From an optimization exercise on the open Yosys and OpenROAD flow, aimed at small area and a short achievable clock period; shortcuts taken in it are not production practice.
RTL that was checked went through simulation tests only; none was proved equivalent to the original.
The series may have gaps, and a smaller design here may also do less where the tests do not look.
Function not checked in runs 2 to 7, 9 and 10: the RTL went through the layout flow alone.
The clock port is modelled as an ideal driver; clocking choices that lean on that would not hold on a real chip.

--- design/flow/run.sh ---
#!/bin/bash
# synth_recipe.tcl (not shown) runs the flow's synth.tcl, then flattens the netlist and writes it again
# the make line also repeats each setting of config.mk as NAME=value (left out here)
make -C /OpenROAD-flow-scripts/flow DESIGN_CONFIG=/design/flow/config.mk WORK_HOME=/design/flow/orfs CLKGATE_MAP_FILE= SYNTH_SCRIPT=/design/flow/synth_recipe.tcl finish
--- design/flow/config.mk ---
export PLATFORM = sky130hd
export DESIGN_NAME = conv
export DESIGN_NICKNAME = conv
export VERILOG_FILES = /design/flow/design.v
export SDC_FILE = /design/flow/constraint.sdc
export NUM_CORES = 4
export LEC_CHECK = 0
export CAP_MARGIN = 20
export CORE_MARGIN = 2
export CORE_UTILIZATION = 40
export SLEW_MARGIN = 20
--- design/flow/constraint.sdc ---
create_clock -name core_clock -period 6.0 [get_ports {clk}]
set_input_delay 1.2000 -clock core_clock [delete_from_list [all_inputs] [get_ports {clk}]]
set_output_delay 1.2000 -clock core_clock [all_outputs]
set_load 0.01 [all_outputs]
--- design/flow/design.v ---
`timescale 1ns / 1ps
module conv( input clk, input data_in, input [1:0]row_in, input [1:0]col_in,
input signed [7:0]data, output reg signed [7:0]out );
reg [71:0] x_flat;
localparam [35:0] KERNEL = {4'hF, 4'hE, 4'hF,    
                            4'h0, 4'h0, 4'h0,    
                            4'h1, 4'h2, 4'h1};   
integer m,n,sum;
reg signed [3:0] k;
reg [7:0] px;
always @(posedge clk) begin
if (data_in == 1) begin
  if (row_in <= 2 && col_in <= 2)
    x_flat[(row_in*3+col_in)*8 +: 8] <= data;
end
else begin
  sum = 0;
  for (m = 0 ; m <= 2 ; m = m + 1) begin
    for (n = 0 ; n <= 2 ; n = n + 1) begin
      k  = KERNEL[((2-m)*3+(2-n))*4 +: 4];
      px = x_flat[(m*3+n)*8 +: 8];
      sum = sum + $signed({1'b0, px}) * k;
    end
  end
  if (sum > 255)
    out <= 255;
  else if (sum < 0)
    out <= 0;
  else
    out <= sum[7:0];
end
end
endmodule
Run 1, metal 3:
(4 px per um)
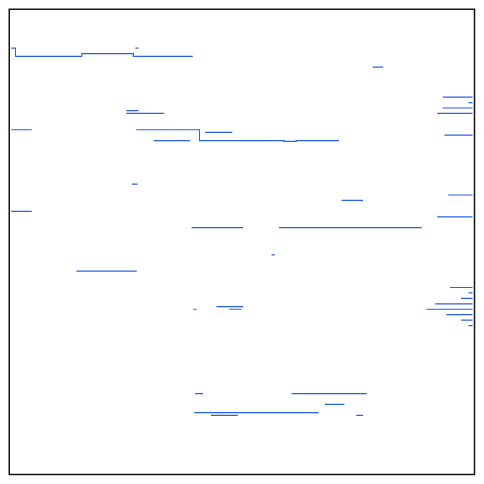
nets with wire on the layer: 33
share of all routed wire: 3.5%
longest straight run: 35.4 um
wire length on this layer: 366 um
main direction: horizontal
drt total wl: 10400 um
via count: 3528
met3 Use GR: 2.82%

Run 1, the worst timing path:
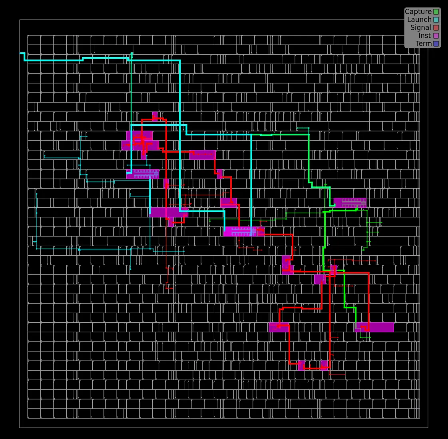
Worst Setup Slack, final: 0.698 ns
Final Core Density: 45.9%

Run 1, selected gate families:
(6 px per um)
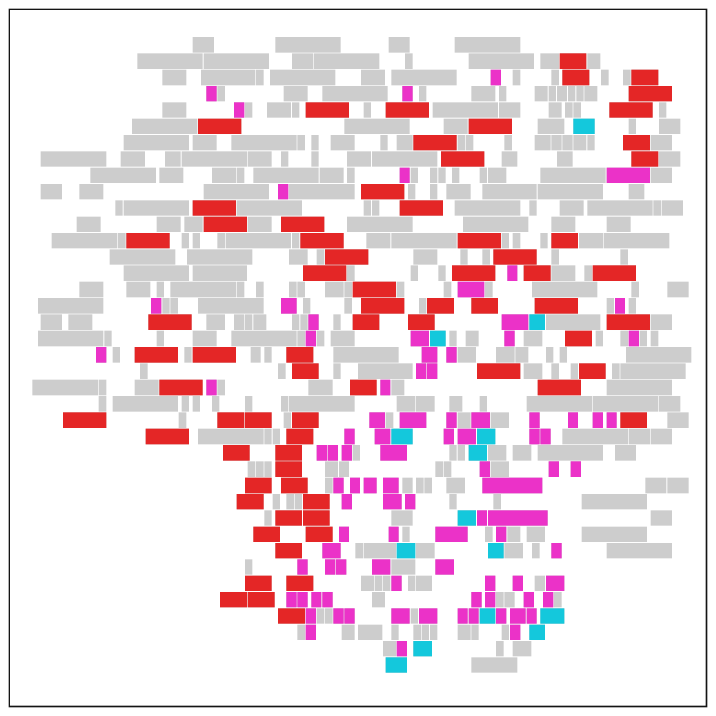
legend:
  cyan:
    family: AND-OR and OR-AND gates
    cells: 14
  magenta:
    family: inverting AOI/OAI gates
    cells: 92
  red:
    family: adder and majority cells
    cells: 71
Post-Layout Cell Count: 675
multi-input logic portion of the cell area: 52.5%
most common cell after layout, fill and taps aside: inv_1

==> results.cfg, run 1 <==
[status]
status = complete, no violations

[place]
hpwl_um = 8130

[die]
start_util_pct = 41.4
die_h_um = 116
core_um2 = 12100
boundaryPins = 22

[synth]
synth_cells = 487
synth_top_family_by_area = adder cells
ys_seq_area_share_pct = 33.5
syn_area_per_cell_um2 = 10.3
yosys.area_share.simple_pct = 9.91
synth_fp_nets = 572
synth_compound_area_share_pct = 14.4

[clock_network]
htreeDepth = 2
cts_tree = yes
root_buffer = clkbuf_16
clock_path_buffers = 2
clkSlewWorstSetupHoldPaths_ns = 0.07
post_cts_resized = 0
numCtsBuffers = 5
clock_sinks = 56
clk_latency_ns = 0.31

[finish]
finalNetCount = 591
syn2layout_area_growth_pct = 10.9
drive_gt1_share_pct = 12.8
regArea_um2 = 1680
multi_input_area_um2 = 2920
mostFrequentLayoutCells = 87 x inv_1, 56 x edfxtp_1, 41 x nand2_1

[setup_path]
critPathMaxStageDelay_ns = 0.55
path_class = reg2reg
worst-path-max-fanout = 8
critPathCaptureType = flip-flop

[timing]
worstMarginPinSlew_ns = 0.652
slew_viol_final = 0
fmax_mhz = 189
tns_ns = 0
slew_headroom_pct = 56.5
rsz0062_at_grt = false
skew_ns = 0.00548
layout_min_cycle_time_ns = 5.30

[global_route]
use_met2_pct = 27.1
grt_pass1_wl_um = 17100
grt_overflow_total = 0
top_usage_layer = met2

[routing]
drc = 0
dr.pass1.iters = 4
viasPerCell = 5.23
final_antenna_net_count = 0
initialDrtViolationCount = 172

[worst_hold_path]
hp-class = reg2reg
[run 1: layout make-up]
type                    count  share of cell area (%)
clock buffers               5                    2.25
clock inverters             3                   0.855
inverters                  87                    5.87
multi-input cells         330                    52.5
flip-flops and latches     56                    30.2
well taps                 168                    3.78
repair buffers             26                    4.46
[run 1: synthesized netlist by cell type (all sizes together), types with 3 or more instances]
cell	count	area (um2)
a2111oi	3	70.1
nand2	43	171
a21oi	35	190
clkbuf	5	18.8
o21ai	37	189
inv	87	327
xnor2	9	78.8
a211oi	5	52.6
mux2	35	394
edfxtp	56	1680
nand3	3	15.0
fa	33	661
buf	9	85.1
xor2	7	61.3
o21a	3	22.5
o211ai	3	27.5
nor4	3	33.8
nor3	6	30.0
nand4	3	18.8
ha	38	475
nor2	24	90.1
nand2b	6	37.5
[run 1: per-layer routing]
| metal | vias to the layer above | wire (um) |
|---|---|---|
| met3 | 9 | 365 |
| met2 | 56 | 4910 |
| met4 | 0 | 126 |
| met1 | 1741 | 5010 |
| met5 | - | 0 |
| li1 | 1722 | - |
[run 1: per-stage QoR]
stage	instances	area [um2]	hold WS, ns
after detailed placement	667	5390	0.568
final	675	5560	0.583
after global placement	667	5390	0.558
after global routing	675	5560	0.593
after CTS	675	5560	0.586
after floorplan	487	5010	0.540
[run 1: worst paths after layout]
check	depth (start not counted)	start	endpoint	slack, ns
min	1	x_flat[16]$_DFFE_PP_	x_flat[16]$_DFFE_PP_	0.58
max reg2reg	18	x_flat[8]$_DFFE_PP_	out[6]$_SDFFCE_PN1N_	0.70
max	18	x_flat[8]$_DFFE_PP_	out[6]$_SDFFCE_PN1N_	0.70
min reg2reg	1	x_flat[16]$_DFFE_PP_	x_flat[16]$_DFFE_PP_	0.58
[run 1: cells by family (layout without fill, tap and decap cells)]
family                   after synthesis  in the layout
buffers and inverters                101            121
XOR/XNOR                              16             16
AO/OA/AOI/OAI                        106            106
AND/OR/NAND/NOR                      101            101
multiplexers                          36             36
adder cells (fa/ha/maj)               71             71
flip-flops                            56             56
[run 1: flip-flops by register name, indices dropped and copies added (netlist names)]
name    count
out         8
x_flat     48
## Run 2: what changed since run 1
==> design/flow/design.v (replaced) <==
`timescale 1ns / 1ps
module conv( input clk, input data_in, input [1:0]row_in, input [1:0]col_in,
input signed [7:0]data, output reg signed [7:0]out );
reg [7:0] x00, x01, x02, x20, x21, x22;
wire w0 = data_in & (row_in == 2'd0);
wire w2 = data_in & (row_in == 2'd2);
always @(posedge clk) begin
  if (w0 & (col_in == 2'd0)) x00 <= data;
  if (w0 & (col_in == 2'd1)) x01 <= data;
  if (w0 & (col_in == 2'd2)) x02 <= data;
  if (w2 & (col_in == 2'd0)) x20 <= data;
  if (w2 & (col_in == 2'd1)) x21 <= data;
  if (w2 & (col_in == 2'd2)) x22 <= data;
end
wire [9:0] p = x20 + {x21, 1'b0} + x22;
wire [9:0] n = x00 + {x01, 1'b0} + x02;
wire [10:0] s = {1'b0, p} - {1'b0, n};
always @(posedge clk)
  if (!data_in)
    out <= s[10] ? 8'd0 : (|s[9:8]) ? 8'd255 : s[7:0];
endmodule
==> results.cfg, run 2 <==
[synth]
synth_fp_nets = 279
async_reset_ff_share_pct = 0
synth_cells = 222
synth_area_leaders = edfxtp_1 54%, fa_1 20%, inv_1 8.3%
synth_area_leader_cell = edfxtp_1
synth.top_cells.by_count = 69 x inv_1, 56 x edfxtp_1, 31 x fa_1, 12 x ha_1
yosysTopAreaCellShare_pct = 53.9
syn_area_per_cell_um2 = 14.1
yosys.cell_count.top_type = inv_1

[status]
status = complete, no violations

[finish]
n_antenna_cell = 0
finalNetCount = 307
syn2layout_area_growth_pct = 14.2
regArea_um2 = 1680
mostFrequentLayoutCells = 69 x inv_1, 56 x edfxtp_1, 31 x fa_1
drive_gt1_share_pct = 7.57
multi_input_area_um2 = 1200
layout_commonest_cell = inv_1

[setup_path]
path_class = reg2reg
critPathMaxStageDelay_ns = 0.62
worst-path-max-fanout = 8
critPathCaptureType = flip-flop

[routing]
final_antenna_net_count = 0
via_count = 1608
wl_um = 4950
drc = 0
viasPerCell = 4.56
dr.pass1.iters = 4
initialDrtViolationCount = 53

[place]
hpwl_um = 3810

[timing]
fmax_mhz = 255
slew_viol_final = 0
slew_headroom_pct = 34.5
rsz0062_at_grt = false
skew_ns = 0.00770
worstMarginPinSlew_ns = 0.976

[clock_network]
post_cts_resized = 0
htreeDepth = 2
root_buffer = clkbuf_8
clk_latency_ns = 0.31
clock_path_buffers = 2
clkSlewWorstSetupHoldPaths_ns = 0.10

[global_route]
grt_overflow_total = 0
grt_pass1_wl_um = 8350

[worst_hold_path]
hp-class = reg2reg

[die]
core_um2 = 7650
[run 2: final timing paths]
check	start	endpoint	slack, ns
max	x02[2]$_DFFE_PP_	out[6]$_SDFFCE_PN0N_	2.08
min	x00[1]$_DFFE_PP_	out[0]$_SDFFCE_PN0N_	0.83
max reg2reg	x02[2]$_DFFE_PP_	out[6]$_SDFFCE_PN0N_	2.08
min reg2reg	x00[1]$_DFFE_PP_	out[0]$_SDFFCE_PN0N_	0.83
[run 2: cell type report]
class,count,share of cell area (%)
clock inverters,3,0.597
inverters,69,7.27
multi-input cells,97,33.6
clock buffers,5,1.93
repair buffers,21,5.90
well taps,102,3.58
flip-flops and latches,56,47.2
[run 2: logic make-up after synthesis]
family / count (synthesis) / share of synthesized area [%]
XOR/XNOR: 5 / 1.40
AND/OR/NAND/NOR: 19 / 4.13
adder cells (fa/ha/maj): 43 / 24.7
AO/OA/AOI/OAI: 30 / 7.62
flip-flops: 56 / 53.9
buffers and inverters: 69 / 8.30
[run 2: routing by layer]
metal  vias to the layer above  wire length [um]  GRT usage (%)
met4                         0                45           3.36
met2                        18              2610           22.1
met3                         5               137           2.69
met5                         -                 0              0
met1                       809              2150           16.5
li1                        776                 -              -
[run 2: worst max-delay path, delay by kind of cell (launching register included)]
kind | cells | cell delay (ns)
adder cells (fa/ha/maj) | 4 | 1.91
flip-flops | 1 | 0.38
AO/OA/AOI/OAI | 3 | 0.72
AND/OR/NAND/NOR | 2 | 0.47
buffers and inverters | 3 | 0.19
[run 2: per-stage QoR]
step | area (um2) | util (%) | instances | hold WS [ns] | worst slack (ns)
2_1_floorplan | 3120 | - | 222 | 0.773 | 2.32
3_3_place_gp | 3470 | 45.4 | 345 | 0.838 | 2.10
3_5_place_dp | 3470 | 45.4 | 345 | 0.829 | 2.09
4_1_cts | 3560 | 46.6 | 353 | 0.854 | 2.06
5_1_grt | 3560 | 46.6 | 353 | 0.901 | 1.85
6_report | 3560 | 46.6 | 353 | 0.835 | 2.08
Run 2, nets reached from selected ports:
(8 px per um)
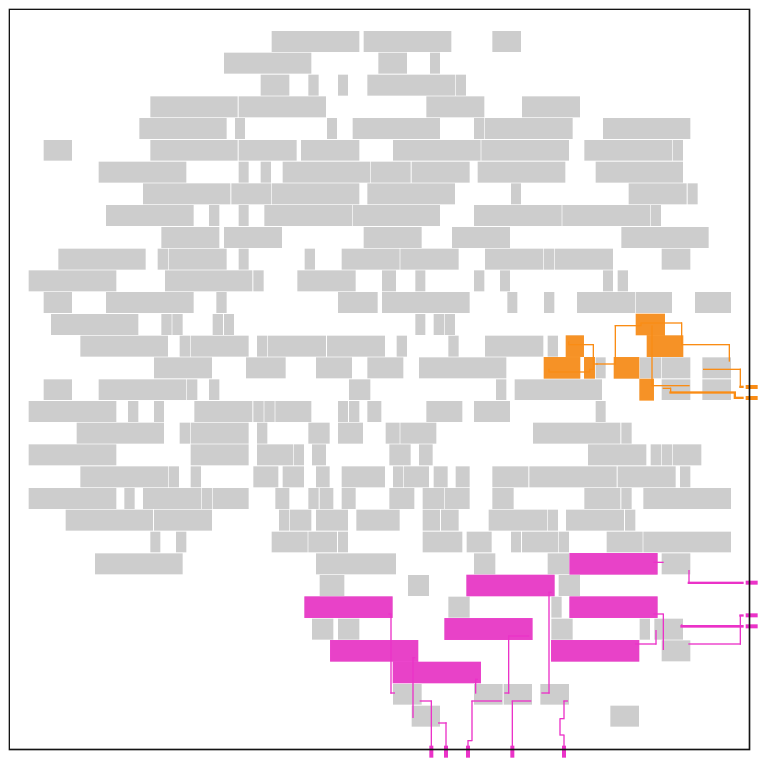
legend:
  magenta:
    port: out
    bits: 8
    direction: output
    end_cells: 8
    buffers: 8
    wire: 117 um
  orange:
    port: row_in
    bits: 2
    direction: input
    end_cells: 7
    buffers: 2
    wire: 69.8 um
number of I/O pins: 22
IO Port Bufs: 21

Run 2, pin map:
(4 px per um) Pins as bars across the die edge, other pins in grey.
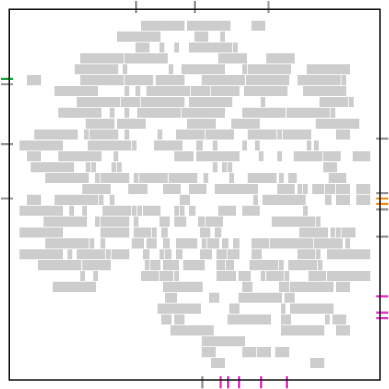
legend:
  green:
    port: clk
    pins: 1
    direction: input
    edge: west
  orange:
    port: row_in
    pins: 2
    direction: input
    edge: east
  magenta:
    port: out
    pins: 8
    direction: output
    edge: 5 south, 3 east
die span in x: 92.3 um
Die H: 92.3 um

Run 2, selected gate families:
(8 px per um)
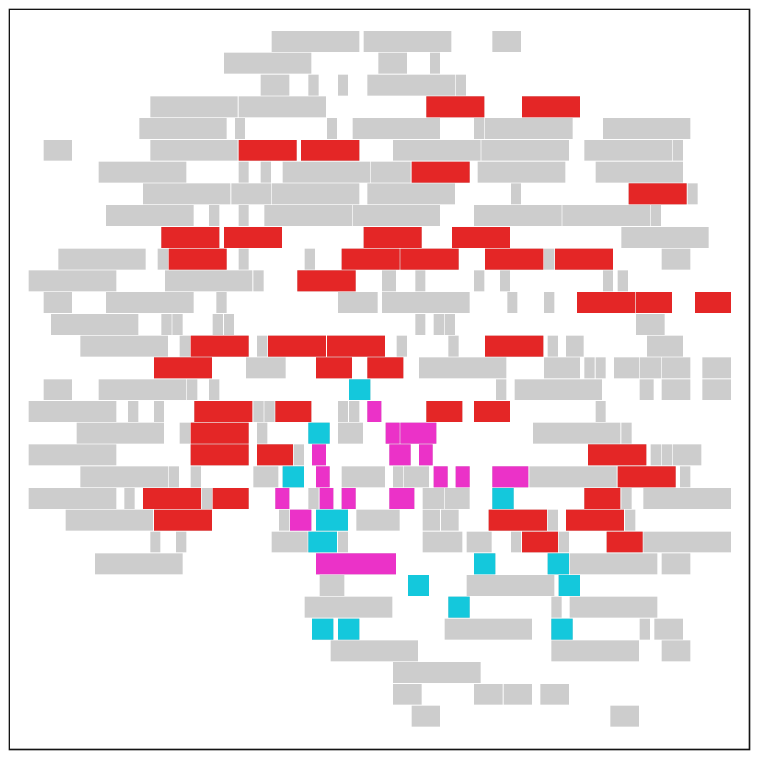
legend:
  magenta:
    family: inverting AOI/OAI gates
    cells: 16
  cyan:
    family: AND-OR and OR-AND gates
    cells: 14
    where: south
  red:
    family: adder and majority cells
    cells: 43
multi-input logic portion of the cell area: 33.6%
Post-Layout Cell Count: 353

Run 2, the worst timing path:
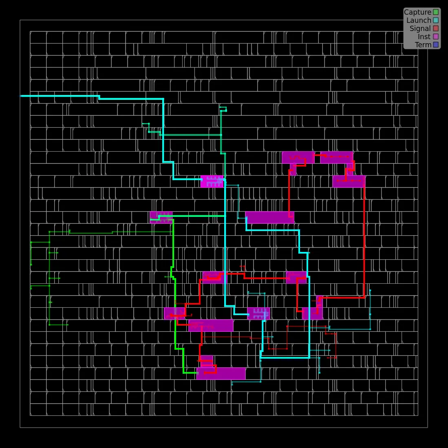
Final Core Density: 46.6%
Setup TNS: 0 ns
Final min period: 3.92 ns
Worst Setup Slack, final: 2.08 ns

## Run 3: what changed since run 2
--- a/design/flow/config.mk
+++ b/design/flow/config.mk
@@ -8,4 +8,5 @@
 export CAP_MARGIN = 20
 export CORE_MARGIN = 2
-export CORE_UTILIZATION = 40
+export CORE_UTILIZATION = 60
+export SETUP_SLACK_MARGIN = 3.8
 export SLEW_MARGIN = 20
==> results.cfg, run 3 <==
[status]
status = complete, no violations

[routing]
drc = 0
wl_per_cell_um = 16.0
dr.pass1.iters = 4
final_antenna_net_count = 0
initialDrtViolationCount = 73
viasPerCell = 5.19

[die]
start_util_pct = 61.5
dieArea_um2 = 5800
core_um2 = 5070
boundaryPins = 22

[setup_path]
worst-path-max-fanout = 8
critical-path-top-delay-family = adder cells
critPathMaxStageDelay_ns = 0.56
crit_buf_inv = 3
path_class = reg2reg
crit_path_start_kind = flip-flop
critPathArrivalTime_ns = 3.71
critPathCaptureType = flip-flop

[finish]
drive_gt1_share_pct = 24.5
syn2layout_area_growth_pct = 22.7
nFillCells = 341
n_antenna_cell = 0
mostFrequentLayoutCells = 56 x inv_1, 56 x edfxtp_1, 28 x fa_1
finalNetCount = 321
design_area_um2 = 3830

[timing]
skew_ns = 0.00477
slew_viol_final = 0
tns_ns = 0
fmax_mhz = 274
layout_min_cycle_time_ns = 3.65
slew_headroom_pct = 64.9
rsz0062_at_grt = true
worstMarginPinSlew_ns = 0.524
hold_viol_final = 0

[global_route]
grt_pass1_wl_um = 9250
grt_overflow_total = 0

[worst_hold_path]
hp-class = reg2reg

[synth]
netlist_area_um2 = 3120
synth_cells = 222
synth.top_cells.by_count = 69 x inv_1, 56 x edfxtp_1, 31 x fa_1, 12 x ha_1
ys_seq_area_share_pct = 53.9
synth_fp_nets = 279
async_reset_ff_share_pct = 0
synth_area_leaders = edfxtp_1 54%, fa_1 20%, inv_1 8.3%
syn_area_per_cell_um2 = 14.1
synth_area_leader_cell = edfxtp_1
yosysTopAreaCellShare_pct = 53.9
ys_seq_elements = 56
yosys.cell_count.top_type = inv_1

[clock_network]
cts_hold_buf = 0
htreeDepth = 2
clkSlewWorstSetupHoldPaths_ns = 0.10
clock_path_buffers = 2
numCtsBuffers = 5
clock_sinks = 56
cts_tree = yes
clk_latency_ns = 0.30
root_buffer = clkbuf_8

[place]
port_buffers = 21
place_congestion = 0.803
place_area_um2 = 3580
hpwl_um = 3910

[power]
run 3: cell counts after synthesis:
Identical to the previous run, type by type.
run 3: worst paths after layout:
kind	startpoint	to	slack, ns	cells after the start
min	x00[1]$_DFFE_PP_	out[0]$_SDFFCE_PN0N_	0.83	3
min reg2reg	x00[1]$_DFFE_PP_	out[0]$_SDFFCE_PN0N_	0.83	3
max reg2reg	x20[2]$_DFFE_PP_	out[3]$_SDFFCE_PN0N_	2.35	12
max	x20[2]$_DFFE_PP_	out[3]$_SDFFCE_PN0N_	2.35	12
run 3: final cells by class:
type / count / area [um2] / share of cell area (%)
sequential: 56 / 1680 / 43.9
multi-input combinational: 97 / 1400 / 36.5
timing repair buffer: 35 / 315 / 8.23
inverter: 69 / 263 / 6.86
tap: 70 / 87.6 / 2.29
clock buffer: 6 / 72.6 / 1.89
clock inverter: 2 / 13.8 / 0.359
run 3: through the flow:
| stage | util, % | hold slack [ns] | worst slack [ns] | std cells |
|---|---|---|---|---|
| floorplan | - | 0.768 | 2.56 | 222 |
| finish | 75.5 | 0.834 | 2.35 | 335 |
| detailed placement | 70.6 | 0.830 | 2.32 | 313 |
| CTS | 74.6 | 0.852 | 2.36 | 331 |
| global placement | 70.6 | 0.811 | 2.44 | 313 |
| global route | 75.5 | 0.932 | 2.21 | 335 |
run 3: cell families after synthesis:
logic type	Yosys count	synth area share (%)
AND/OR/NAND/NOR	19	4.13
buffers and inverters	69	8.30
XOR/XNOR	5	1.40
adder cells (fa/ha/maj)	43	24.7
AO/OA/AOI/OAI	30	7.62
flip-flops	56	53.9
run 3: repair_timing:
action | CTS | global route
endpoints found under the hold margin | 0 | 0
pin swaps | 8 | 14
setup buffers | 10 | 4
setup endpoints to repair | 64 | 43
gates cloned | 0 | 0
gates resized for setup | 28 | 21
run 3: worst register-to-register path, delay by kind of cell, from the launching register on:
kind / cells / cell delay [ns]
AOI/OAI and AO/OA: 3 / 0.67
adders and majority gates: 4 / 1.80
buffers and inverters: 3 / 0.25
DFF: 1 / 0.42
and+or+nand+nor: 2 / 0.27
run 3: metal layers:
layer | vias up | routed length (um) | track usage, %
li1 | 805 | - | -
met1 | 879 | 2440 | 28.7
met2 | 43 | 2620 | 34.5
met3 | 12 | 225 | 4.98
met4 | 0 | 91 | 6.73
met5 | - | 0 | 0
Run 3, pin map:
(6 px per um) Pins as bars across the die edge, other pins in grey.
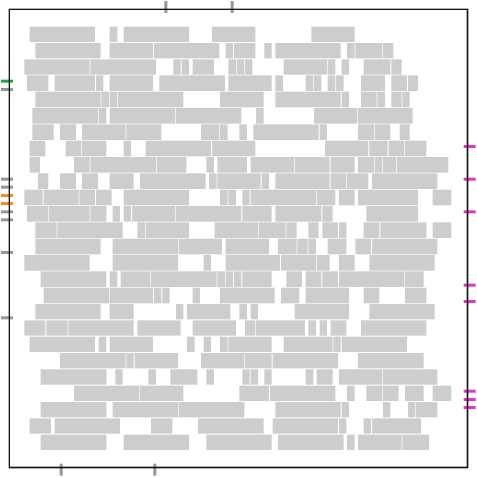
die span in x: 76.1 um
Die H: 76.1 um

Run 3, nets reached from selected ports:
(10 px per um)
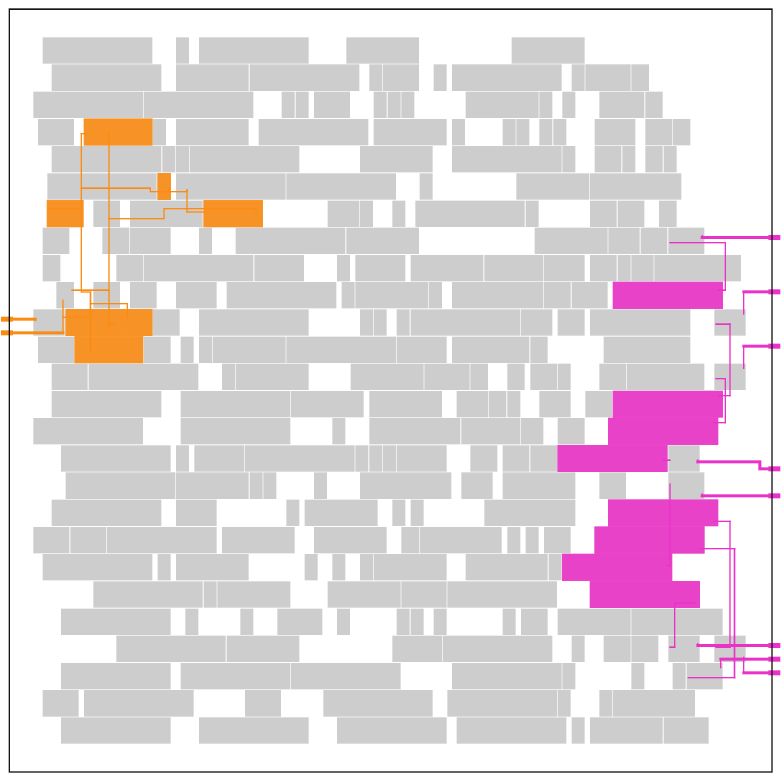
legend:
  orange:
    port: row_in
    bits: 2
    direction: input
    end_cells: 7
    buffers: 2
    wire: 99.9 um
  magenta:
    port: out
    bits: 8
    direction: output
    end_cells: 8
    buffers: 8
    wire: 128 um

Run 3, metal 3:
(8 px per um)
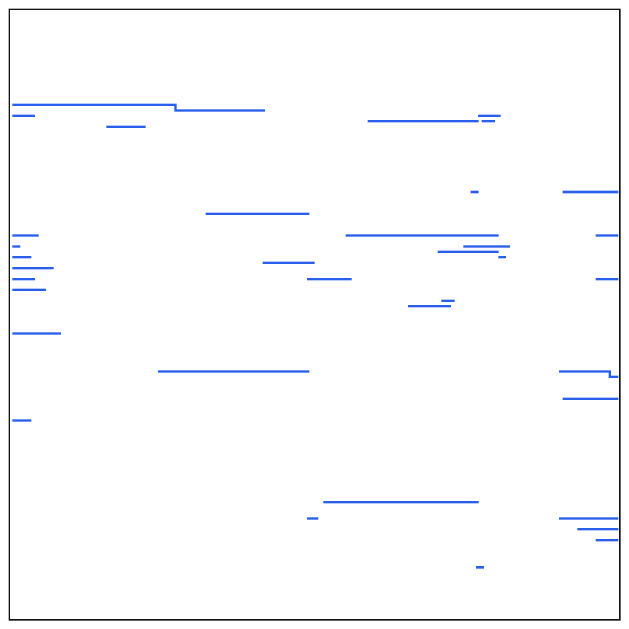
main direction: horizontal
share of all routed wire: 4.2%
longest straight run: 20.2 um
nets with wire on the layer: 29
wire length on this layer: 225 um
via count: 1739
drt total wl: 5370 um

Run 3, selected gate families:
(10 px per um)
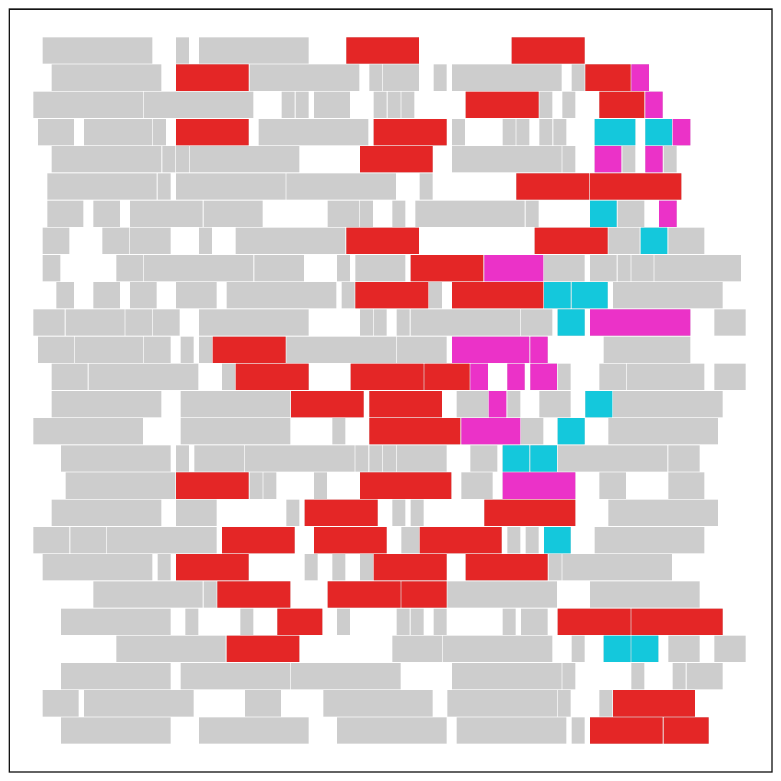
legend:
  cyan:
    family: AND-OR and OR-AND gates
    cells: 14
  red:
    family: adder and majority cells
    cells: 43
  magenta:
    family: inverting AOI/OAI gates
    cells: 16
Post-Layout Cell Count: 335
multi-input logic portion of the cell area: 36.5%

## Run 4: what changed since run 3
--- a/design/flow/config.mk
+++ b/design/flow/config.mk
@@ -9,4 +9,4 @@
 export CORE_MARGIN = 2
 export CORE_UTILIZATION = 60
-export SETUP_SLACK_MARGIN = 3.8
+export SETUP_SLACK_MARGIN = 3.0
 export SLEW_MARGIN = 20
==> results.cfg, run 4 <==
[global_route]
grt_overflow_total = 0
grt_pass1_vias = 1824
antenna_found_initial = 0
grt_start_max_net_pins = 17
grt_use_total_pct = 20.6
grt_pass1_wl_um = 8780

[synth]
synth_fp_nets = 279
ys_seq_elements = 56
synth_cells = 222
synth-edff-count = 56
yosysTopAreaCellShare_pct = 53.9
yosys_warnings = 1
synth.top_cells.by_count = 69 x inv_1, 56 x edfxtp_1, 31 x fa_1, 12 x ha_1
ys.flop_type = edfxtp_1
synth_area_leader_cell = edfxtp_1
netlist_area_um2 = 3120
synth.distinct_cells = 27
yosys.cell_count.top_type = inv_1
syn_area_per_cell_um2 = 14.1
async_reset_ff_share_pct = 0
synth_area_leaders = edfxtp_1 54%, fa_1 20%, inv_1 8.3%
ys_seq_area_share_pct = 53.9

[die]
die_h_um = 76.1
dieArea_um2 = 5800
die_w_um = 76.1
core_um2 = 5070
rows = 26
boundaryPins = 22
start_util_pct = 61.5

[timing]
setup_viol = 0
slew_viol_final = 0
rsz0062_at_grt = true
hold_viol_final = 0
slew_headroom_pct = 31.8
worstMarginPinSlew_ns = 1.02
period_share_pct = 60.9
tns_ns = 0
fmax_mhz = 274
skew_ns = 0.00819

[finish]
n_antenna_cell = 0
finalNetCount = 316
layout_commonest_cell = inv_1
syn2layout_area_growth_pct = 19.9
mostFrequentLayoutCells = 61 x inv_1, 56 x edfxtp_1, 28 x fa_1
drive_gt1_share_pct = 18.1
design_area_um2 = 3740

[place]
place_area_um2 = 3570
hpwl_um = 3970
dp.cells = 313
place_congestion = 0.820
port_buffers = 21

[setup_path]
slowest_stage = fa_1
crit_path_start_kind = flip-flop
critPathMaxStageDelay_ns = 0.55
critical-path-top-delay-family = adder cells
cp_common_cell = inv_2
path_class = reg2reg
worst-path-max-fanout = 8
crit_buf_inv = 4
crit_required_ns = 6.06
critPathArrivalTime_ns = 3.72
crit_chain = fa_1 -> inv_1 -> fa_2 -> inv_2 -> fa_1 -> inv_2 -> ha_4 -> inv_2 -> fa_2 -> nand2b_4 -> a21oi_4 -> o2111a_1 -> o32ai_4 -> o21a_1
critPathCaptureType = flip-flop

[clock_network]
clkSlewWorstSetupHoldPaths_ns = 0.09
clock_path_buffers = 2
htreeDepth = 2
clock_sinks = 56
numCtsBuffers = 5
cts_tree = yes
clk_latency_ns = 0.30
root_buffer = clkbuf_8

[routing]
wl_um = 5310
dr.pass1.iters = 4
final_antenna_net_count = 0
viasPerCell = 5.05
initialDrtViolationCount = 44
via_count = 1660
drc = 0
wl_per_cell_um = 16.1

[flow_run]
drv_cap = 0

[status]
status = complete, no violations

[worst_hold_path]
hp-class = reg2reg
-- run 4: cell counts after synthesis --
Identical to the previous run, type by type.
-- run 4: final cells by class --
class	count	area, um2
clock buffers	5	68.8
inverters	69	259
fillers	349	1330
multi-input cells	97	1360
flip-flops and latches	56	1680
clock inverters	2	12.5
well taps	70	87.6
repair buffers	30	278
-- run 4: what timing repair did --
| item | CTS | global route |
|---|---|---|
| setup endpoints to repair | 24 | 16 |
| hold buffers | 0 | 0 |
| hold endpoints to repair | 0 | 0 |
| pin swaps | 17 | 10 |
| resized for setup | 6 | 3 |
| setup buffers | 4 | 5 |
-- run 4: final timing paths --
kind | start | to | slack, ns | cells past startpoint
max | x00[0]$_DFFE_PP_ | out[2]$_SDFFCE_PN0N_ | 2.35 | 14
min | x00[1]$_DFFE_PP_ | out[0]$_SDFFCE_PN0N_ | 0.88 | 3
max reg2reg | x00[0]$_DFFE_PP_ | out[2]$_SDFFCE_PN0N_ | 2.35 | 14
min reg2reg | x00[1]$_DFFE_PP_ | out[0]$_SDFFCE_PN0N_ | 0.88 | 3
-- run 4: layer usage --
metal	up-vias	track usage (%)	part of all wire, %
li1	794	-	-
met1	830	24.9	41
met2	27	36.6	54
met3	9	4.15	3.0
met4	0	8.00	2.0
met5	-	0	0
-- run 4: stage by stage --
step | setup WS, ns | util [%] | hold slack (ns)
2_1_floorplan | 2.56 | - | 0.768
3_3_place_gp | 2.43 | 70.3 | 0.835
3_5_place_dp | 2.35 | 70.3 | 0.859
4_1_cts | 2.39 | 73.0 | 0.895
5_1_grt | 2.19 | 73.7 | 0.948
6_report | 2.35 | 73.7 | 0.884
-- run 4: tightest hold or removal path, delay by kind of cell (launching register included) --
kind | cells | cell delay (ns)
DFF | 1 | 0.37
AOI/OAI and AO/OA | 1 | 0.12
buffers and inverters | 1 | 0.12
adders and majority gates | 1 | 0.16
-- run 4: logic make-up after synthesis --
family / Yosys count / share of synthesized area (%)
and+or+nand+nor: 19 / 4.13
adders and majority gates: 43 / 24.7
buffers and inverters: 69 / 8.30
xor gates and xnor gates: 5 / 1.40
AOI/OAI and AO/OA: 30 / 7.62
DFF: 56 / 53.9
Run 4, nets reached from selected ports:
(10 px per um)
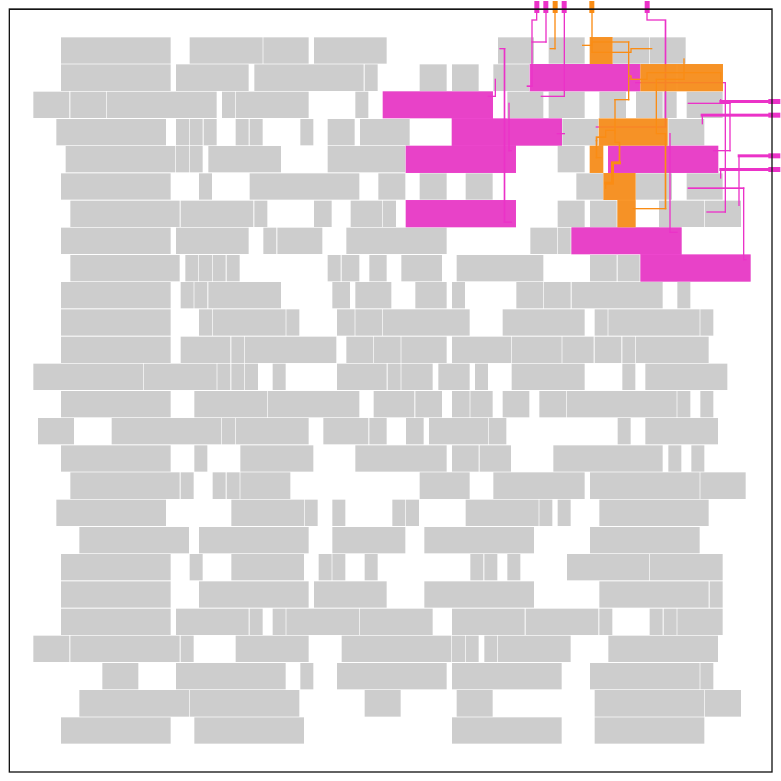

Run 4, selected gate families:
(10 px per um)
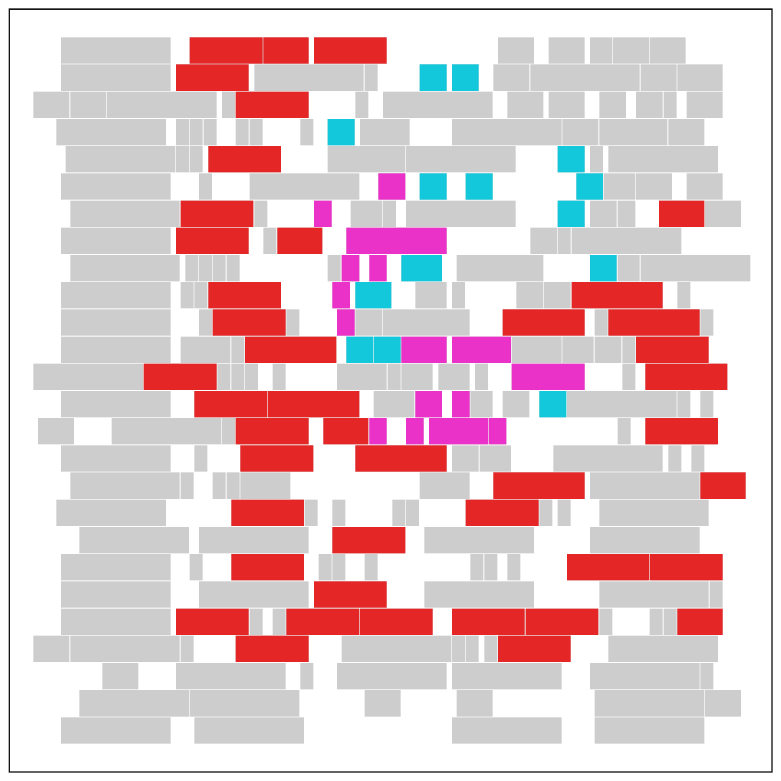
Post-Layout Cell Count: 329
multi-input logic portion of the cell area: 36.2%

Run 4, the worst timing path:
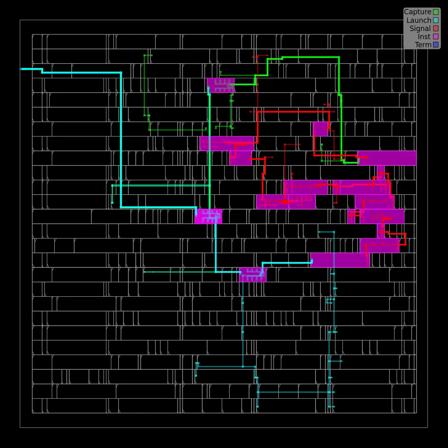
Final min period: 3.65 ns
Worst Setup Slack, final: 2.35 ns
Final Core Density: 73.7%

Run 4, pin map:
(6 px per um) Pins as bars across the die edge, other pins in grey.
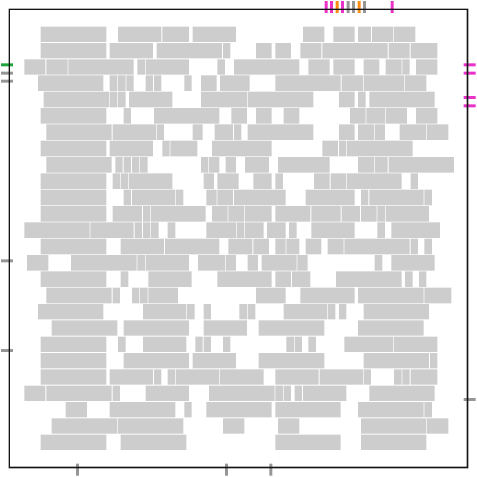

## Run 5: what changed since run 4
==> design/flow/flow/run.sh (new file) <==
#!/bin/bash
# Standard ORFS flow with chosen overrides; full tool output goes to standard.log.
bash standard.sh BUFFER_PORTS_ARGS='-buffer_cell sky130_fd_sc_hd__buf_2' CORE_UTILIZATION=60 ABC_AREA=1 finish > standard.log 2>&1
==> design/flow/standard.sh (new file) <==
#!/bin/bash
# synth_recipe.tcl (not shown) runs the flow's synth.tcl, then flattens the netlist and writes it again
# the make line also repeats each setting of config.mk as NAME=value (left out here)
make -C /OpenROAD-flow-scripts/flow DESIGN_CONFIG=/design/flow/config.mk WORK_HOME=/design/flow/orfs CLKGATE_MAP_FILE= SYNTH_SCRIPT=/design/flow/synth_recipe.tcl "${@:-finish}"
--- a/design/flow/config.mk
+++ b/design/flow/config.mk
@@ -8,5 +8,4 @@
 export CAP_MARGIN = 20
 export CORE_MARGIN = 2
-export CORE_UTILIZATION = 60
-export SETUP_SLACK_MARGIN = 3.0
+export CORE_UTILIZATION = 40
 export SLEW_MARGIN = 20
removed: design/flow/run.sh
==> results.cfg, run 5 <==
[status]
status = complete, no violations

[timing]
slew_headroom_pct = 34.5
worstMarginPinSlew_ns = 0.977
period_share_pct = 59.6
slew_viol_final = 0
tns_ns = 0
skew_ns = 0.00497
rsz0062_at_grt = false
fmax_mhz = 280

[die]
boundaryPins = 22
rows = 26
core_um2 = 5110

[finish]
finalNetCount = 340
drive_gt1_share_pct = 17.3
n_antenna_cell = 0
nFillCells = 411
mostFrequentLayoutCells = 82 x inv_1, 56 x edfxtp_1, 31 x fa_1
final_core_util_pct = 67.9

[place]
place_congestion = 0.832
dp_slack_ns = 2.43

[synth]
synth_area_leader_cell = edfxtp_1
synth_area_leaders = edfxtp_1 53%, fa_1 20%, inv_1 9.7%
syn_area_per_cell_um2 = 12.5
synth.distinct_cells = 19
yosys_warnings = 1
synth_cells = 253
ys_seq_elements = 56

[setup_path]
crit_path_start_kind = flip-flop
crit_chain = fa_1 -> inv_1 -> fa_1 -> inv_1 -> fa_1 -> inv_1 -> ha_1 -> inv_1 -> fa_1 -> inv_1 -> nand2_1 -> nand2_2 -> nand3_2 -> nand3_2 -> nand2_2 -> nor2_4 -> a21oi_1
critPathArrivalTime_ns = 3.63
critPathCaptureType = flip-flop
cp_common_cell = inv_1

[clock_network]
clock_path_buffers = 2
numCtsBuffers = 5
post_cts_buffers = 0
cts_hold_buf = 0
post_cts_resized = 0

[routing]
drc = 0
initialDrtViolationCount = 95
viasPerCell = 4.88

[flow_run]
drv_cap = 0

[worst_hold_path]
hp-class = reg2reg

[global_route]
grt_overflow_total = 0
grt_pass1_vias = 1702
run 5: final timing paths:
path	start	depth (start not counted)	to	slack, ns
hold reg to reg	x00[1]$_DFFE_PP_	4	out[0]$_SDFFCE_PN0N_	0.91
setup / recovery	x00[0]$_DFFE_PP_	17	out[6]$_SDFFCE_PN0N_	2.42
hold / removal	x00[1]$_DFFE_PP_	4	out[0]$_SDFFCE_PN0N_	0.91
setup reg to reg	x00[0]$_DFFE_PP_	17	out[6]$_SDFFCE_PN0N_	2.42
run 5: logic make-up (layout without fill, tap and decap cells):
| kind of cell | Yosys count | count (layout) | share of synthesized area [%] |
|---|---|---|---|
| buffers and inverters | 82 | 112 | 9.74 |
| and+or+nand+nor | 56 | 56 | 9.14 |
| AOI/OAI and AO/OA | 13 | 13 | 2.73 |
| DFF | 56 | 56 | 53.2 |
| adders and majority gates | 43 | 43 | 24.4 |
| xor gates and xnor gates | 3 | 3 | 0.831 |
run 5: area by class of cell:
class                           instances  area (um2)  area share (%)
Clock buffer                            6        72.6            2.09
Clock inverter                          1        5.00           0.144
Inverter                               82         308            8.88
Multi-Input combinational cell        115        1190            34.4
Sequential cell                        56        1680            48.5
Tap cell                               70        87.6            2.53
Timing Repair Buffer                   23         120            3.46
run 5: routing by layer:
metal | global-route usage, % | vias up | routed length [um]
li1 | - | 840 | -
met3 | 3.67 | 6 | 162
met4 | 6.55 | 0 | 59
met1 | 29.5 | 849 | 2420
met2 | 26.3 | 27 | 2100
met5 | 0 | - | 0
run 5: worst max-delay path: cells and delay by family (launching register included):
family | cells | cell delay [ns]
compound gates | 1 | 0.10
fa+ha+maj | 5 | 1.93
buf+inv | 5 | 0.34
flops | 1 | 0.40
simple gates | 6 | 0.55
run 5: through the flow:
| stage | hold slack [ns] | cells | area (um2) |
|---|---|---|---|
| 2_1_floorplan | 0.820 | 253 | 3160 |
| 3_3_place_gp | 0.855 | 346 | 3390 |
| 3_5_place_dp | 0.898 | 346 | 3390 |
| 4_1_cts | 0.923 | 353 | 3470 |
| 5_1_grt | 0.995 | 353 | 3470 |
| 6_report | 0.907 | 353 | 3470 |
Run 5, metal 3:
(8 px per um)
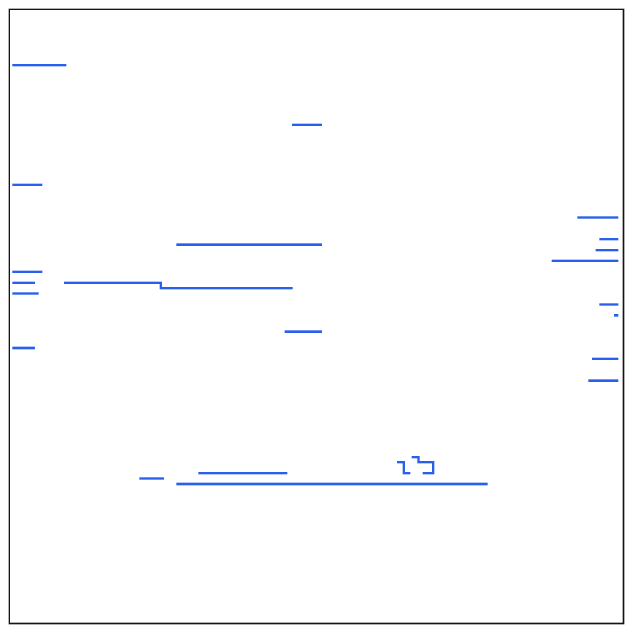
drt total wl: 4740 um
via count: 1722
met3 Use GR: 3.67%

Run 5, pin map:
(6 px per um) Pins as bars across the die edge, other pins in grey.
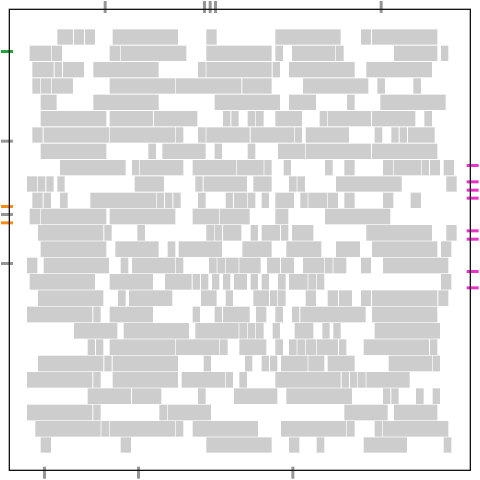
Die H: 76.6 um
die span in x: 76.6 um

Run 5, selected gate families:
(8 px per um)
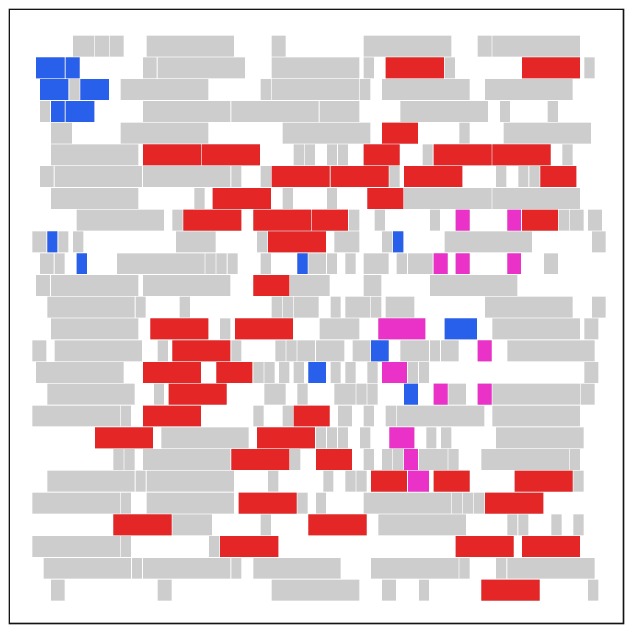
legend:
  red:
    family: adder and majority cells
    cells: 43
  blue:
    family: NOR gates
    cells: 14
  magenta:
    family: inverting AOI/OAI gates
    cells: 13
Post-Layout Cell Count: 353
multi-input logic portion of the cell area: 34.4%

Run 5, the worst timing path:
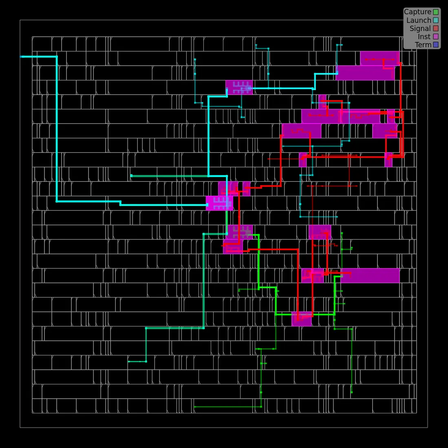
Final min period: 3.58 ns
Worst Setup Slack, final: 2.42 ns

## Run 6: what changed since run 5
==> design/flow/design.v (replaced) <==
`timescale 1ns / 1ps
module conv( input clk, input data_in, input [1:0]row_in, input [1:0]col_in,
input signed [7:0]data, output reg signed [7:0]out );
reg [7:0] n00, n01, n02, x20, x21, x22;
wire w0 = data_in & (row_in == 2'd0);
wire w2 = data_in & (row_in == 2'd2);
always @(posedge clk) begin
  if (w0 & (col_in == 2'd0)) n00 <= ~data;
  if (w0 & (col_in == 2'd1)) n01 <= ~data;
  if (w0 & (col_in == 2'd2)) n02 <= ~data;
  if (w2 & (col_in == 2'd0)) x20 <= data;
  if (w2 & (col_in == 2'd1)) x21 <= data;
  if (w2 & (col_in == 2'd2)) x22 <= data;
end
wire [10:0] a = {3'b0, x20}, b = {3'b0, x22}, c = {3'b0, n00};
wire [10:0] d = {3'b0, n02}, e = {2'b0, x21, 1'b0}, f = {2'b0, n01, 1'b0};
wire [10:0] s1 = a ^ b ^ c, c1 = {(a & b | a & c | b & c), 1'b0};
wire [10:0] s2 = d ^ e ^ f, c2 = {(d & e | d & f | e & f), 1'b0};
wire [10:0] s3 = s1 ^ c1 ^ s2, c3 = {(s1 & c1 | s1 & s2 | c1 & s2), 1'b0};
wire [10:0] s4 = s3 ^ c3 ^ c2, c4 = {(s3 & c3 | s3 & c2 | c3 & c2), 1'b0};
wire [10:0] t = s4 + c4 + 11'd4;
always @(posedge clk)
  if (!data_in)
    out <= t[10] ? ((t[9] | t[8]) ? 8'd255 : t[7:0]) : 8'd0;
endmodule
==> results.cfg, run 6 <==
[timing]
layout_min_cycle_time_ns = 3.93
worstMarginPinSlew_ns = 0.915
fmax_mhz = 255
slew_viol_final = 0
tns_ns = 0
period_share_pct = 65.4
fin_hold_ws_ns = 0.765

[status]
status = complete, no violations

[synth]
netlist_area_um2 = 3160
synth.top_cells.by_count = 74 x inv_1, 56 x edfxtp_1, 32 x fa_1, 28 x nand2_1, 18 x ha_1
synth_fp_nets = 310
async_reset_ff_share_pct = 0
yosysTopAreaCellShare_pct = 53.1
synth_area_leaders = edfxtp_1 53%, fa_1 20%, inv_1 8.8%

[place]
port_buffers = 21

[setup_path]
worst-path-max-fanout = 8
critPathMaxStageDelay_ns = 0.54
path_class = reg2reg
crit_path_start_kind = flip-flop
crit_required_ns = 6.08
slowest_stage = fa_1
cp_common_cell = inv_1

[clock_network]
htreeDepth = 2
cts_tree = yes
clk_latency_ns = 0.31
numCtsBuffers = 5
clkSlewWorstSetupHoldPaths_ns = 0.09
clock_path_buffers = 2
cts_hold_buf = 0

[global_route]
antenna_found_initial = 0
grt_start_max_net_pins = 18
grt_pass1_wl_um = 8130
grt_pass1_vias = 1714

[finish]
n_antenna_cell = 0
syn2layout_area_growth_pct = 9.81
nFillCells = 398

[die]
dieArea_um2 = 5870
core_um2 = 5110
boundaryPins = 22
start_util_pct = 62.0

[routing]
via_count = 1656

[worst_hold_path]
hp-class = reg2reg
==> run 6: cell types whose count changed after synthesis, sizes merged, moves of 2 or more <==
cell	change
nor2	-2
ha	+6
a21oi	-9
xor2	-2
nand4	-2
nand3	+10
inv	-8
==> run 6: logic make-up after synthesis <==
family | count (synthesis) | share of synthesized area, %
compound gates | 4 | 0.831
fa+ha+maj | 50 | 27.4
buf+inv | 75 | 8.90
flops | 56 | 53.1
simple gates | 59 | 9.21
xor+xnor | 2 | 0.554
==> run 6: area by class of cell <==
type	count	area [um2]	area share (%)
Sequential cell	56	1680	48.4
Clock buffer	5	68.8	1.98
Multi-Input combinational cell	115	1230	35.4
Timing Repair Buffer	21	105	3.02
Clock inverter	3	18.8	0.540
Tap cell	70	87.6	2.52
Inverter	75	282	8.10
==> run 6: path summary, 6_finish.rpt <==
| check | slack [ns] | endpoint | startpoint | cells after the start |
|---|---|---|---|---|
| min | 0.76 | out[0]$_SDFFCE_PN0N_ | n02[0]$_DFFE_PP_ | 5 |
| min reg2reg | 0.76 | out[0]$_SDFFCE_PN0N_ | n02[0]$_DFFE_PP_ | 5 |
| max reg2reg | 2.07 | out[3]$_SDFFCE_PN0N_ | x20[3]$_DFFE_PP_ | 19 |
| max | 2.07 | out[3]$_SDFFCE_PN0N_ | x20[3]$_DFFE_PP_ | 19 |
==> run 6: routing by layer <==
| layer | track usage, % | vias up | part of all wire, % |
|---|---|---|---|
| met3 | 3.55 | 7 | 3.3 |
| met2 | 30.0 | 31 | 48 |
| li1 | - | 822 | - |
| met5 | 0 | - | 0 |
| met4 | 6.55 | 0 | 2.0 |
| met1 | 26.2 | 796 | 47 |
==> run 6: worst max-delay path, delay by kind of cell, from the launching register on <==
family / cells / cell delay, ns
adder cells (fa/ha/maj): 6 / 2.41
AND/OR/NAND/NOR: 8 / 0.60
buffers and inverters: 5 / 0.27
flip-flops: 1 / 0.40
==> run 6: through the flow <==
stage          util (%)  cells  area [um2]  setup WS [ns]
2_1_floorplan         -    246        3160           2.27
3_3_place_gp       66.3    337        3390           2.16
3_5_place_dp       66.3    337        3390           2.09
4_1_cts            68.0    345        3470           2.06
5_1_grt            68.0    345        3470           1.75
6_report           68.0    345        3470           2.07
Run 6, selected gate families:
(8 px per um)
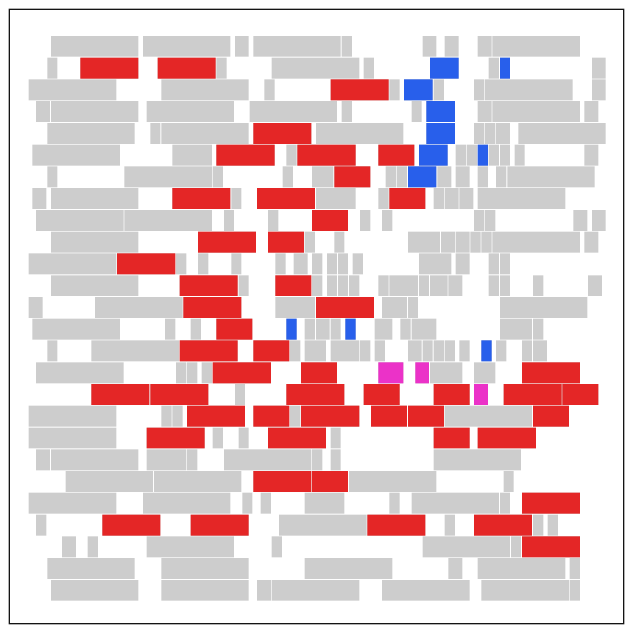
multi-input logic portion of the cell area: 35.4%
Post-Layout Cell Count: 345

Run 6, the worst timing path:
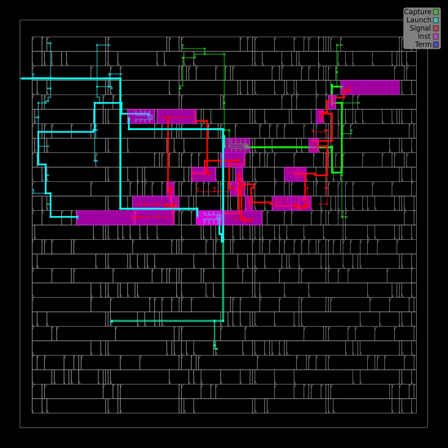
Worst Setup Slack, final: 2.07 ns
Final Core Density: 68.0%

Run 6, nets reached from selected ports:
(10 px per um)
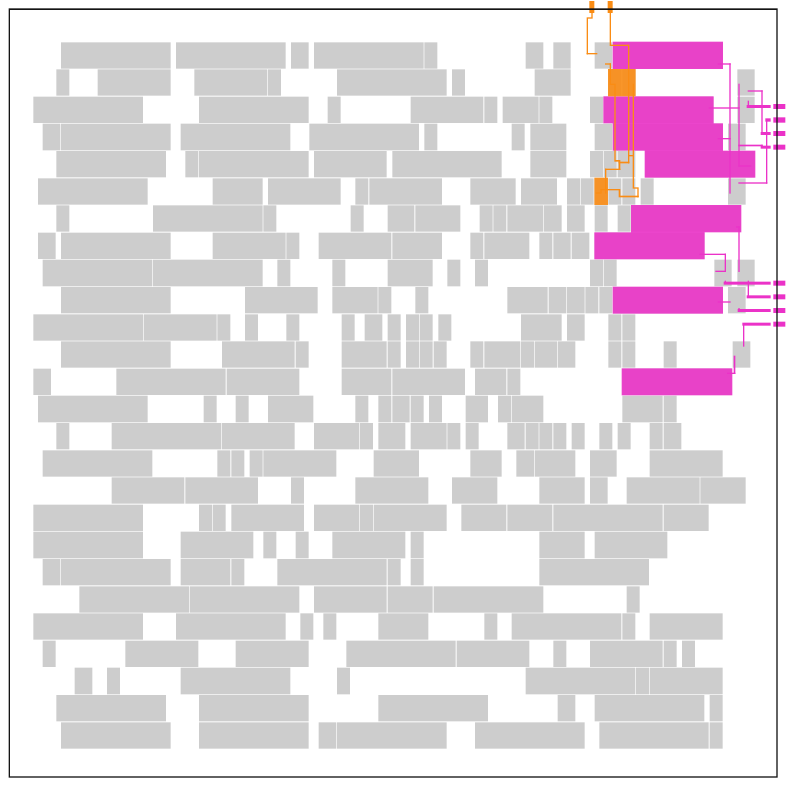
legend:
  magenta:
    port: out
    bits: 8
    direction: output
    end_cells: 8
    buffers: 8
    wire: 78.2 um
  orange:
    port: row_in
    bits: 2
    direction: input
    end_cells: 3
    buffers: 2
    wire: 56.2 um

Run 6, pin map:
(6 px per um) Pins as bars across the die edge, other pins in grey.
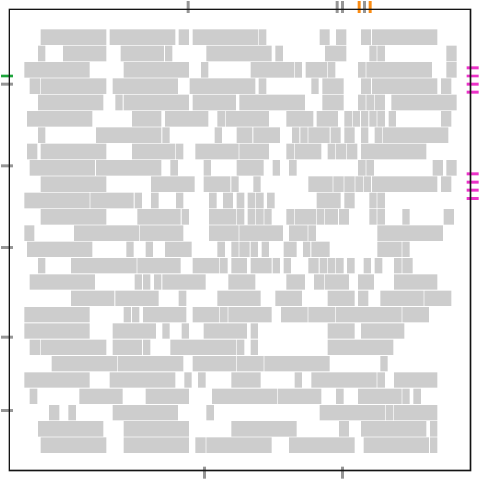
Die H: 76.6 um
die span in x: 76.6 um

## Run 7: what changed since run 6
--- a/design/flow/design.v
+++ b/design/flow/design.v
@@ -15,11 +15,34 @@
 wire [10:0] a = {3'b0, x20}, b = {3'b0, x22}, c = {3'b0, n00};
 wire [10:0] d = {3'b0, n02}, e = {2'b0, x21, 1'b0}, f = {2'b0, n01, 1'b0};
-wire [10:0] s1 = a ^ b ^ c, c1 = {(a & b | a & c | b & c), 1'b0};
-wire [10:0] s2 = d ^ e ^ f, c2 = {(d & e | d & f | e & f), 1'b0};
-wire [10:0] s3 = s1 ^ c1 ^ s2, c3 = {(s1 & c1 | s1 & s2 | c1 & s2), 1'b0};
-wire [10:0] s4 = s3 ^ c3 ^ c2, c4 = {(s3 & c3 | s3 & c2 | c3 & c2), 1'b0};
-wire [10:0] t = s4 + c4 + 11'd4;
+wire [10:0] s1 = a ^ b ^ c;
+wire [10:0] c1 = {(a & b | a & c | b & c), 1'b1};
+wire [10:0] s2 = d ^ e ^ f;
+wire [10:0] maj2 = d & e | d & f | e & f;    
+wire [10:0] c2 = {maj2[9:1], 1'b1, 1'b0};
+wire [10:0] s3 = s1 ^ c1 ^ s2;
+wire [10:0] c3 = {(s1 & c1 | s1 & s2 | c1 & s2), 1'b1};
+wire [10:0] s4 = s3 ^ c3 ^ c2;
+wire [10:0] c4 = {(s3 & c3 | s3 & c2 | c3 & c2), 1'b0};
+wire [9:0] g = s4[9:0] & c4[9:0];
+wire [9:0] p = s4[9:0] ^ c4[9:0];
+wire [7:0] g1, p1, g2, p2, g3;
+genvar i;
+generate for (i = 0; i < 8; i = i + 1) begin : ks
+  assign g1[i] = (i >= 1) ? g[i] | p[i] & g[i-1] : g[i];
+  assign p1[i] = (i >= 1) ? p[i] & p[i-1] : p[i];
+  assign g2[i] = (i >= 2) ? g1[i] | p1[i] & g1[i-2] : g1[i];
+  assign p2[i] = (i >= 2) ? p1[i] & p1[i-2] : p1[i];
+  assign g3[i] = (i >= 4) ? g2[i] | p2[i] & g2[i-4] : g2[i];
+end endgenerate
+wire [8:0] cy = {g3, 1'b0};           
+wire [7:0] lo = p[7:0] ^ cy[7:0];
+wire t8_0 = p[8],  t9_0 = p[9] ^ g[8],          t10_0 = c4[10] | g[9] | p[9] & g[8];
+wire t8_1 = ~p[8], t9_1 = p[9] ^ (g[8] | p[8]), t10_1 = c4[10] | g[9] | p[9] & (g[8] | p[8]);
+wire sat_0 = t10_0 & (t9_0 | t8_0), pass_0 = t10_0;
+wire sat_1 = t10_1 & (t9_1 | t8_1), pass_1 = t10_1;
+wire sat  = cy[8] ? sat_1 : sat_0;
+wire pass = cy[8] ? pass_1 : pass_0;
 always @(posedge clk)
   if (!data_in)
-    out <= t[10] ? ((t[9] | t[8]) ? 8'd255 : t[7:0]) : 8'd0;
+    out <= {8{sat}} | (lo & {8{pass}});
 endmodule
==> design/flow/flow/run.sh (replaced) <==
#!/bin/bash
# Standard ORFS flow with chosen overrides; full tool output goes to standard.log.
bash standard.sh SYNTH_ARGS=-noabc ABC_AREA=1 BUFFER_PORTS_ARGS='-buffer_cell sky130_fd_sc_hd__buf_2' CORE_UTILIZATION=60 finish > standard.log 2>&1
==> results.cfg, run 7 <==
[clock_network]
root_buffer = clkbuf_8
clkSlewWorstSetupHoldPaths_ns = 0.09
numCtsBuffers = 5
clock_sinks = 56
cts_tree = yes
clock_path_buffers = 2
post_cts_resized = 0
post_cts_buffers = 0
clk_latency_ns = 0.31
cts_hold_buf = 0

[setup_path]
cp_common_cell = fa_1
crit_path_start_kind = flip-flop
path_class = reg2reg
crit_start = x20[7]$_DFFE_PP_
crit_required_ns = 6.06
reg2regPathDepth = 11
critPathArrivalTime_ns = 3.46
critPathMaxStageDelay_ns = 0.48
worst-r2r-setup-slack_ns = 2.60
critPathCaptureType = flip-flop
r2r-start = x20[7]$_DFFE_PP_
worst-path-max-fanout = 8
rr_endpoint = out[4]$_DFFE_PN_

[worst_hold_path]
holdPathStages = 4
hold_start = n02[0]$_DFFE_PP_
hp-class = reg2reg
whs_endpoint = out[0]$_DFFE_PN_

[timing]
hold_viol_final = 0
fin_hold_ws_ns = 0.779
worstMarginPinSlew_ns = 0.941
tns_ns = 0
slew_viol_final = 0
skew_ns = 0.00838
fmax_mhz = 294
rsz0062_at_grt = false
setup_viol = 0
period_share_pct = 56.7

[finish]
nFillCells = 347
syn2layout_area_growth_pct = 11.0
design_area_um2 = 3320
finalNetCount = 296
drive_gt1_share_pct = 19.9
n_antenna_cell = 0
mostFrequentLayoutCells = 56 x edfxtp_1, 39 x nand2_1, 32 x fa_1

[synth]
netlist_area_um2 = 2990
ys_seq_area_share_pct = 56.2
yosysTopAreaCellShare_pct = 56.2
ys.flop_type = edfxtp_1
synth.distinct_cells = 21
synth_area_leader_cell = edfxtp_1
async_reset_ff_share_pct = 0
synth_cells = 207
ys_seq_elements = 56
synth_area_leaders = edfxtp_1 56%, fa_1 21%, ha_1 6.3%
yosys.cell_count.top_type = edfxtp_1
yosys_warnings = 1
synth.top_cells.by_count = 56 x edfxtp_1, 39 x nand2_1, 32 x fa_1, 29 x inv_1, 15 x ha_1
synth-edff-count = 56
syn_area_per_cell_um2 = 14.4

[die]
start_util_pct = 62.9
dieArea_um2 = 5560
boundaryPins = 22
rows = 25
core_um2 = 4750

[routing]
initialDrtViolationCount = 66
dr.pass1.iters = 4
wl_um = 4370
via_count = 1525
wl_per_cell_um = 14.4
final_antenna_net_count = 0
drc = 0
viasPerCell = 5.03

[global_route]
grt_pass1_vias = 1620
grt_overflow_total = 0
grt_pass1_wl_um = 7040
antenna_found_initial = 0
grt_use_total_pct = 18.0
grt_start_max_net_pins = 18

[place]
place_congestion = 0.836
hpwl_um = 3410
port_buffers = 21
dp.cells = 295

[status]
status = complete, no violations

[flow_run]
drv_cap = 0
## run 7: cell count changes after synthesis, moves of 2 or more
cell     change
or2_2        +2
nand3_1      -8
nand2_2      +3
inv_1       -45
inv_2        +2
nand2_4      -2
ha_1         -3
nand2_1     +11
## run 7: worst max path at each step
stage | to | slack, ns | cells past startpoint
finish | out[4]$_DFFE_PN_ | 2.60 | 11
detailed placement | out[4]$_DFFE_PN_ | 2.59 | 11
CTS | out[4]$_DFFE_PN_ | 2.59 | 11
global placement | out[4]$_DFFE_PN_ | 2.70 | 11
floorplan | out[0]$_DFFE_PN_ | 2.76 | 11
global route | out[6]$_DFFE_PN_ | 2.44 | 11
## run 7: cells by family (layout without fill, tap and decap cells)
group / Yosys count / in the layout / share of synthesized area (%)
AND/OR/NAND/NOR: 66 / 66 / 10.2
flip-flops: 56 / 56 / 56.2
adder cells (fa/ha/maj): 47 / 47 / 27.7
buffers and inverters: 31 / 60 / 3.89
AO/OA/AOI/OAI: 4 / 4 / 1.13
XOR/XNOR: 3 / 3 / 0.879
## run 7: area by class of cell
cell class	instances	area [um2]	area share, %
clock buffers	6	72.6	2.19
clock inverters	2	38.8	1.17
inverters	31	116	3.50
multi-input cells	120	1220	36.8
flip-flops and latches	56	1680	50.6
well taps	67	83.8	2.52
repair buffers	21	105	3.17
## run 7: worst max-delay path: cells and delay by family, from the launching register on
family | cells | cell delay [ns]
flip-flops | 1 | 0.41
AO/OA/AOI/OAI | 1 | 0.11
buffers and inverters | 1 | 0.11
AND/OR/NAND/NOR | 4 | 0.49
adder cells (fa/ha/maj) | 5 | 2.05
## run 7: per-layer routing
layer,routed length (um),vias to the layer above,GRT usage [%],part of all wire [%]
li1,-,735,-,-
met1,1710,750,20.6,39
met2,2360,35,31.1,54
met3,225,5,5.42,5.2
met4,77,0,8.33,1.8
met5,0,-,0,0
Run 7, the worst timing path:
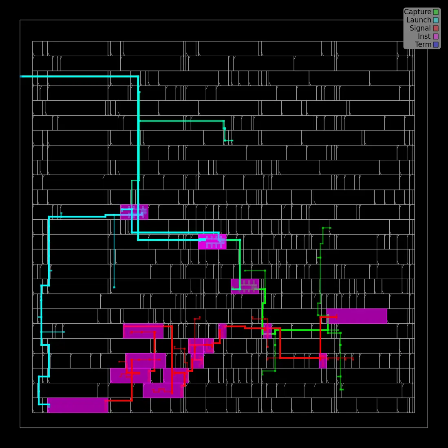
Final Core Density: 69.8%
Worst Setup Slack, final: 2.60 ns
Final min period: 3.40 ns
Post-Layout Cell Count: 303

Run 7, nets reached from selected ports:
(10 px per um)
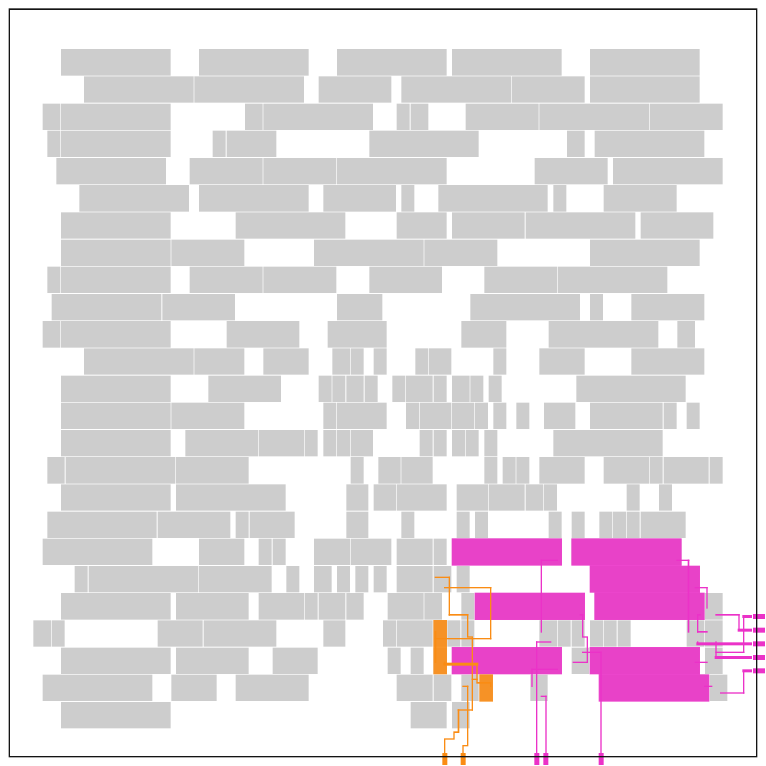

Run 7, selected gate families:
(10 px per um)
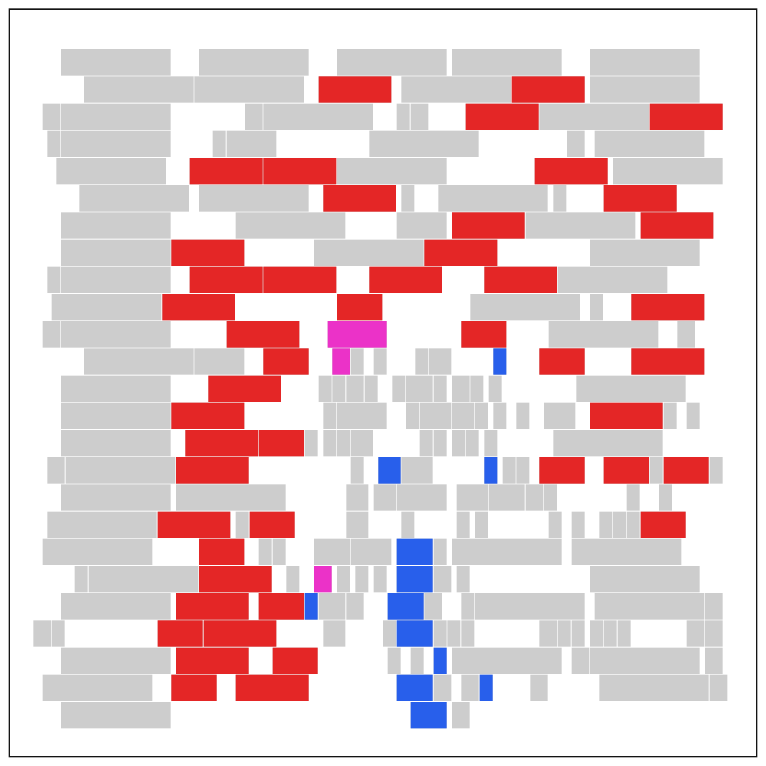
most common cell after layout, fill and taps aside: edfxtp_1
multi-input logic portion of the cell area: 36.8%

Run 7, pin map:
(6 px per um) Pins as bars across the die edge, other pins in grey.
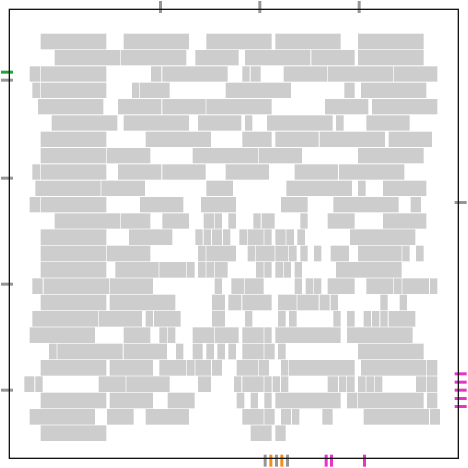
die span in x: 74.6 um
Die H: 74.6 um

## Run 8: what changed since run 7
--- a/design/flow/design.v
+++ b/design/flow/design.v
@@ -24,6 +24,6 @@
 wire [10:0] s4 = s3 ^ c3 ^ c2;
 wire [10:0] c4 = {(s3 & c3 | s3 & c2 | c3 & c2), 1'b0};
-wire [9:0] g = s4[9:0] & c4[9:0];
-wire [9:0] p = s4[9:0] ^ c4[9:0];
+wire [7:0] g = s4[7:0] & c4[7:0];
+wire [7:0] p = s4[7:0] ^ c4[7:0];
 wire [7:0] g1, p1, g2, p2, g3;
 genvar i;
@@ -36,13 +36,12 @@
 end endgenerate
 wire [8:0] cy = {g3, 1'b0};           
-wire [7:0] lo = p[7:0] ^ cy[7:0];
-wire t8_0 = p[8],  t9_0 = p[9] ^ g[8],          t10_0 = c4[10] | g[9] | p[9] & g[8];
-wire t8_1 = ~p[8], t9_1 = p[9] ^ (g[8] | p[8]), t10_1 = c4[10] | g[9] | p[9] & (g[8] | p[8]);
-wire sat_0 = t10_0 & (t9_0 | t8_0), pass_0 = t10_0;
-wire sat_1 = t10_1 & (t9_1 | t8_1), pass_1 = t10_1;
-wire sat  = cy[8] ? sat_1 : sat_0;
-wire pass = cy[8] ? pass_1 : pass_0;
+wire [7:0] lo = p ^ cy[7:0];
+localparam [127:0] HTAB = 128'hfffffffffffffffbfffbb220b2200000;
+wire [4:0] hb = {c4[10], c4[9], s4[9], c4[8], s4[8]};
+wire [3:0] hf = HTAB[hb*4 +: 4];
+wire sat  = cy[8] ? hf[0] : hf[2];
+wire pass = cy[8] ? hf[1] : hf[3];
+wire hold = data_in;
 always @(posedge clk)
-  if (!data_in)
-    out <= {8{sat}} | (lo & {8{pass}});
+  out <= {8{hold}} & out | {8{~hold & sat}} | {8{~hold & pass}} & lo;
 endmodule
==> design/flow/flow/run.sh (replaced) <==
#!/bin/bash
# Standard ORFS flow with chosen overrides, plus flow/skew.tcl after clock tree
# synthesis, which delays the clock of the out register (useful skew for the
# paths from the window registers into it). Full tool output goes to standard.log.
export SKEW_DLY_COUNT=1
export SKEW_DRV_CELL=sky130_fd_sc_hd__clkbuf_4
bash standard.sh SYNTH_ARGS=-noabc ABC_AREA=1 BUFFER_PORTS_ARGS='-buffer_cell sky130_fd_sc_hd__buf_2' CORE_UTILIZATION=60 HOLD_SLACK_MARGIN=0.1 POST_CTS_TCL=$PWD/flow/skew.tcl finish > standard.log 2>&1
==> design/flow/flow/skew.tcl (new file) <==
# Delay the clock of the output register (useful skew for the paths from the
# window registers into it): a chain of delay cells and a clock buffer between
# the clock tree and the out flip-flops' clock pins.
set dly_cell  [expr {[info exists ::env(SKEW_DLY_CELL)] ? $::env(SKEW_DLY_CELL) : "sky130_fd_sc_hd__clkdlybuf4s50_1"}]
set dly_count [expr {[info exists ::env(SKEW_DLY_COUNT)] ? $::env(SKEW_DLY_COUNT) : 1}]
set drv_cell  [expr {[info exists ::env(SKEW_DRV_CELL)] ? $::env(SKEW_DRV_CELL) : "sky130_fd_sc_hd__clkbuf_2"}]
set pins {}
foreach pin [all_registers -clock_pins] {
  if {[string match {out\[*} [get_full_name $pin]]} { lappend pins $pin }
}
puts "skew: [llength $pins] out clock pins"
set bufs {}
set b [insert_buffer -buffer_cell $drv_cell -load_pins $pins -load_pins_on_diff_nets -buffer_name skew_drv -net_name skew_net_drv]
puts "skew: inserted $b"
set prev [get_pins -of_objects [get_cells $b] -filter "direction == input"]
for {set i 0} {$i < $dly_count} {incr i} {
  set b [insert_buffer -buffer_cell $dly_cell -load_pins $prev -buffer_name skew_dly$i -net_name skew_net_dly$i]
  puts "skew: inserted $b"
  set prev [get_pins -of_objects [get_cells $b] -filter "direction == input"]
}
foreach n [[ord::get_db_block] getNets] {
  if {[string match skew_net* [$n getName]]} { $n setSigType CLOCK }
}
estimate_parasitics -placement
detailed_placement
check_placement -verbose
estimate_parasitics -placement
==> results.cfg, run 8 <==
[setup_path]
crit_required_ns = 5.90
crit_buf_inv = 2
critPathCaptureType = flip-flop
reg2regPathDepth = 11
crit_chain = buf_2 -> inv_2 -> nor2_1 -> nand2_1 -> nor3_2
critPathMaxStageDelay_ns = 0.76
slowest_stage = nor3_2
worst-path-max-fanout = 10
critPathArrivalTime_ns = 2.53

[synth]
ys.flop_type = edfxtp_1
synth-edff-count = 48
netlist_area_um2 = 2930
synth_cells = 219
ys_seq_elements = 56
async_reset_ff_share_pct = 0
syn_area_per_cell_um2 = 13.4
ys_seq_area_share_pct = 54.7

[timing]
rsz0062_at_grt = false
tns_ns = 0
skew_ns = 0.655
worstMarginPinSlew_ns = 0.973
layout_min_cycle_time_ns = 2.63
slew_headroom_pct = 34.8
setup_viol = 0
period_share_pct = 43.8

[die]
core_um2 = 4720
dieArea_um2 = 5460
boundaryPins = 22
start_util_pct = 62.0

[finish]
finalNetCount = 305
nFillCells = 351
regArea_um2 = 1600
design_area_um2 = 3250

[worst_hold_path]
hold_start = n02[0]$_DFFE_PP_
whs_endpoint = out[0]$_DFF_P_
holdPathStages = 4
hp-class = reg2reg

[status]
status = complete, no violations

[flow_run]
drv_cap = 0

[global_route]
grt_use_total_pct = 20.7
grt_pass1_vias = 1761

[routing]
wl_per_cell_um = 15.7
met2WireLength_um = 2650
drc = 0
top_layer = met4
initialDrtViolationCount = 78

[place]
port_buffers = 21
hpwl_um = 3770

[clock_network]
clock_sinks = 56
## run 8: changes by cell type after synthesis, sizes merged, moves of 2 or more
cell | previous run | this run
ha | 15 | 12
nand2 | 44 | 39
edfxtp | 56 | 48
o21ai | 0 | 3
dfxtp | 0 | 8
inv | 31 | 33
nand3 | 6 | 24
or2 | 2 | 0
## run 8: metal layers
layer | GRT usage [%] | vias to the layer above
met4 | 9.70 | 0
met5 | 0 | -
met2 | 35.0 | 41
met3 | 4.80 | 13
li1 | - | 783
met1 | 25.1 | 859
## run 8: cell families after synthesis
group	synth area share (%)
xor+xnor	0.897
fa+ha+maj	26.3
flops	54.7
compound gates	1.41
buf+inv	4.40
simple gates	12.3
## run 8: final cells by class, clock buffers not listed
type | instances | area share, %
Inverter | 33 | 3.81
Multi-Input combinational cell | 129 | 37.9
Tap cell | 67 | 2.58
Sequential cell | 56 | 49.3
Clock inverter | 3 | 0.578
Timing Repair Buffer | 21 | 3.23
## run 8: worst max path at each step
stage                      from          endpoint  slack (ns)  cells past startpoint
2_1_floorplan  x20[5]$_DFFE_PP_    out[0]$_DFF_P_        3.04                     12
3_3_place_gp   x20[5]$_DFFE_PP_    out[5]$_DFF_P_        2.91                     11
3_5_place_dp   x20[5]$_DFFE_PP_    out[3]$_DFF_P_        2.83                     11
5_1_grt        x20[5]$_DFFE_PP_    out[3]$_DFF_P_        3.28                     11
6_report                data_in  x20[0]$_DFFE_PP_        3.37                      5
## run 8: stage by stage
| step | instances | setup WS, ns | utilization, % | hold slack, ns |
|---|---|---|---|---|
| final | 316 | 3.37 | 68.8 | 0.0796 |
| after global routing | 316 | 3.28 | 68.8 | 0.125 |
| after detailed placement | 306 | 2.83 | 66.6 | 0.456 |
| after global placement | 306 | 2.91 | 66.6 | 0.454 |
| after floorplan | 219 | 3.04 | - | 0.500 |
## run 8: worst min-delay path, delay by kind of cell (launching register included)
family                     cells  cell delay [ns]
DFF                            1             0.36
adders and majority gates      1             0.16
and+or+nand+nor                2             0.14
buffers and inverters          1             0.06
Run 8, selected gate families:
(10 px per um)
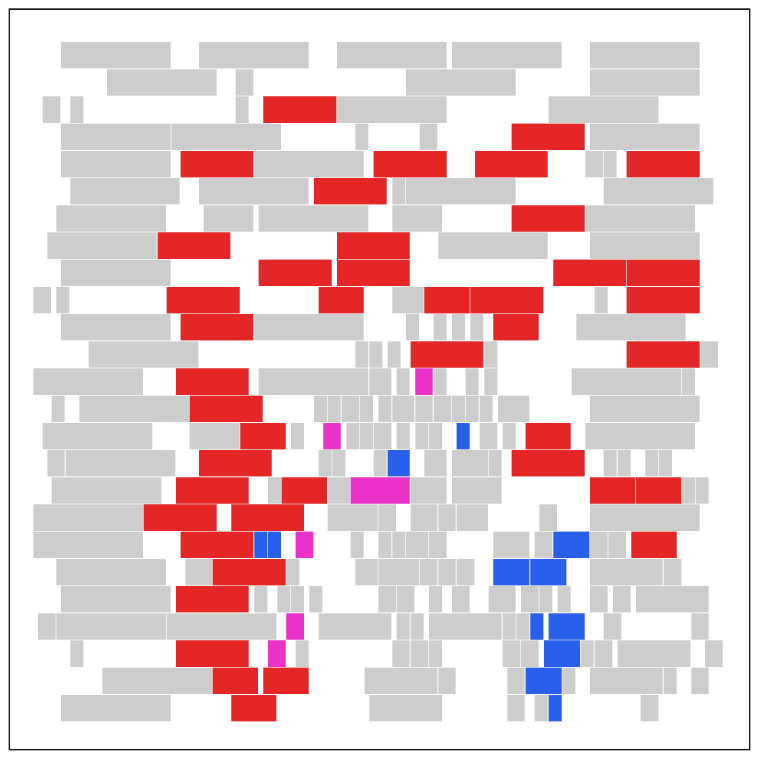
legend:
  blue:
    family: NOR gates
    cells: 12
  magenta:
    family: inverting AOI/OAI gates
    cells: 6
  red:
    family: adder and majority cells
    cells: 43
Post-Layout Cell Count: 316
multi-input logic portion of the cell area: 37.9%

Run 8, metal 3:
(8 px per um)
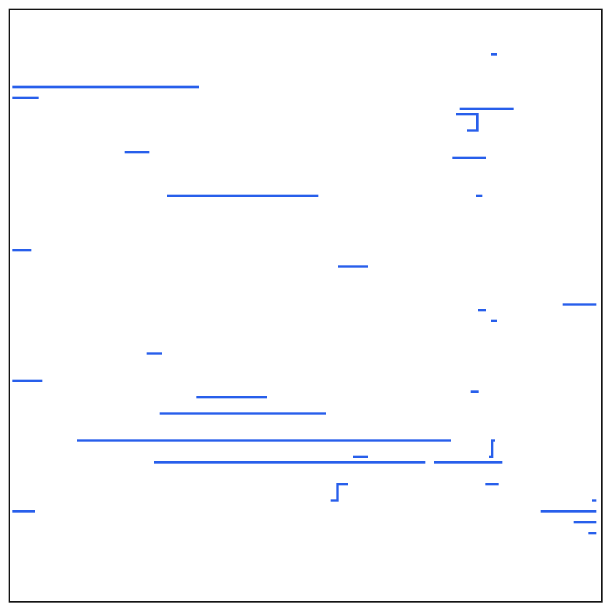
nets with wire on the layer: 23
longest straight run: 46.5 um
main direction: horizontal
wire length on this layer: 219 um
drt total wl: 4970 um
met3 Use GR: 4.80%

Run 8, nets reached from selected ports:
(10 px per um)
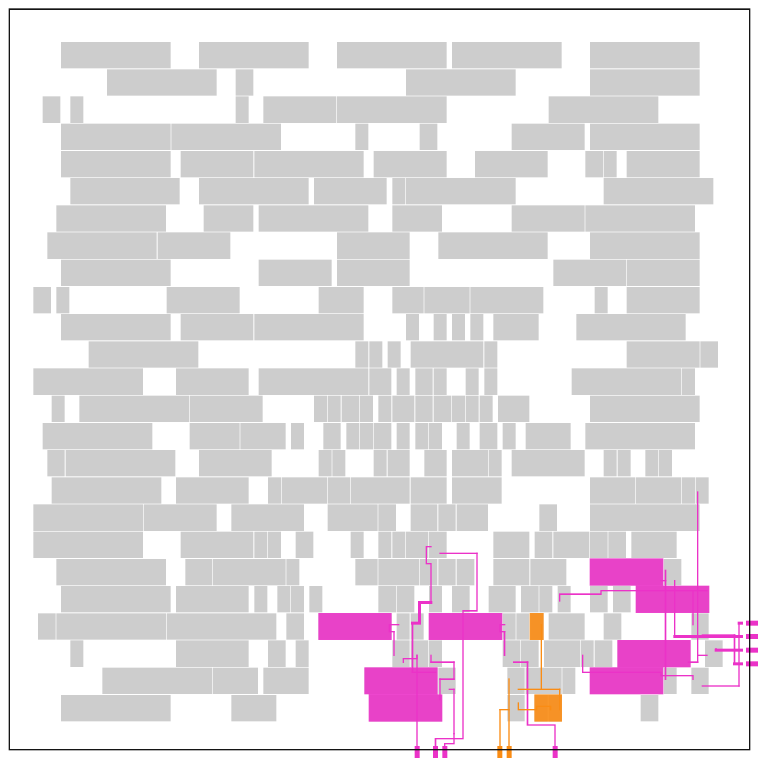
legend:
  magenta:
    port: out
    bits: 8
    direction: output
    end_cells: 8
    buffers: 8
    wire: 186 um
  orange:
    port: row_in
    bits: 2
    direction: input
    end_cells: 3
    buffers: 2
    wire: 28.3 um

Run 8, pin map:
(6 px per um) Pins as bars across the die edge, other pins in grey.
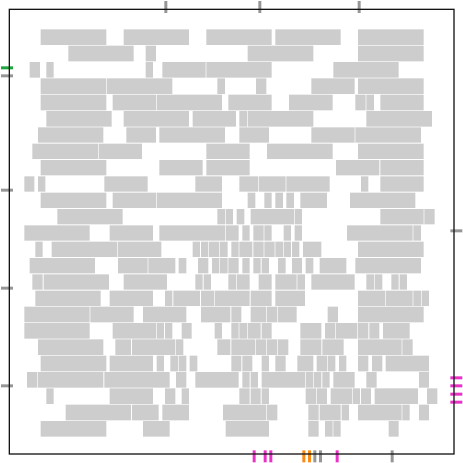
legend:
  orange:
    port: row_in
    pins: 2
    direction: input
    edge: south
  green:
    port: clk
    pins: 1
    direction: input
    edge: west
  magenta:
    port: out
    pins: 8
    direction: output
    edge: 4 east, 4 south
all pins by edge: 9 south, 5 west, 5 east, 3 north
die span in x: 73.9 um
Die H: 73.9 um

## Run 9: what changed since run 8
--- a/design/flow/design.v
+++ b/design/flow/design.v
@@ -5,11 +5,15 @@
 wire w0 = data_in & (row_in == 2'd0);
 wire w2 = data_in & (row_in == 2'd2);
+wire [5:0] we = {w2 & (col_in == 2'd2), w2 & (col_in == 2'd1), w2 & (col_in == 2'd0),
+                 w0 & (col_in == 2'd2), w0 & (col_in == 2'd1), w0 & (col_in == 2'd0)};
+wire [5:0] we_n = ~we;
+wire [7:0] dn = ~data;
 always @(posedge clk) begin
-  if (w0 & (col_in == 2'd0)) n00 <= ~data;
-  if (w0 & (col_in == 2'd1)) n01 <= ~data;
-  if (w0 & (col_in == 2'd2)) n02 <= ~data;
-  if (w2 & (col_in == 2'd0)) x20 <= data;
-  if (w2 & (col_in == 2'd1)) x21 <= data;
-  if (w2 & (col_in == 2'd2)) x22 <= data;
+  n00 <= {8{we[0]}} & dn   | {8{we_n[0]}} & n00;
+  n01 <= {8{we[1]}} & dn   | {8{we_n[1]}} & n01;
+  n02 <= {8{we[2]}} & dn   | {8{we_n[2]}} & n02;
+  x20 <= {8{we[3]}} & data | {8{we_n[3]}} & x20;
+  x21 <= {8{we[4]}} & data | {8{we_n[4]}} & x21;
+  x22 <= {8{we[5]}} & data | {8{we_n[5]}} & x22;
 end
 wire [10:0] a = {3'b0, x20}, b = {3'b0, x22}, c = {3'b0, n00};
==> results.cfg, run 9 <==
[synth]
async_reset_ff_share_pct = 0
netlist_area_um2 = 3090
synth.top_cells.by_count = 79 x nand2_1, 56 x dfxtp_1, 31 x fa_1, 31 x inv_1
ys_seq_area_share_pct = 36.3
synth.distinct_cells = 24
syn_area_per_cell_um2 = 9.57
synth_area_leaders = dfxtp_1 36%, fa_1 20%, nand2_1 9.6%
ys_seq_elements = 56
yosysTopAreaCellShare_pct = 36.3
yosys_warnings = 1
ys.flop_type = dfxtp_1
synth_area_leader_cell = dfxtp_1
synth_fp_nets = 380
synth-edff-count = 0
synth_cells = 323
yosys.cell_count.top_type = nand2_1

[setup_path]
critPathCaptureType = output port
path_class = reg2out
critPathMaxStageDelay_ns = 0.34
slowest_stage = dfxtp_1
critPathArrivalTime_ns = 1.40
crit_path_start_kind = flip-flop
crit_chain = buf_2
crit_buf_inv = 1
worst-path-max-fanout = 2
critical-path-top-delay-family = flip-flops
crit_required_ns = 4.80

[clock_network]
clk_latency_ns = 0.93
clock_sinks = 56
clkSlewWorstSetupHoldPaths_ns = 0.09
cts_tree = yes

[finish]
drive_gt1_share_pct = 21.6
n_antenna_cell = 0
design_area_um2 = 3320
nFillCells = 460
final_core_util_pct = 65.8
mostFrequentLayoutCells = 79 x nand2_1, 56 x dfxtp_1, 31 x inv_1, 31 x fa_1
multi_input_area_um2 = 1760
regArea_um2 = 1120
finalNetCount = 404
syn2layout_area_growth_pct = 7.37

[timing]
skew_ns = 0.651
slew_headroom_pct = 70.1
slew_viol_final = 0
hold_viol_final = 0
worstMarginPinSlew_ns = 0.448
layout_min_cycle_time_ns = 2.60
fmax_mhz = 384
rsz0062_at_grt = false
period_share_pct = 43.4
setup_viol = 0
tns_ns = 0

[routing]
final_antenna_net_count = 0
wl_per_cell_um = 12.5
dr.pass1.iters = 4
initialDrtViolationCount = 86
drc = 0
viasPerCell = 4.91

[die]
start_util_pct = 61.3
dieArea_um2 = 5740
rows = 26
boundaryPins = 22
core_um2 = 5040

[worst_hold_path]
hp-class = reg2reg

[global_route]
antenna_found_initial = 0
grt_overflow_total = 0
grt_use_total_pct = 20.8
grt_pass1_vias = 2001
grt_start_max_net_pins = 18
grt_pass1_wl_um = 8850

[place]
place_area_um2 = 3200
port_buffers = 21
hpwl_um = 4030
place_congestion = 0.839

[flow_run]
drv_cap = 0

[status]
status = complete, no violations
run 9: cell types whose count changed in the layout (fill, tap and decap cells not counted), sizes merged, moves of 2 or more:
cell and change:
nand2 +50, dfxtp +48, edfxtp -48, o21ai +48, nor3 -6, nand3 +3, nor2 +3, clkinvlp -2
run 9: cell type report, clock buffers not listed:
cell class / instances / share of cell area, %
flip-flops and latches: 56 / 33.8
repair buffers: 22 / 3.47
inverters: 33 / 3.81
well taps: 70 / 2.64
clock inverters: 2 / 0.415
multi-input cells: 227 / 53.2
run 9: layer usage:
metal,share of wire (%),GRT usage [%],wire [um]
met5,0,0,0
met4,1.1,6.04,57
met3,1.7,4.37,91
met2,50,36.3,2610
met1,47,26.0,2470
run 9: path summary, 6_finish.rpt:
kind	start	to	slack (ns)	cells past startpoint
worst max register to register	x20[5]$_DFF_P_	out[7]$_DFF_P_	3.53	11
worst max-delay path	out[0]$_DFF_P_	out[0]	3.40	1
worst min-delay path	x22[0]$_DFF_P_	out[0]$_DFF_P_	0.38	5
worst min register to register	x22[0]$_DFF_P_	out[0]$_DFF_P_	0.38	5
run 9: kinds of logic (layout without fill, tap and decap cells):
group / after synthesis / count (layout) / synth area share [%]
compound gates: 54 / 54 / 12.0
xor+xnor: 3 / 3 / 0.850
fa+ha+maj: 43 / 43 / 24.9
buf+inv: 40 / 65 / 6.64
flops: 56 / 56 / 36.3
simple gates: 127 / 127 / 19.3
run 9: per-stage QoR:
| stage | hold slack (ns) | cells | worst slack [ns] |
|---|---|---|---|
| floorplan | 0.434 | 323 | 3.10 |
| global placement | 0.451 | 407 | 2.95 |
| detailed placement | 0.453 | 407 | 2.92 |
| global route | 0.436 | 418 | 3.33 |
| finish | 0.376 | 418 | 3.40 |
Run 9, the worst timing path:
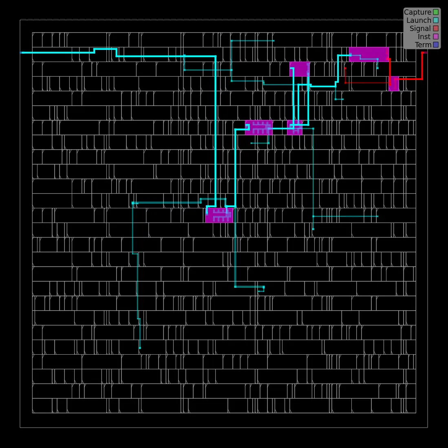
Post-Layout Cell Count: 418
Worst Setup Slack, final: 3.40 ns

Run 9, pin map:
(6 px per um) Pins as bars across the die edge, other pins in grey.
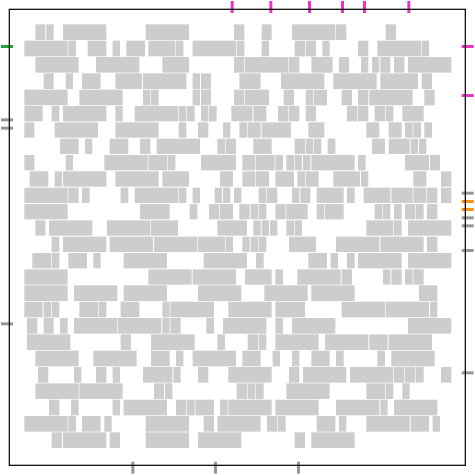
Die H: 75.8 um
die span in x: 75.8 um

Run 9, selected gate families:
(10 px per um)
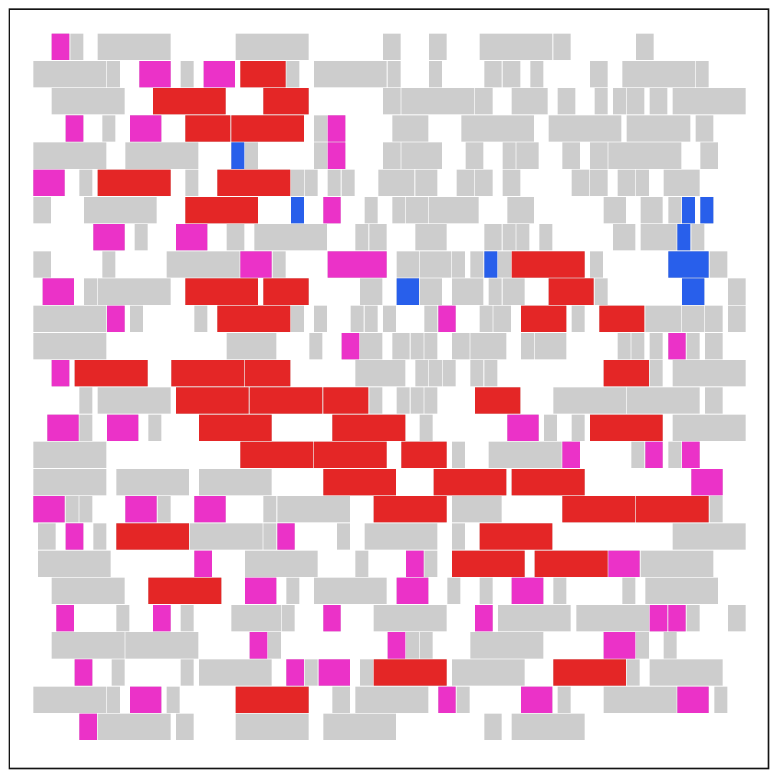
legend:
  red:
    family: adder and majority cells
    cells: 43
  blue:
    family: NOR gates
    cells: 9
  magenta:
    family: inverting AOI/OAI gates
    cells: 54
    where: widely spread
most common cell after layout, fill and taps aside: nand2_1
multi-input logic portion of the cell area: 53.2%

Run 9, metal 3:
(8 px per um)
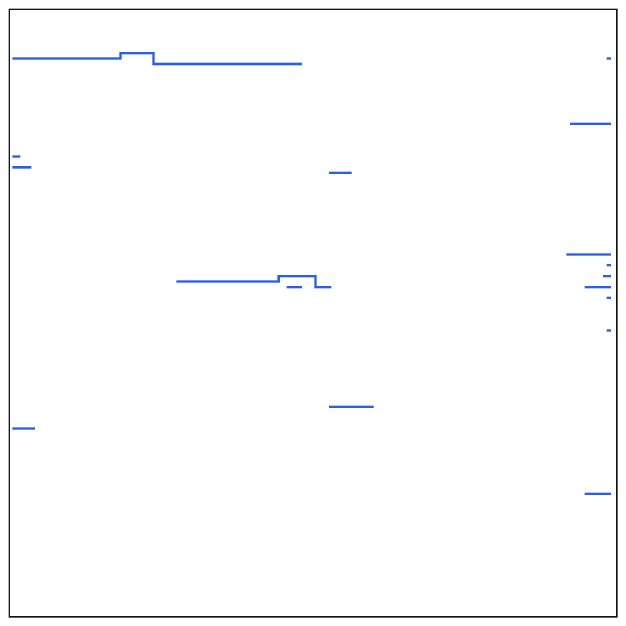
longest straight run: 18.4 um
wire length on this layer: 91.5 um
share of all routed wire: 1.8%
nets with wire on the layer: 14
via count: 2052
met3 Use GR: 4.37%
drt total wl: 5240 um

## Run 10: what changed since run 9
==> design/flow/flow/run.sh (replaced) <==
#!/bin/bash
# Standard ORFS flow with chosen overrides, plus flow/skew.tcl after clock tree
# synthesis, which delays the clock of the out register (useful skew for the
# paths from the window registers into it). Full tool output goes to standard.log.
export SKEW_DLY_COUNT=1
export SKEW_DRV_CELL=sky130_fd_sc_hd__clkbuf_4
bash standard.sh SYNTH_ARGS=-noabc ABC_AREA=1 BUFFER_PORTS_ARGS='-buffer_cell sky130_fd_sc_hd__buf_2' CORE_UTILIZATION=60 HOLD_SLACK_MARGIN=0.1 SETUP_SLACK_MARGIN=3.5 POST_CTS_TCL=$PWD/flow/skew.tcl finish > standard.log 2>&1
==> results.cfg, run 10 <==
[routing]
dr.pass1.iters = 5
drc = 0
via_count = 2127
viasPerCell = 5.08
wl_per_cell_um = 13.5
final_antenna_net_count = 0

[synth]
yosysTopAreaCellShare_pct = 36.3
synth_area_leader_cell = dfxtp_1
ys.flop_type = dfxtp_1
yosys.cell_count.top_type = nand2_1
synth.top_cells.by_count = 79 x nand2_1, 56 x dfxtp_1, 31 x fa_1, 31 x inv_1
async_reset_ff_share_pct = 0
synth-edff-count = 0
synth.distinct_cells = 24
ys_seq_area_share_pct = 36.3
synth_cells = 323

[setup_path]
r2r-start = n00[5]$_DFF_P_
critical-path-top-delay-family = flip-flops
crit_chain = buf_6
critPathMaxStageDelay_ns = 0.36
critPathCaptureType = output port
crit_buf_inv = 1
reg2regPathDepth = 12

[timing]
layout_min_cycle_time_ns = 2.58
setup_viol = 0
tns_ns = 0
skew_ns = 0.636
fmax_mhz = 388
slew_headroom_pct = 67.6
hold_viol_final = 0
period_share_pct = 42.9
slew_viol_final = 0

[flow_run]
drv_cap = 0

[worst_hold_path]
hold_start = n02[0]$_DFF_P_
hp-class = reg2reg

[finish]
layout_commonest_cell = nand2_1
mostFrequentLayoutCells = 78 x nand2_1, 44 x dfxtp_1, 31 x inv_1
syn2layout_area_growth_pct = 12.7
n_antenna_cell = 0
final_core_util_pct = 69.1
regArea_um2 = 1140
multi_input_area_um2 = 1860
design_area_um2 = 3480

[status]
status = complete, no violations

[global_route]
antenna_found_initial = 0
grt_overflow_total = 0

[place]
hpwl_um = 4130
place_congestion = 0.855
dp_slack_ns = 3.01
port_buffers = 21

[die]
die_h_um = 75.8
core_um2 = 5040
die_w_um = 75.8

[clock_network]
clock_sinks = 56
## run 10: cell counts after synthesis
No cell type changed its count.
## run 10: final cells by class, clock buffers not listed
cell class,instances,area share [%]
clock inverter,2,0.395
inverter,33,3.63
multi-input combinational,227,53.4
sequential,56,32.6
tap,70,2.51
timing repair buffer,23,4.89
## run 10: kinds of logic after synthesis
logic type / synth area share (%)
flops: 36.3
buf+inv: 6.64
xor+xnor: 0.850
fa+ha+maj: 24.9
compound gates: 12.0
simple gates: 19.3
## run 10: through the flow
stage          cells  hold WS [ns]
3_3_place_gp     407         0.448
5_1_grt          419         0.113
6_report         419        0.0896
3_5_place_dp     407         0.452
2_1_floorplan    323         0.434
## run 10: worst max-delay path by stage
stage                        start        endpoint  depth (start not counted)  slack (ns)
floorplan           n01[1]$_DFF_P_  out[2]$_DFF_P_                         12        3.19
global placement    x20[1]$_DFF_P_  out[7]$_DFF_P_                         13        3.06
detailed placement  x20[3]$_DFF_P_  out[6]$_DFF_P_                         11        3.01
global route        out[1]$_DFF_P_          out[1]                          1        3.38
finish              out[1]$_DFF_P_          out[1]                          1        3.42
## run 10: layer usage
metal	GRT usage, %	routed length, um	share of wire (%)	vias up
met5	0	0	0	-
met2	36.8	2700	48	29
met1	29.2	2720	48	1003
met4	5.85	87	1.5	0
li1	-	-	-	1087
met3	4.23	154	2.7	8
## run 10: worst reg2reg max path, stage by stage, from the launching register on
cell and delay (ns):
dfxtp_2 0.34, fa_1 0.50, fa_1 0.57, fa_1 0.45, ha_4 0.25, nand2_1 0.06
nand2_1 0.10, a21oi_4 0.18, nand2_2 0.09, nand2_2 0.08, nand2_4 0.07, nand3_1 0.08
nand3_1 0.07
Run 10, pin map:
(6 px per um) Pins as bars across the die edge, other pins in grey.
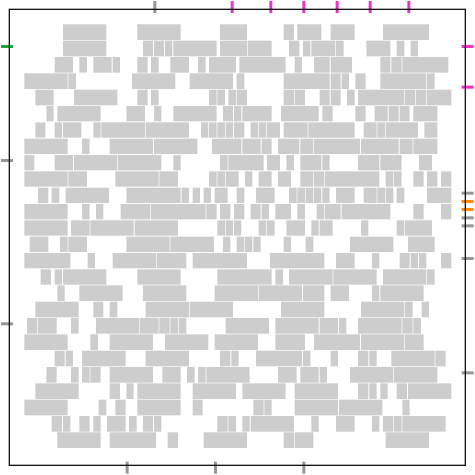
legend:
  green:
    port: clk
    pins: 1
    direction: input
    edge: west
  orange:
    port: row_in
    pins: 2
    direction: input
    edge: east
  magenta:
    port: out
    pins: 8
    direction: output
    edge: 6 north, 2 east
all pins by edge: 9 east, 7 north, 3 west, 3 south

Run 10, selected gate families:
(10 px per um)
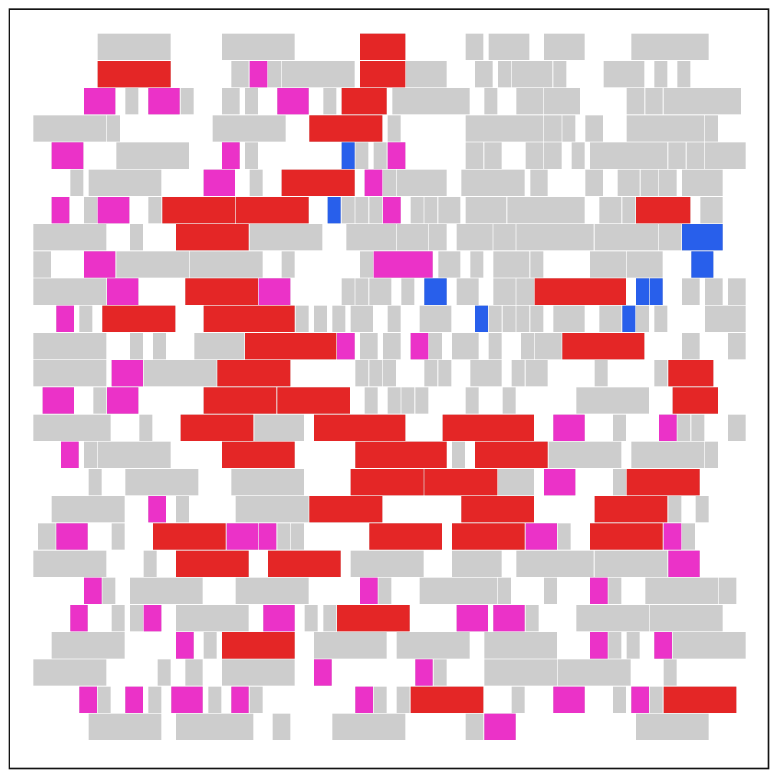
legend:
  blue:
    family: NOR gates
    cells: 9
  red:
    family: adder and majority cells
    cells: 43
  magenta:
    family: inverting AOI/OAI gates
    cells: 54
    where: widely spread
multi-input logic portion of the cell area: 53.4%
Post-Layout Cell Count: 419

Run 10, metal 3:
(8 px per um)
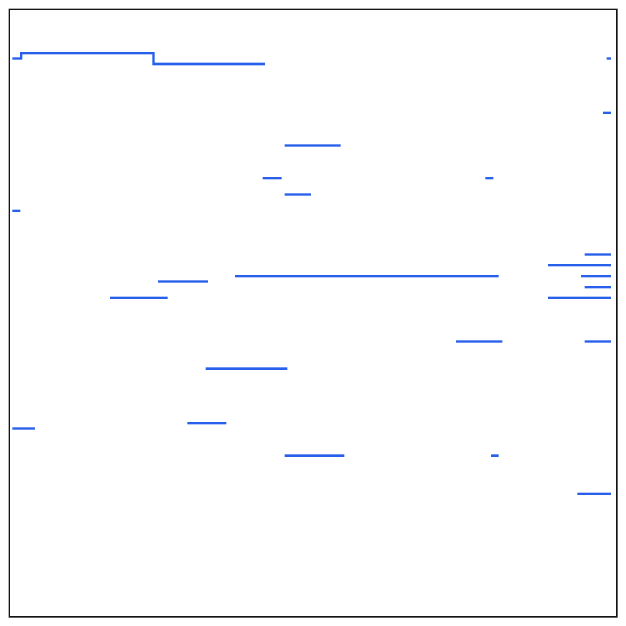
longest straight run: 32.7 um
share of all routed wire: 2.7%
met3 Use GR: 4.23%
drt total wl: 5670 um

Run 10, nets reached from selected ports:
(10 px per um)
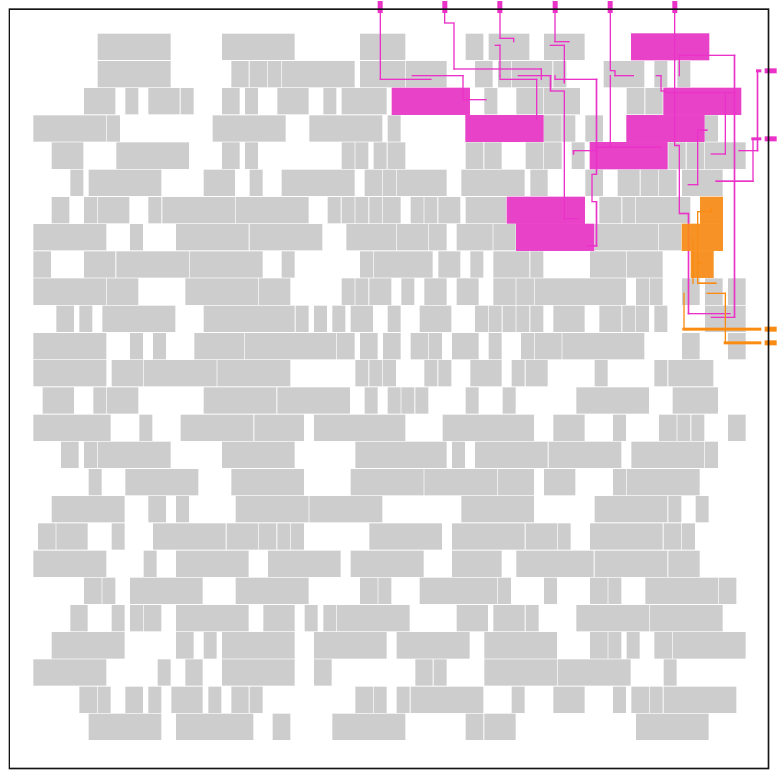
legend:
  orange:
    port: row_in
    bits: 2
    direction: input
    end_cells: 3
    buffers: 2
    wire: 37.0 um
  magenta:
    port: out
    bits: 8
    direction: output
    end_cells: 8
    buffers: 8
    wire: 247 um

## Run 11: what changed since run 10
--- a/design/flow/design.v
+++ b/design/flow/design.v
@@ -5,15 +5,11 @@
 wire w0 = data_in & (row_in == 2'd0);
 wire w2 = data_in & (row_in == 2'd2);
-wire [5:0] we = {w2 & (col_in == 2'd2), w2 & (col_in == 2'd1), w2 & (col_in == 2'd0),
-                 w0 & (col_in == 2'd2), w0 & (col_in == 2'd1), w0 & (col_in == 2'd0)};
-wire [5:0] we_n = ~we;
-wire [7:0] dn = ~data;
 always @(posedge clk) begin
-  n00 <= {8{we[0]}} & dn   | {8{we_n[0]}} & n00;
-  n01 <= {8{we[1]}} & dn   | {8{we_n[1]}} & n01;
-  n02 <= {8{we[2]}} & dn   | {8{we_n[2]}} & n02;
-  x20 <= {8{we[3]}} & data | {8{we_n[3]}} & x20;
-  x21 <= {8{we[4]}} & data | {8{we_n[4]}} & x21;
-  x22 <= {8{we[5]}} & data | {8{we_n[5]}} & x22;
+  if (w0 & (col_in == 2'd0)) n00 <= ~data;
+  if (w0 & (col_in == 2'd1)) n01 <= ~data;
+  if (w0 & (col_in == 2'd2)) n02 <= ~data;
+  if (w2 & (col_in == 2'd0)) x20 <= data;
+  if (w2 & (col_in == 2'd1)) x21 <= data;
+  if (w2 & (col_in == 2'd2)) x22 <= data;
 end
 wire [10:0] a = {3'b0, x20}, b = {3'b0, x22}, c = {3'b0, n00};
==> design/flow/flow/run.sh (replaced) <==
#!/bin/bash
# The standard ORFS flow (standard.sh) with these changes:
#  - synthesis without Yosys's early ABC pass (SYNTH_ARGS=-noabc), ABC area script;
#  - extra don't-use cells: sky130_fd_sc_hd__ha_1 sky130_fd_sc_hd__ha_2 sky130_fd_sc_hd__ha_4
#  - port buffers of a chosen cell;
#  - flow/skew.tcl after clock tree synthesis, which delays the clock of the out
#    register (useful skew for the paths from the window registers into it).
# The full output of the tools goes to standard.log here (ORFS's own logs are under orfs/logs).
export SKEW_DRV_CELL=sky130_fd_sc_hd__clkbuf_4
export DONT_USE_CELLS="sky130_fd_sc_hd__ha_1 sky130_fd_sc_hd__ha_2 sky130_fd_sc_hd__ha_4"
bash standard.sh SYNTH_ARGS=-noabc ABC_AREA=1 BUFFER_PORTS_ARGS='-buffer_cell sky130_fd_sc_hd__buf_2' CORE_UTILIZATION=60 HOLD_SLACK_MARGIN=0.1  POST_CTS_TCL=$PWD/flow/skew.tcl finish > standard.log 2>&1
==> design/flow/flow/skew.tcl (replaced) <==
# Useful skew for the paths from the window registers into the out register:
# after clock tree synthesis, delay the clock of the out flip-flops with a
# buffer (SKEW_DRV_CELL) and a chain of delay cells in front of it. Each cell
# of the chain is chosen from a list by the worst setup slack it gives, and the
# chain stops when no cell improves that slack.
proc skew_env {name default} {
  if {[info exists ::env($name)] && $::env($name) ne ""} { return $::env($name) }
  return $default
}
set drv_cell [skew_env SKEW_DRV_CELL sky130_fd_sc_hd__clkbuf_4]
set cands [skew_env SKEW_CANDS {sky130_fd_sc_hd__clkdlybuf4s50_1 sky130_fd_sc_hd__clkdlybuf4s25_1 sky130_fd_sc_hd__clkdlybuf4s18_1 sky130_fd_sc_hd__clkdlybuf4s15_1 sky130_fd_sc_hd__clkbuf_1}]
set max_cells [skew_env SKEW_MAX_CELLS 6]

proc skew_ws {} {
  estimate_parasitics -placement
  return [worst_slack -max]
}
proc skew_input_pin {inst} {
  return [get_pins -of_objects [get_cells $inst] -filter "direction == input"]
}

set pins {}
foreach pin [all_registers -clock_pins] {
  if {[string match {out\[*} [get_full_name $pin]]} { lappend pins $pin }
}
puts "skew: [llength $pins] out clock pins"
set ws0 [skew_ws]
puts "skew: worst setup slack without skew $ws0"
set head [insert_buffer -buffer_cell $drv_cell -load_pins $pins -load_pins_on_diff_nets -buffer_name skew_drv -net_name skew_net]
set ws [skew_ws]
puts "skew: driver $head ($drv_cell): worst setup slack $ws"
if {$ws <= $ws0} {
  remove_buffers $head
  estimate_parasitics -placement
  puts "skew: no gain, driver removed"
} else {
  for {set i 0} {$i < $max_cells} {incr i} {
    set x [insert_buffer -buffer_cell [lindex $cands 0] -load_pins [skew_input_pin $head] -buffer_name skew_dly$i -net_name skew_net]
    set best ""
    set best_ws $ws
    foreach c $cands {
      replace_cell $x $c
      set w [skew_ws]
      puts "skew:   $c: $w"
      if {$w > $best_ws + 0.002} { set best $c; set best_ws $w }
    }
    if {$best eq ""} {
      remove_buffers $x
      estimate_parasitics -placement
      puts "skew: no cell improves the slack; chain done"
      break
    }
    replace_cell $x $best
    set head $x
    set ws [skew_ws]
    puts "skew: added $x ($best): worst setup slack $ws"
  }
}
foreach n [[ord::get_db_block] getNets] {
  if {[string match skew_net* [$n getName]]} { $n setSigType CLOCK }
}
detailed_placement
check_placement -verbose
estimate_parasitics -placement
puts "skew: final worst setup slack [worst_slack -max]"
==> results.cfg, run 11 <==
[timing]
hold_viol_final = 0
slew_viol_final = 0
worstMarginPinSlew_ns = 0.991
tns_ns = 0
fin_hold_ws_ns = 0.0747
setup_viol = 0

[synth]
async_reset_ff_share_pct = 0
yosys.cell_count.top_type = edfxtp_1
netlist_area_um2 = 2930
synth.top_cells.by_count = 48 x edfxtp_1, 34 x nand2_1, 31 x fa_1, 31 x inv_1, 22 x nand3_1
synth_area_leaders = edfxtp_1 49%, fa_1 21%, dfxtp_1 5.5%
synth_area_leader_cell = edfxtp_1
synth-edff-count = 48
yosys_warnings = 1
syn_area_per_cell_um2 = 13.4
ys_seq_elements = 56
ys.flop_type = edfxtp_1
synth.distinct_cells = 22

[place]
place_area_um2 = 3140
hpwl_um = 3770
place_congestion = 0.903
port_buffers = 21
dp_slack_ns = 2.83

[setup_path]
reg2regPathDepth = 11
worst-r2r-setup-slack_ns = 3.45
crit_required_ns = 4.80
worst-path-max-fanout = 2
critPathArrivalTime_ns = 1.45
path_class = reg2out
slowest_stage = dfxtp_1
path_depth = 1
critPathMaxStageDelay_ns = 0.36
crit_buf_inv = 1
setup.worst_path.end = out[5]
crit_chain = buf_2
critPathCaptureType = output port
crit_start = out[5]$_DFF_P_

[die]
die_h_um = 73.9
start_util_pct = 62.0
rows = 25
core_um2 = 4720
die_w_um = 73.9

[finish]
nFillCells = 351
design_area_um2 = 3250
drive_gt1_share_pct = 18.5
finalNetCount = 305
syn2layout_area_growth_pct = 10.9

[routing]
initialDrtViolationCount = 76
dr.pass1.iters = 4
drc = 0
wl_per_cell_um = 15.8
viasPerCell = 5.33

[global_route]
grt_use_total_pct = 20.7
grt_start_max_net_pins = 18

[status]
status = complete, no violations

[flow_run]
drv_cap = 0

[clock_network]
clkSlewWorstSetupHoldPaths_ns = 0.09

[worst_hold_path]
hp-class = reg2reg
run 11: cell count changes after synthesis, sizes merged:
cell    change
nand3       -3
nand2      -50
nor2        -3
dfxtp      -48
nor3        +6
o21ai      -48
edfxtp     +48
buf         -6
run 11: area by class of cell, clock buffers not listed:
cell class                 count  area (um2)  area share, %
clock inverter                 3        18.8          0.578
tap                           67        83.8           2.58
multi-input combinational    129        1230           37.9
timing repair buffer          21         105           3.23
sequential                    56        1600           49.3
inverter                      33         124           3.81
run 11: worst min path at each step:
| stage | start | to | slack [ns] | cells after the start |
|---|---|---|---|---|
| 2_1_floorplan | out[6]$_DFF_P_ | out[6]$_DFF_P_ | 0.50 | 2 |
| 3_3_place_gp | out[6]$_DFF_P_ | out[6]$_DFF_P_ | 0.45 | 2 |
| 3_5_place_dp | out[4]$_DFF_P_ | out[4]$_DFF_P_ | 0.46 | 2 |
| 5_1_grt | n02[0]$_DFFE_PP_ | out[0]$_DFF_P_ | 0.13 | 4 |
| 6_report | n02[0]$_DFFE_PP_ | out[0]$_DFF_P_ | 0.07 | 4 |
run 11: per-layer routing:
layer | share of wire (%) | global-route usage [%] | up-vias
li1 | - | - | 784
met1 | 40 | 25.1 | 851
met2 | 53 | 35.0 | 36
met3 | 3.0 | 4.80 | 13
met4 | 3.3 | 9.70 | 0
met5 | 0 | 0 | -
run 11: cells by family after synthesis:
kind of cell    share of synthesized area, %
xor+xnor                               0.897
flops                                   54.7
simple gates                            12.3
buf+inv                                 4.40
compound gates                          1.41
fa+ha+maj                               26.3
run 11: through the flow:
step | cells
2_1_floorplan | 219
3_3_place_gp | 306
3_5_place_dp | 306
5_1_grt | 316
6_report | 316
run 11: worst reg2reg max path, cell delays in order (launching register included):
cell and delay, ns:
edfxtp_1 0.41, fa_1 0.51, fa_1 0.58, fa_1 0.42, ha_1 0.37, nand2_1 0.08, nand2_1 0.10, a21oi_4 0.17
nand2_2 0.08, nand2_1 0.08, nand3_2 0.17, nand3_1 0.15
Run 11, the worst timing path:
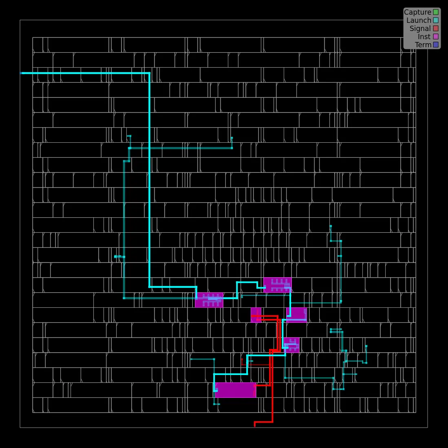
Post-Layout Cell Count: 316
Final min period: 2.65 ns
Worst Setup Slack, final: 3.35 ns
Final Core Density: 68.8%

Run 11, metal 3:
(8 px per um)
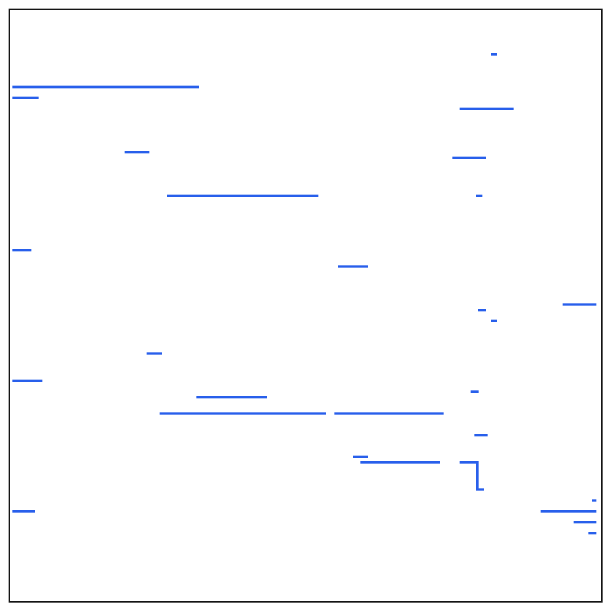
longest straight run: 23.0 um
nets with wire on the layer: 21
met3 Use GR: 4.80%
via count: 1684
drt total wl: 4990 um

Run 11, nets reached from selected ports:
(10 px per um)
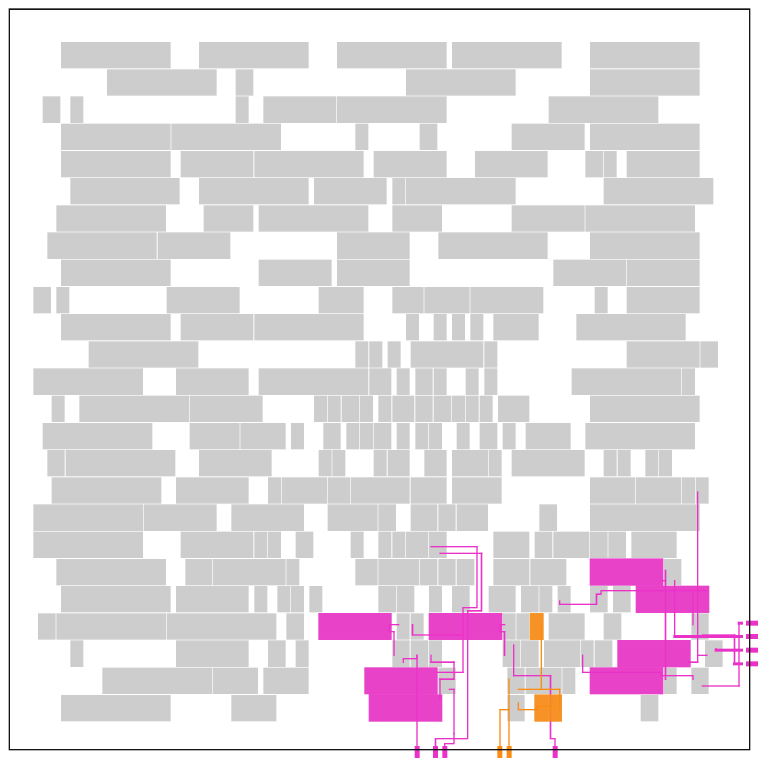

## Run 12: what changed since run 11
--- a/design/flow/flow/run.sh
+++ b/design/flow/flow/run.sh
@@ -9,3 +9,3 @@
 export SKEW_DRV_CELL=sky130_fd_sc_hd__clkbuf_4
 export DONT_USE_CELLS="sky130_fd_sc_hd__ha_1 sky130_fd_sc_hd__ha_2 sky130_fd_sc_hd__ha_4"
-bash standard.sh SYNTH_ARGS=-noabc ABC_AREA=1 BUFFER_PORTS_ARGS='-buffer_cell sky130_fd_sc_hd__buf_2' CORE_UTILIZATION=60 HOLD_SLACK_MARGIN=0.1  POST_CTS_TCL=$PWD/flow/skew.tcl finish > standard.log 2>&1
+bash standard.sh SYNTH_ARGS=-noabc ABC_AREA=1 BUFFER_PORTS_ARGS='-buffer_cell sky130_fd_sc_hd__buf_2' CORE_UTILIZATION=60 HOLD_SLACK_MARGIN=0.1 SETUP_SLACK_MARGIN=3.7 SETUP_MOVE_SEQUENCE=swap POST_CTS_TCL=$PWD/flow/skew.tcl finish > standard.log 2>&1
==> results.cfg, run 12 <==
[status]
status = complete, no violations

[die]
start_util_pct = 62.0
rows = 25
die_w_um = 73.9
dieArea_um2 = 5460
die_h_um = 73.9
core_um2 = 4720
boundaryPins = 22

[setup_path]
path_class = reg2out
rr_endpoint = out[0]$_DFF_P_
r2r-start = n00[2]$_DFFE_PP_
critPathMaxStageDelay_ns = 0.35
crit_chain = buf_2
crit_path_start_kind = flip-flop
reg2regPathDepth = 12
critical-path-top-delay-family = flip-flops
crit_buf_inv = 1
slowest_stage = dfxtp_1
worst-path-max-fanout = 2
crit_required_ns = 4.80
critPathCaptureType = output port
critPathArrivalTime_ns = 1.42
worst-r2r-setup-slack_ns = 3.52

[routing]
initialDrtViolationCount = 106
viasPerCell = 5.26
wl_per_cell_um = 15.4
dr.pass1.iters = 4
final_antenna_net_count = 0
drc = 0

[place]
dp_slack_ns = 2.90
port_buffers = 21
hpwl_um = 3710
place_congestion = 0.960

[global_route]
grt_overflow_total = 0
grt_pass1_wl_um = 8280
grt_start_max_net_pins = 18
grt_use_total_pct = 21.5
grt_pass1_vias = 1816
antenna_found_initial = 0

[worst_hold_path]
hold_start = n02[0]$_DFFE_PP_
whs_endpoint = out[0]$_DFF_P_
hp-class = reg2reg
holdPathStages = 4

[timing]
skew_ns = 0.651
fmax_mhz = 382
tns_ns = 0
hold_viol_final = 0
period_share_pct = 43.7
slew_headroom_pct = 37.6
slew_viol_final = 0
worstMarginPinSlew_ns = 0.931
rsz0062_at_grt = true
setup_viol = 0

[synth]
synth_cells = 219
synth.top_cells.by_count = 48 x edfxtp_1, 34 x nand2_1, 31 x fa_1, 31 x inv_1, 22 x nand3_1
synth_area_leader_cell = edfxtp_1
synth_area_leaders = edfxtp_1 49%, fa_1 21%, dfxtp_1 5.5%
ys_seq_area_share_pct = 54.7
synth-edff-count = 48
ys.flop_type = edfxtp_1
async_reset_ff_share_pct = 0
yosys.cell_count.top_type = edfxtp_1
yosys_warnings = 1
synth.distinct_cells = 22
syn_area_per_cell_um2 = 13.4
synth_fp_nets = 276
netlist_area_um2 = 2930
yosysTopAreaCellShare_pct = 49.2
ys_seq_elements = 56

[clock_network]
cts_tree = yes
clk_latency_ns = 0.94
clkSlewWorstSetupHoldPaths_ns = 0.09
clock_sinks = 56

[finish]
n_antenna_cell = 0
finalNetCount = 305
drive_gt1_share_pct = 21.7
multi_input_area_um2 = 1320
nFillCells = 334
regArea_um2 = 1600
syn2layout_area_growth_pct = 14.0
mostFrequentLayoutCells = 48 x edfxtp_1, 32 x nand2_1, 31 x inv_1

[flow_run]
drv_cap = 0
==> run 12: cell counts after synthesis <==
No cell type changed its count.
==> run 12: kinds of logic (layout without fill, tap and decap cells) <==
kind of cell | count (synthesis) | in the layout | synth area share [%]
xor gates and xnor gates | 3 | 3 | 0.897
adders and majority gates | 43 | 43 | 26.3
and+or+nand+nor | 77 | 77 | 12.3
buffers and inverters | 34 | 64 | 4.40
AOI/OAI and AO/OA | 6 | 6 | 1.41
DFF | 56 | 56 | 54.7
==> run 12: per-layer routing <==
layer	GRT usage, %	wire, um
met1	25.7	1960
met2	39.3	2720
met3	4.25	130
met4	6.26	61
met5	0	0
==> run 12: area by class of cell, clock buffers not listed <==
class | instances | area share, %
clock inverters | 2 | 0.487
multi-input cells | 129 | 39.5
repair buffers | 21 | 3.15
flip-flops and latches | 56 | 48.0
well taps | 67 | 2.51
inverters | 33 | 3.71
==> run 12: worst max path at each step <==
| stage | end | startpoint | cells past startpoint | slack, ns |
|---|---|---|---|---|
| after floorplan | out[0]$_DFF_P_ | n01[1]$_DFFE_PP_ | 12 | 3.12 |
| after global placement | out[4]$_DFF_P_ | n01[1]$_DFFE_PP_ | 11 | 2.95 |
| after detailed placement | out[0]$_DFF_P_ | n01[1]$_DFFE_PP_ | 11 | 2.90 |
| after global routing | out[2] | out[2]$_DFF_P_ | 1 | 3.30 |
| final | out[2] | out[2]$_DFF_P_ | 1 | 3.38 |
==> run 12: through the flow <==
step                area (um2)  std cells  hold slack (ns)
floorplan                 3050        219            0.499
global placement          3230        306            0.452
detailed placement        3230        306            0.450
global route              3340        316            0.170
finish                    3340        316            0.155
Run 12, nets reached from selected ports:
(10 px per um)
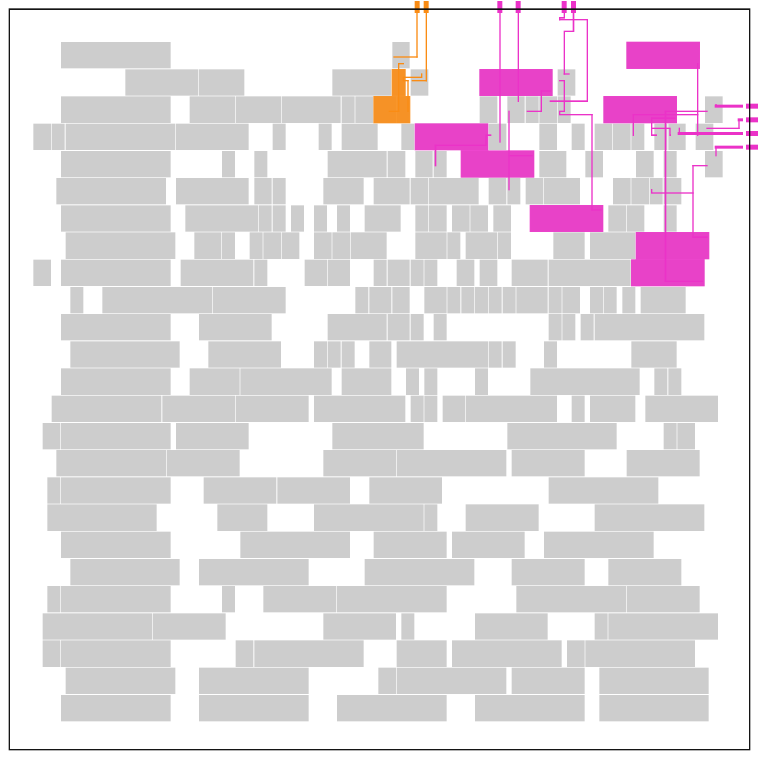
legend:
  orange:
    port: row_in
    bits: 2
    direction: input
    end_cells: 3
    buffers: 2
    wire: 27.1 um
  magenta:
    port: out
    bits: 8
    direction: output
    end_cells: 8
    buffers: 8
    wire: 165 um

Run 12, metal 3:
(8 px per um)
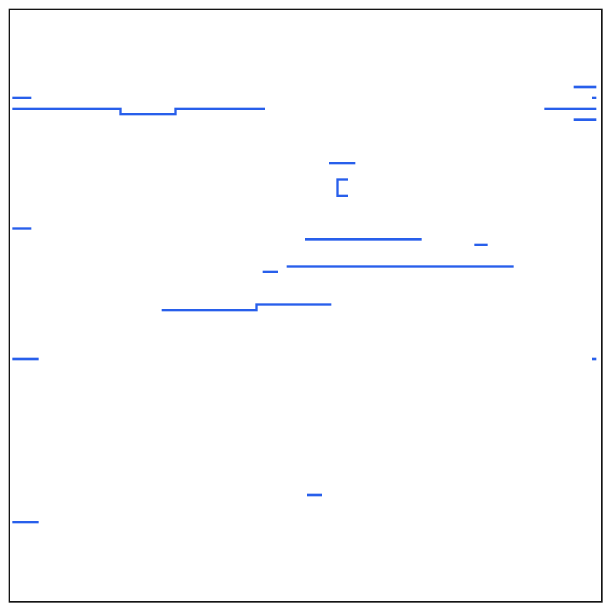
share of all routed wire: 2.7%
main direction: horizontal
drt total wl: 4880 um
via count: 1663
met3 Use GR: 4.25%

Run 12, the worst timing path:
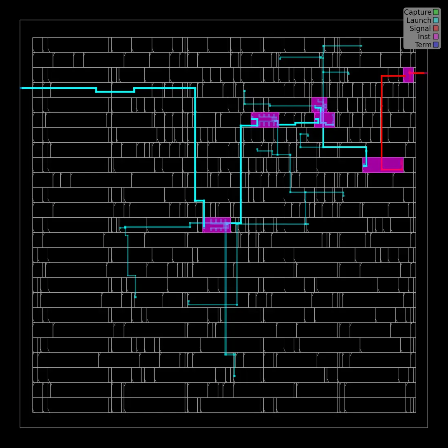
Worst Setup Slack, final: 3.38 ns
Final Core Density: 70.7%
Final min period: 2.62 ns

Run 12, selected gate families:
(10 px per um)
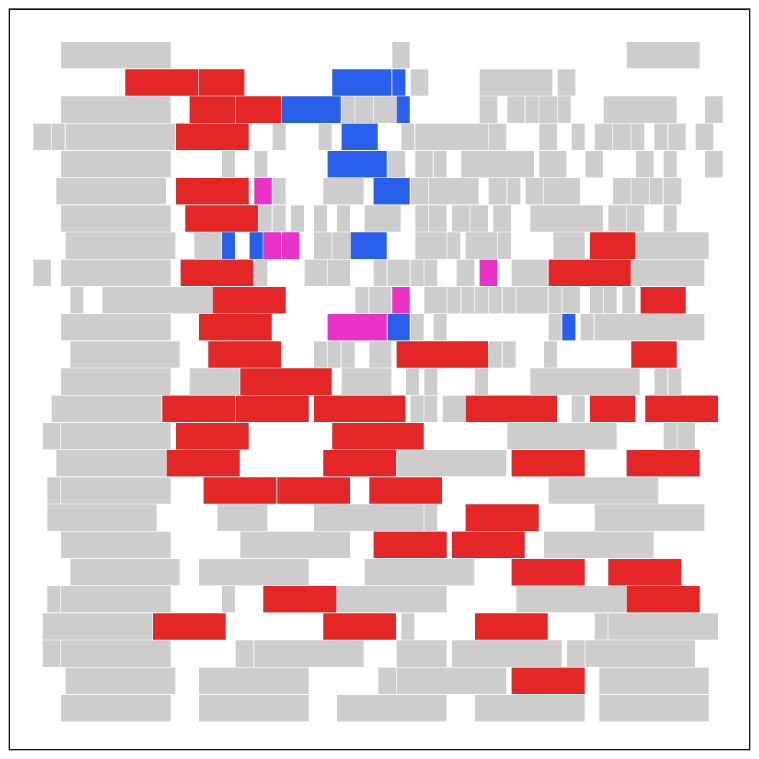
legend:
  blue:
    family: NOR gates
    cells: 12
    where: north
  magenta:
    family: inverting AOI/OAI gates
    cells: 6
  red:
    family: adder and majority cells
    cells: 43
multi-input logic portion of the cell area: 39.5%
most common cell after layout, fill and taps aside: edfxtp_1

## separate check: timing with driven ports
Ports are ideal in the flow. The routed layouts listed here were re-timed in OpenROAD. Step 1 sets driving cells, clkbuf_16 on the clock port and buf_2 on the other inputs (assumed; they add their load-dependent delay and slew). Step 2, shift: input delay + t, output delay - t, t = (earliest + latest rising clock arrival at the registers) / 2. This alone moves slack from input paths to output paths. a / b / c = no drivers / after step 1 / after step 2; a / b = the first two.
run | t, ns | slack for setup (ns) | worst setup path at the end | clock arrival spread, ns
run 1 | 0.341 | 0.698 / 0.698 / 0.698 | register to register | 0.009 / 0.008
run 2 | 0.336 | 2.083 / 2.083 / 2.083 | register to register | 0.008 / 0.008
run 3 | 0.328 | 2.354 / 2.354 / 2.354 | register to register | 0.006 / 0.006
run 4 | 0.323 | 2.347 / 2.347 / 2.347 | register to register | 0.011 / 0.010
run 5 | 0.327 | 2.423 / 2.423 / 2.423 | register to register | 0.004 / 0.005
run 6 | 0.332 | 2.075 / 2.075 / 2.075 | register to register | 0.009 / 0.009
run 7 | 0.328 | 2.598 / 2.598 / 2.598 | register to register | 0.013 / 0.013
run 8 | 0.632 | 3.369 / 3.349 / 2.747 | input to register | 0.655 / 0.655
run 9 | 0.633 | 3.397 / 3.367 / 3.353 | input to register | 0.651 / 0.651
run 10 | 0.620 | 3.424 / 3.398 / 3.302 | input to register | 0.636 / 0.636
run 11 | 0.635 | 3.353 / 3.323 / 2.741 | input to register | 0.660 / 0.660
run 12 | 0.640 | 3.380 / 3.352 / 3.002 | input to register | 0.651 / 0.651
Clock arrivals are far apart in 5 of these runs, so t is only a midpoint there and step 2 fits no single register. For run 8, which loses most, drivers alone change the setup slack by -0.020 ns; drivers and shift together by -0.622 ns.
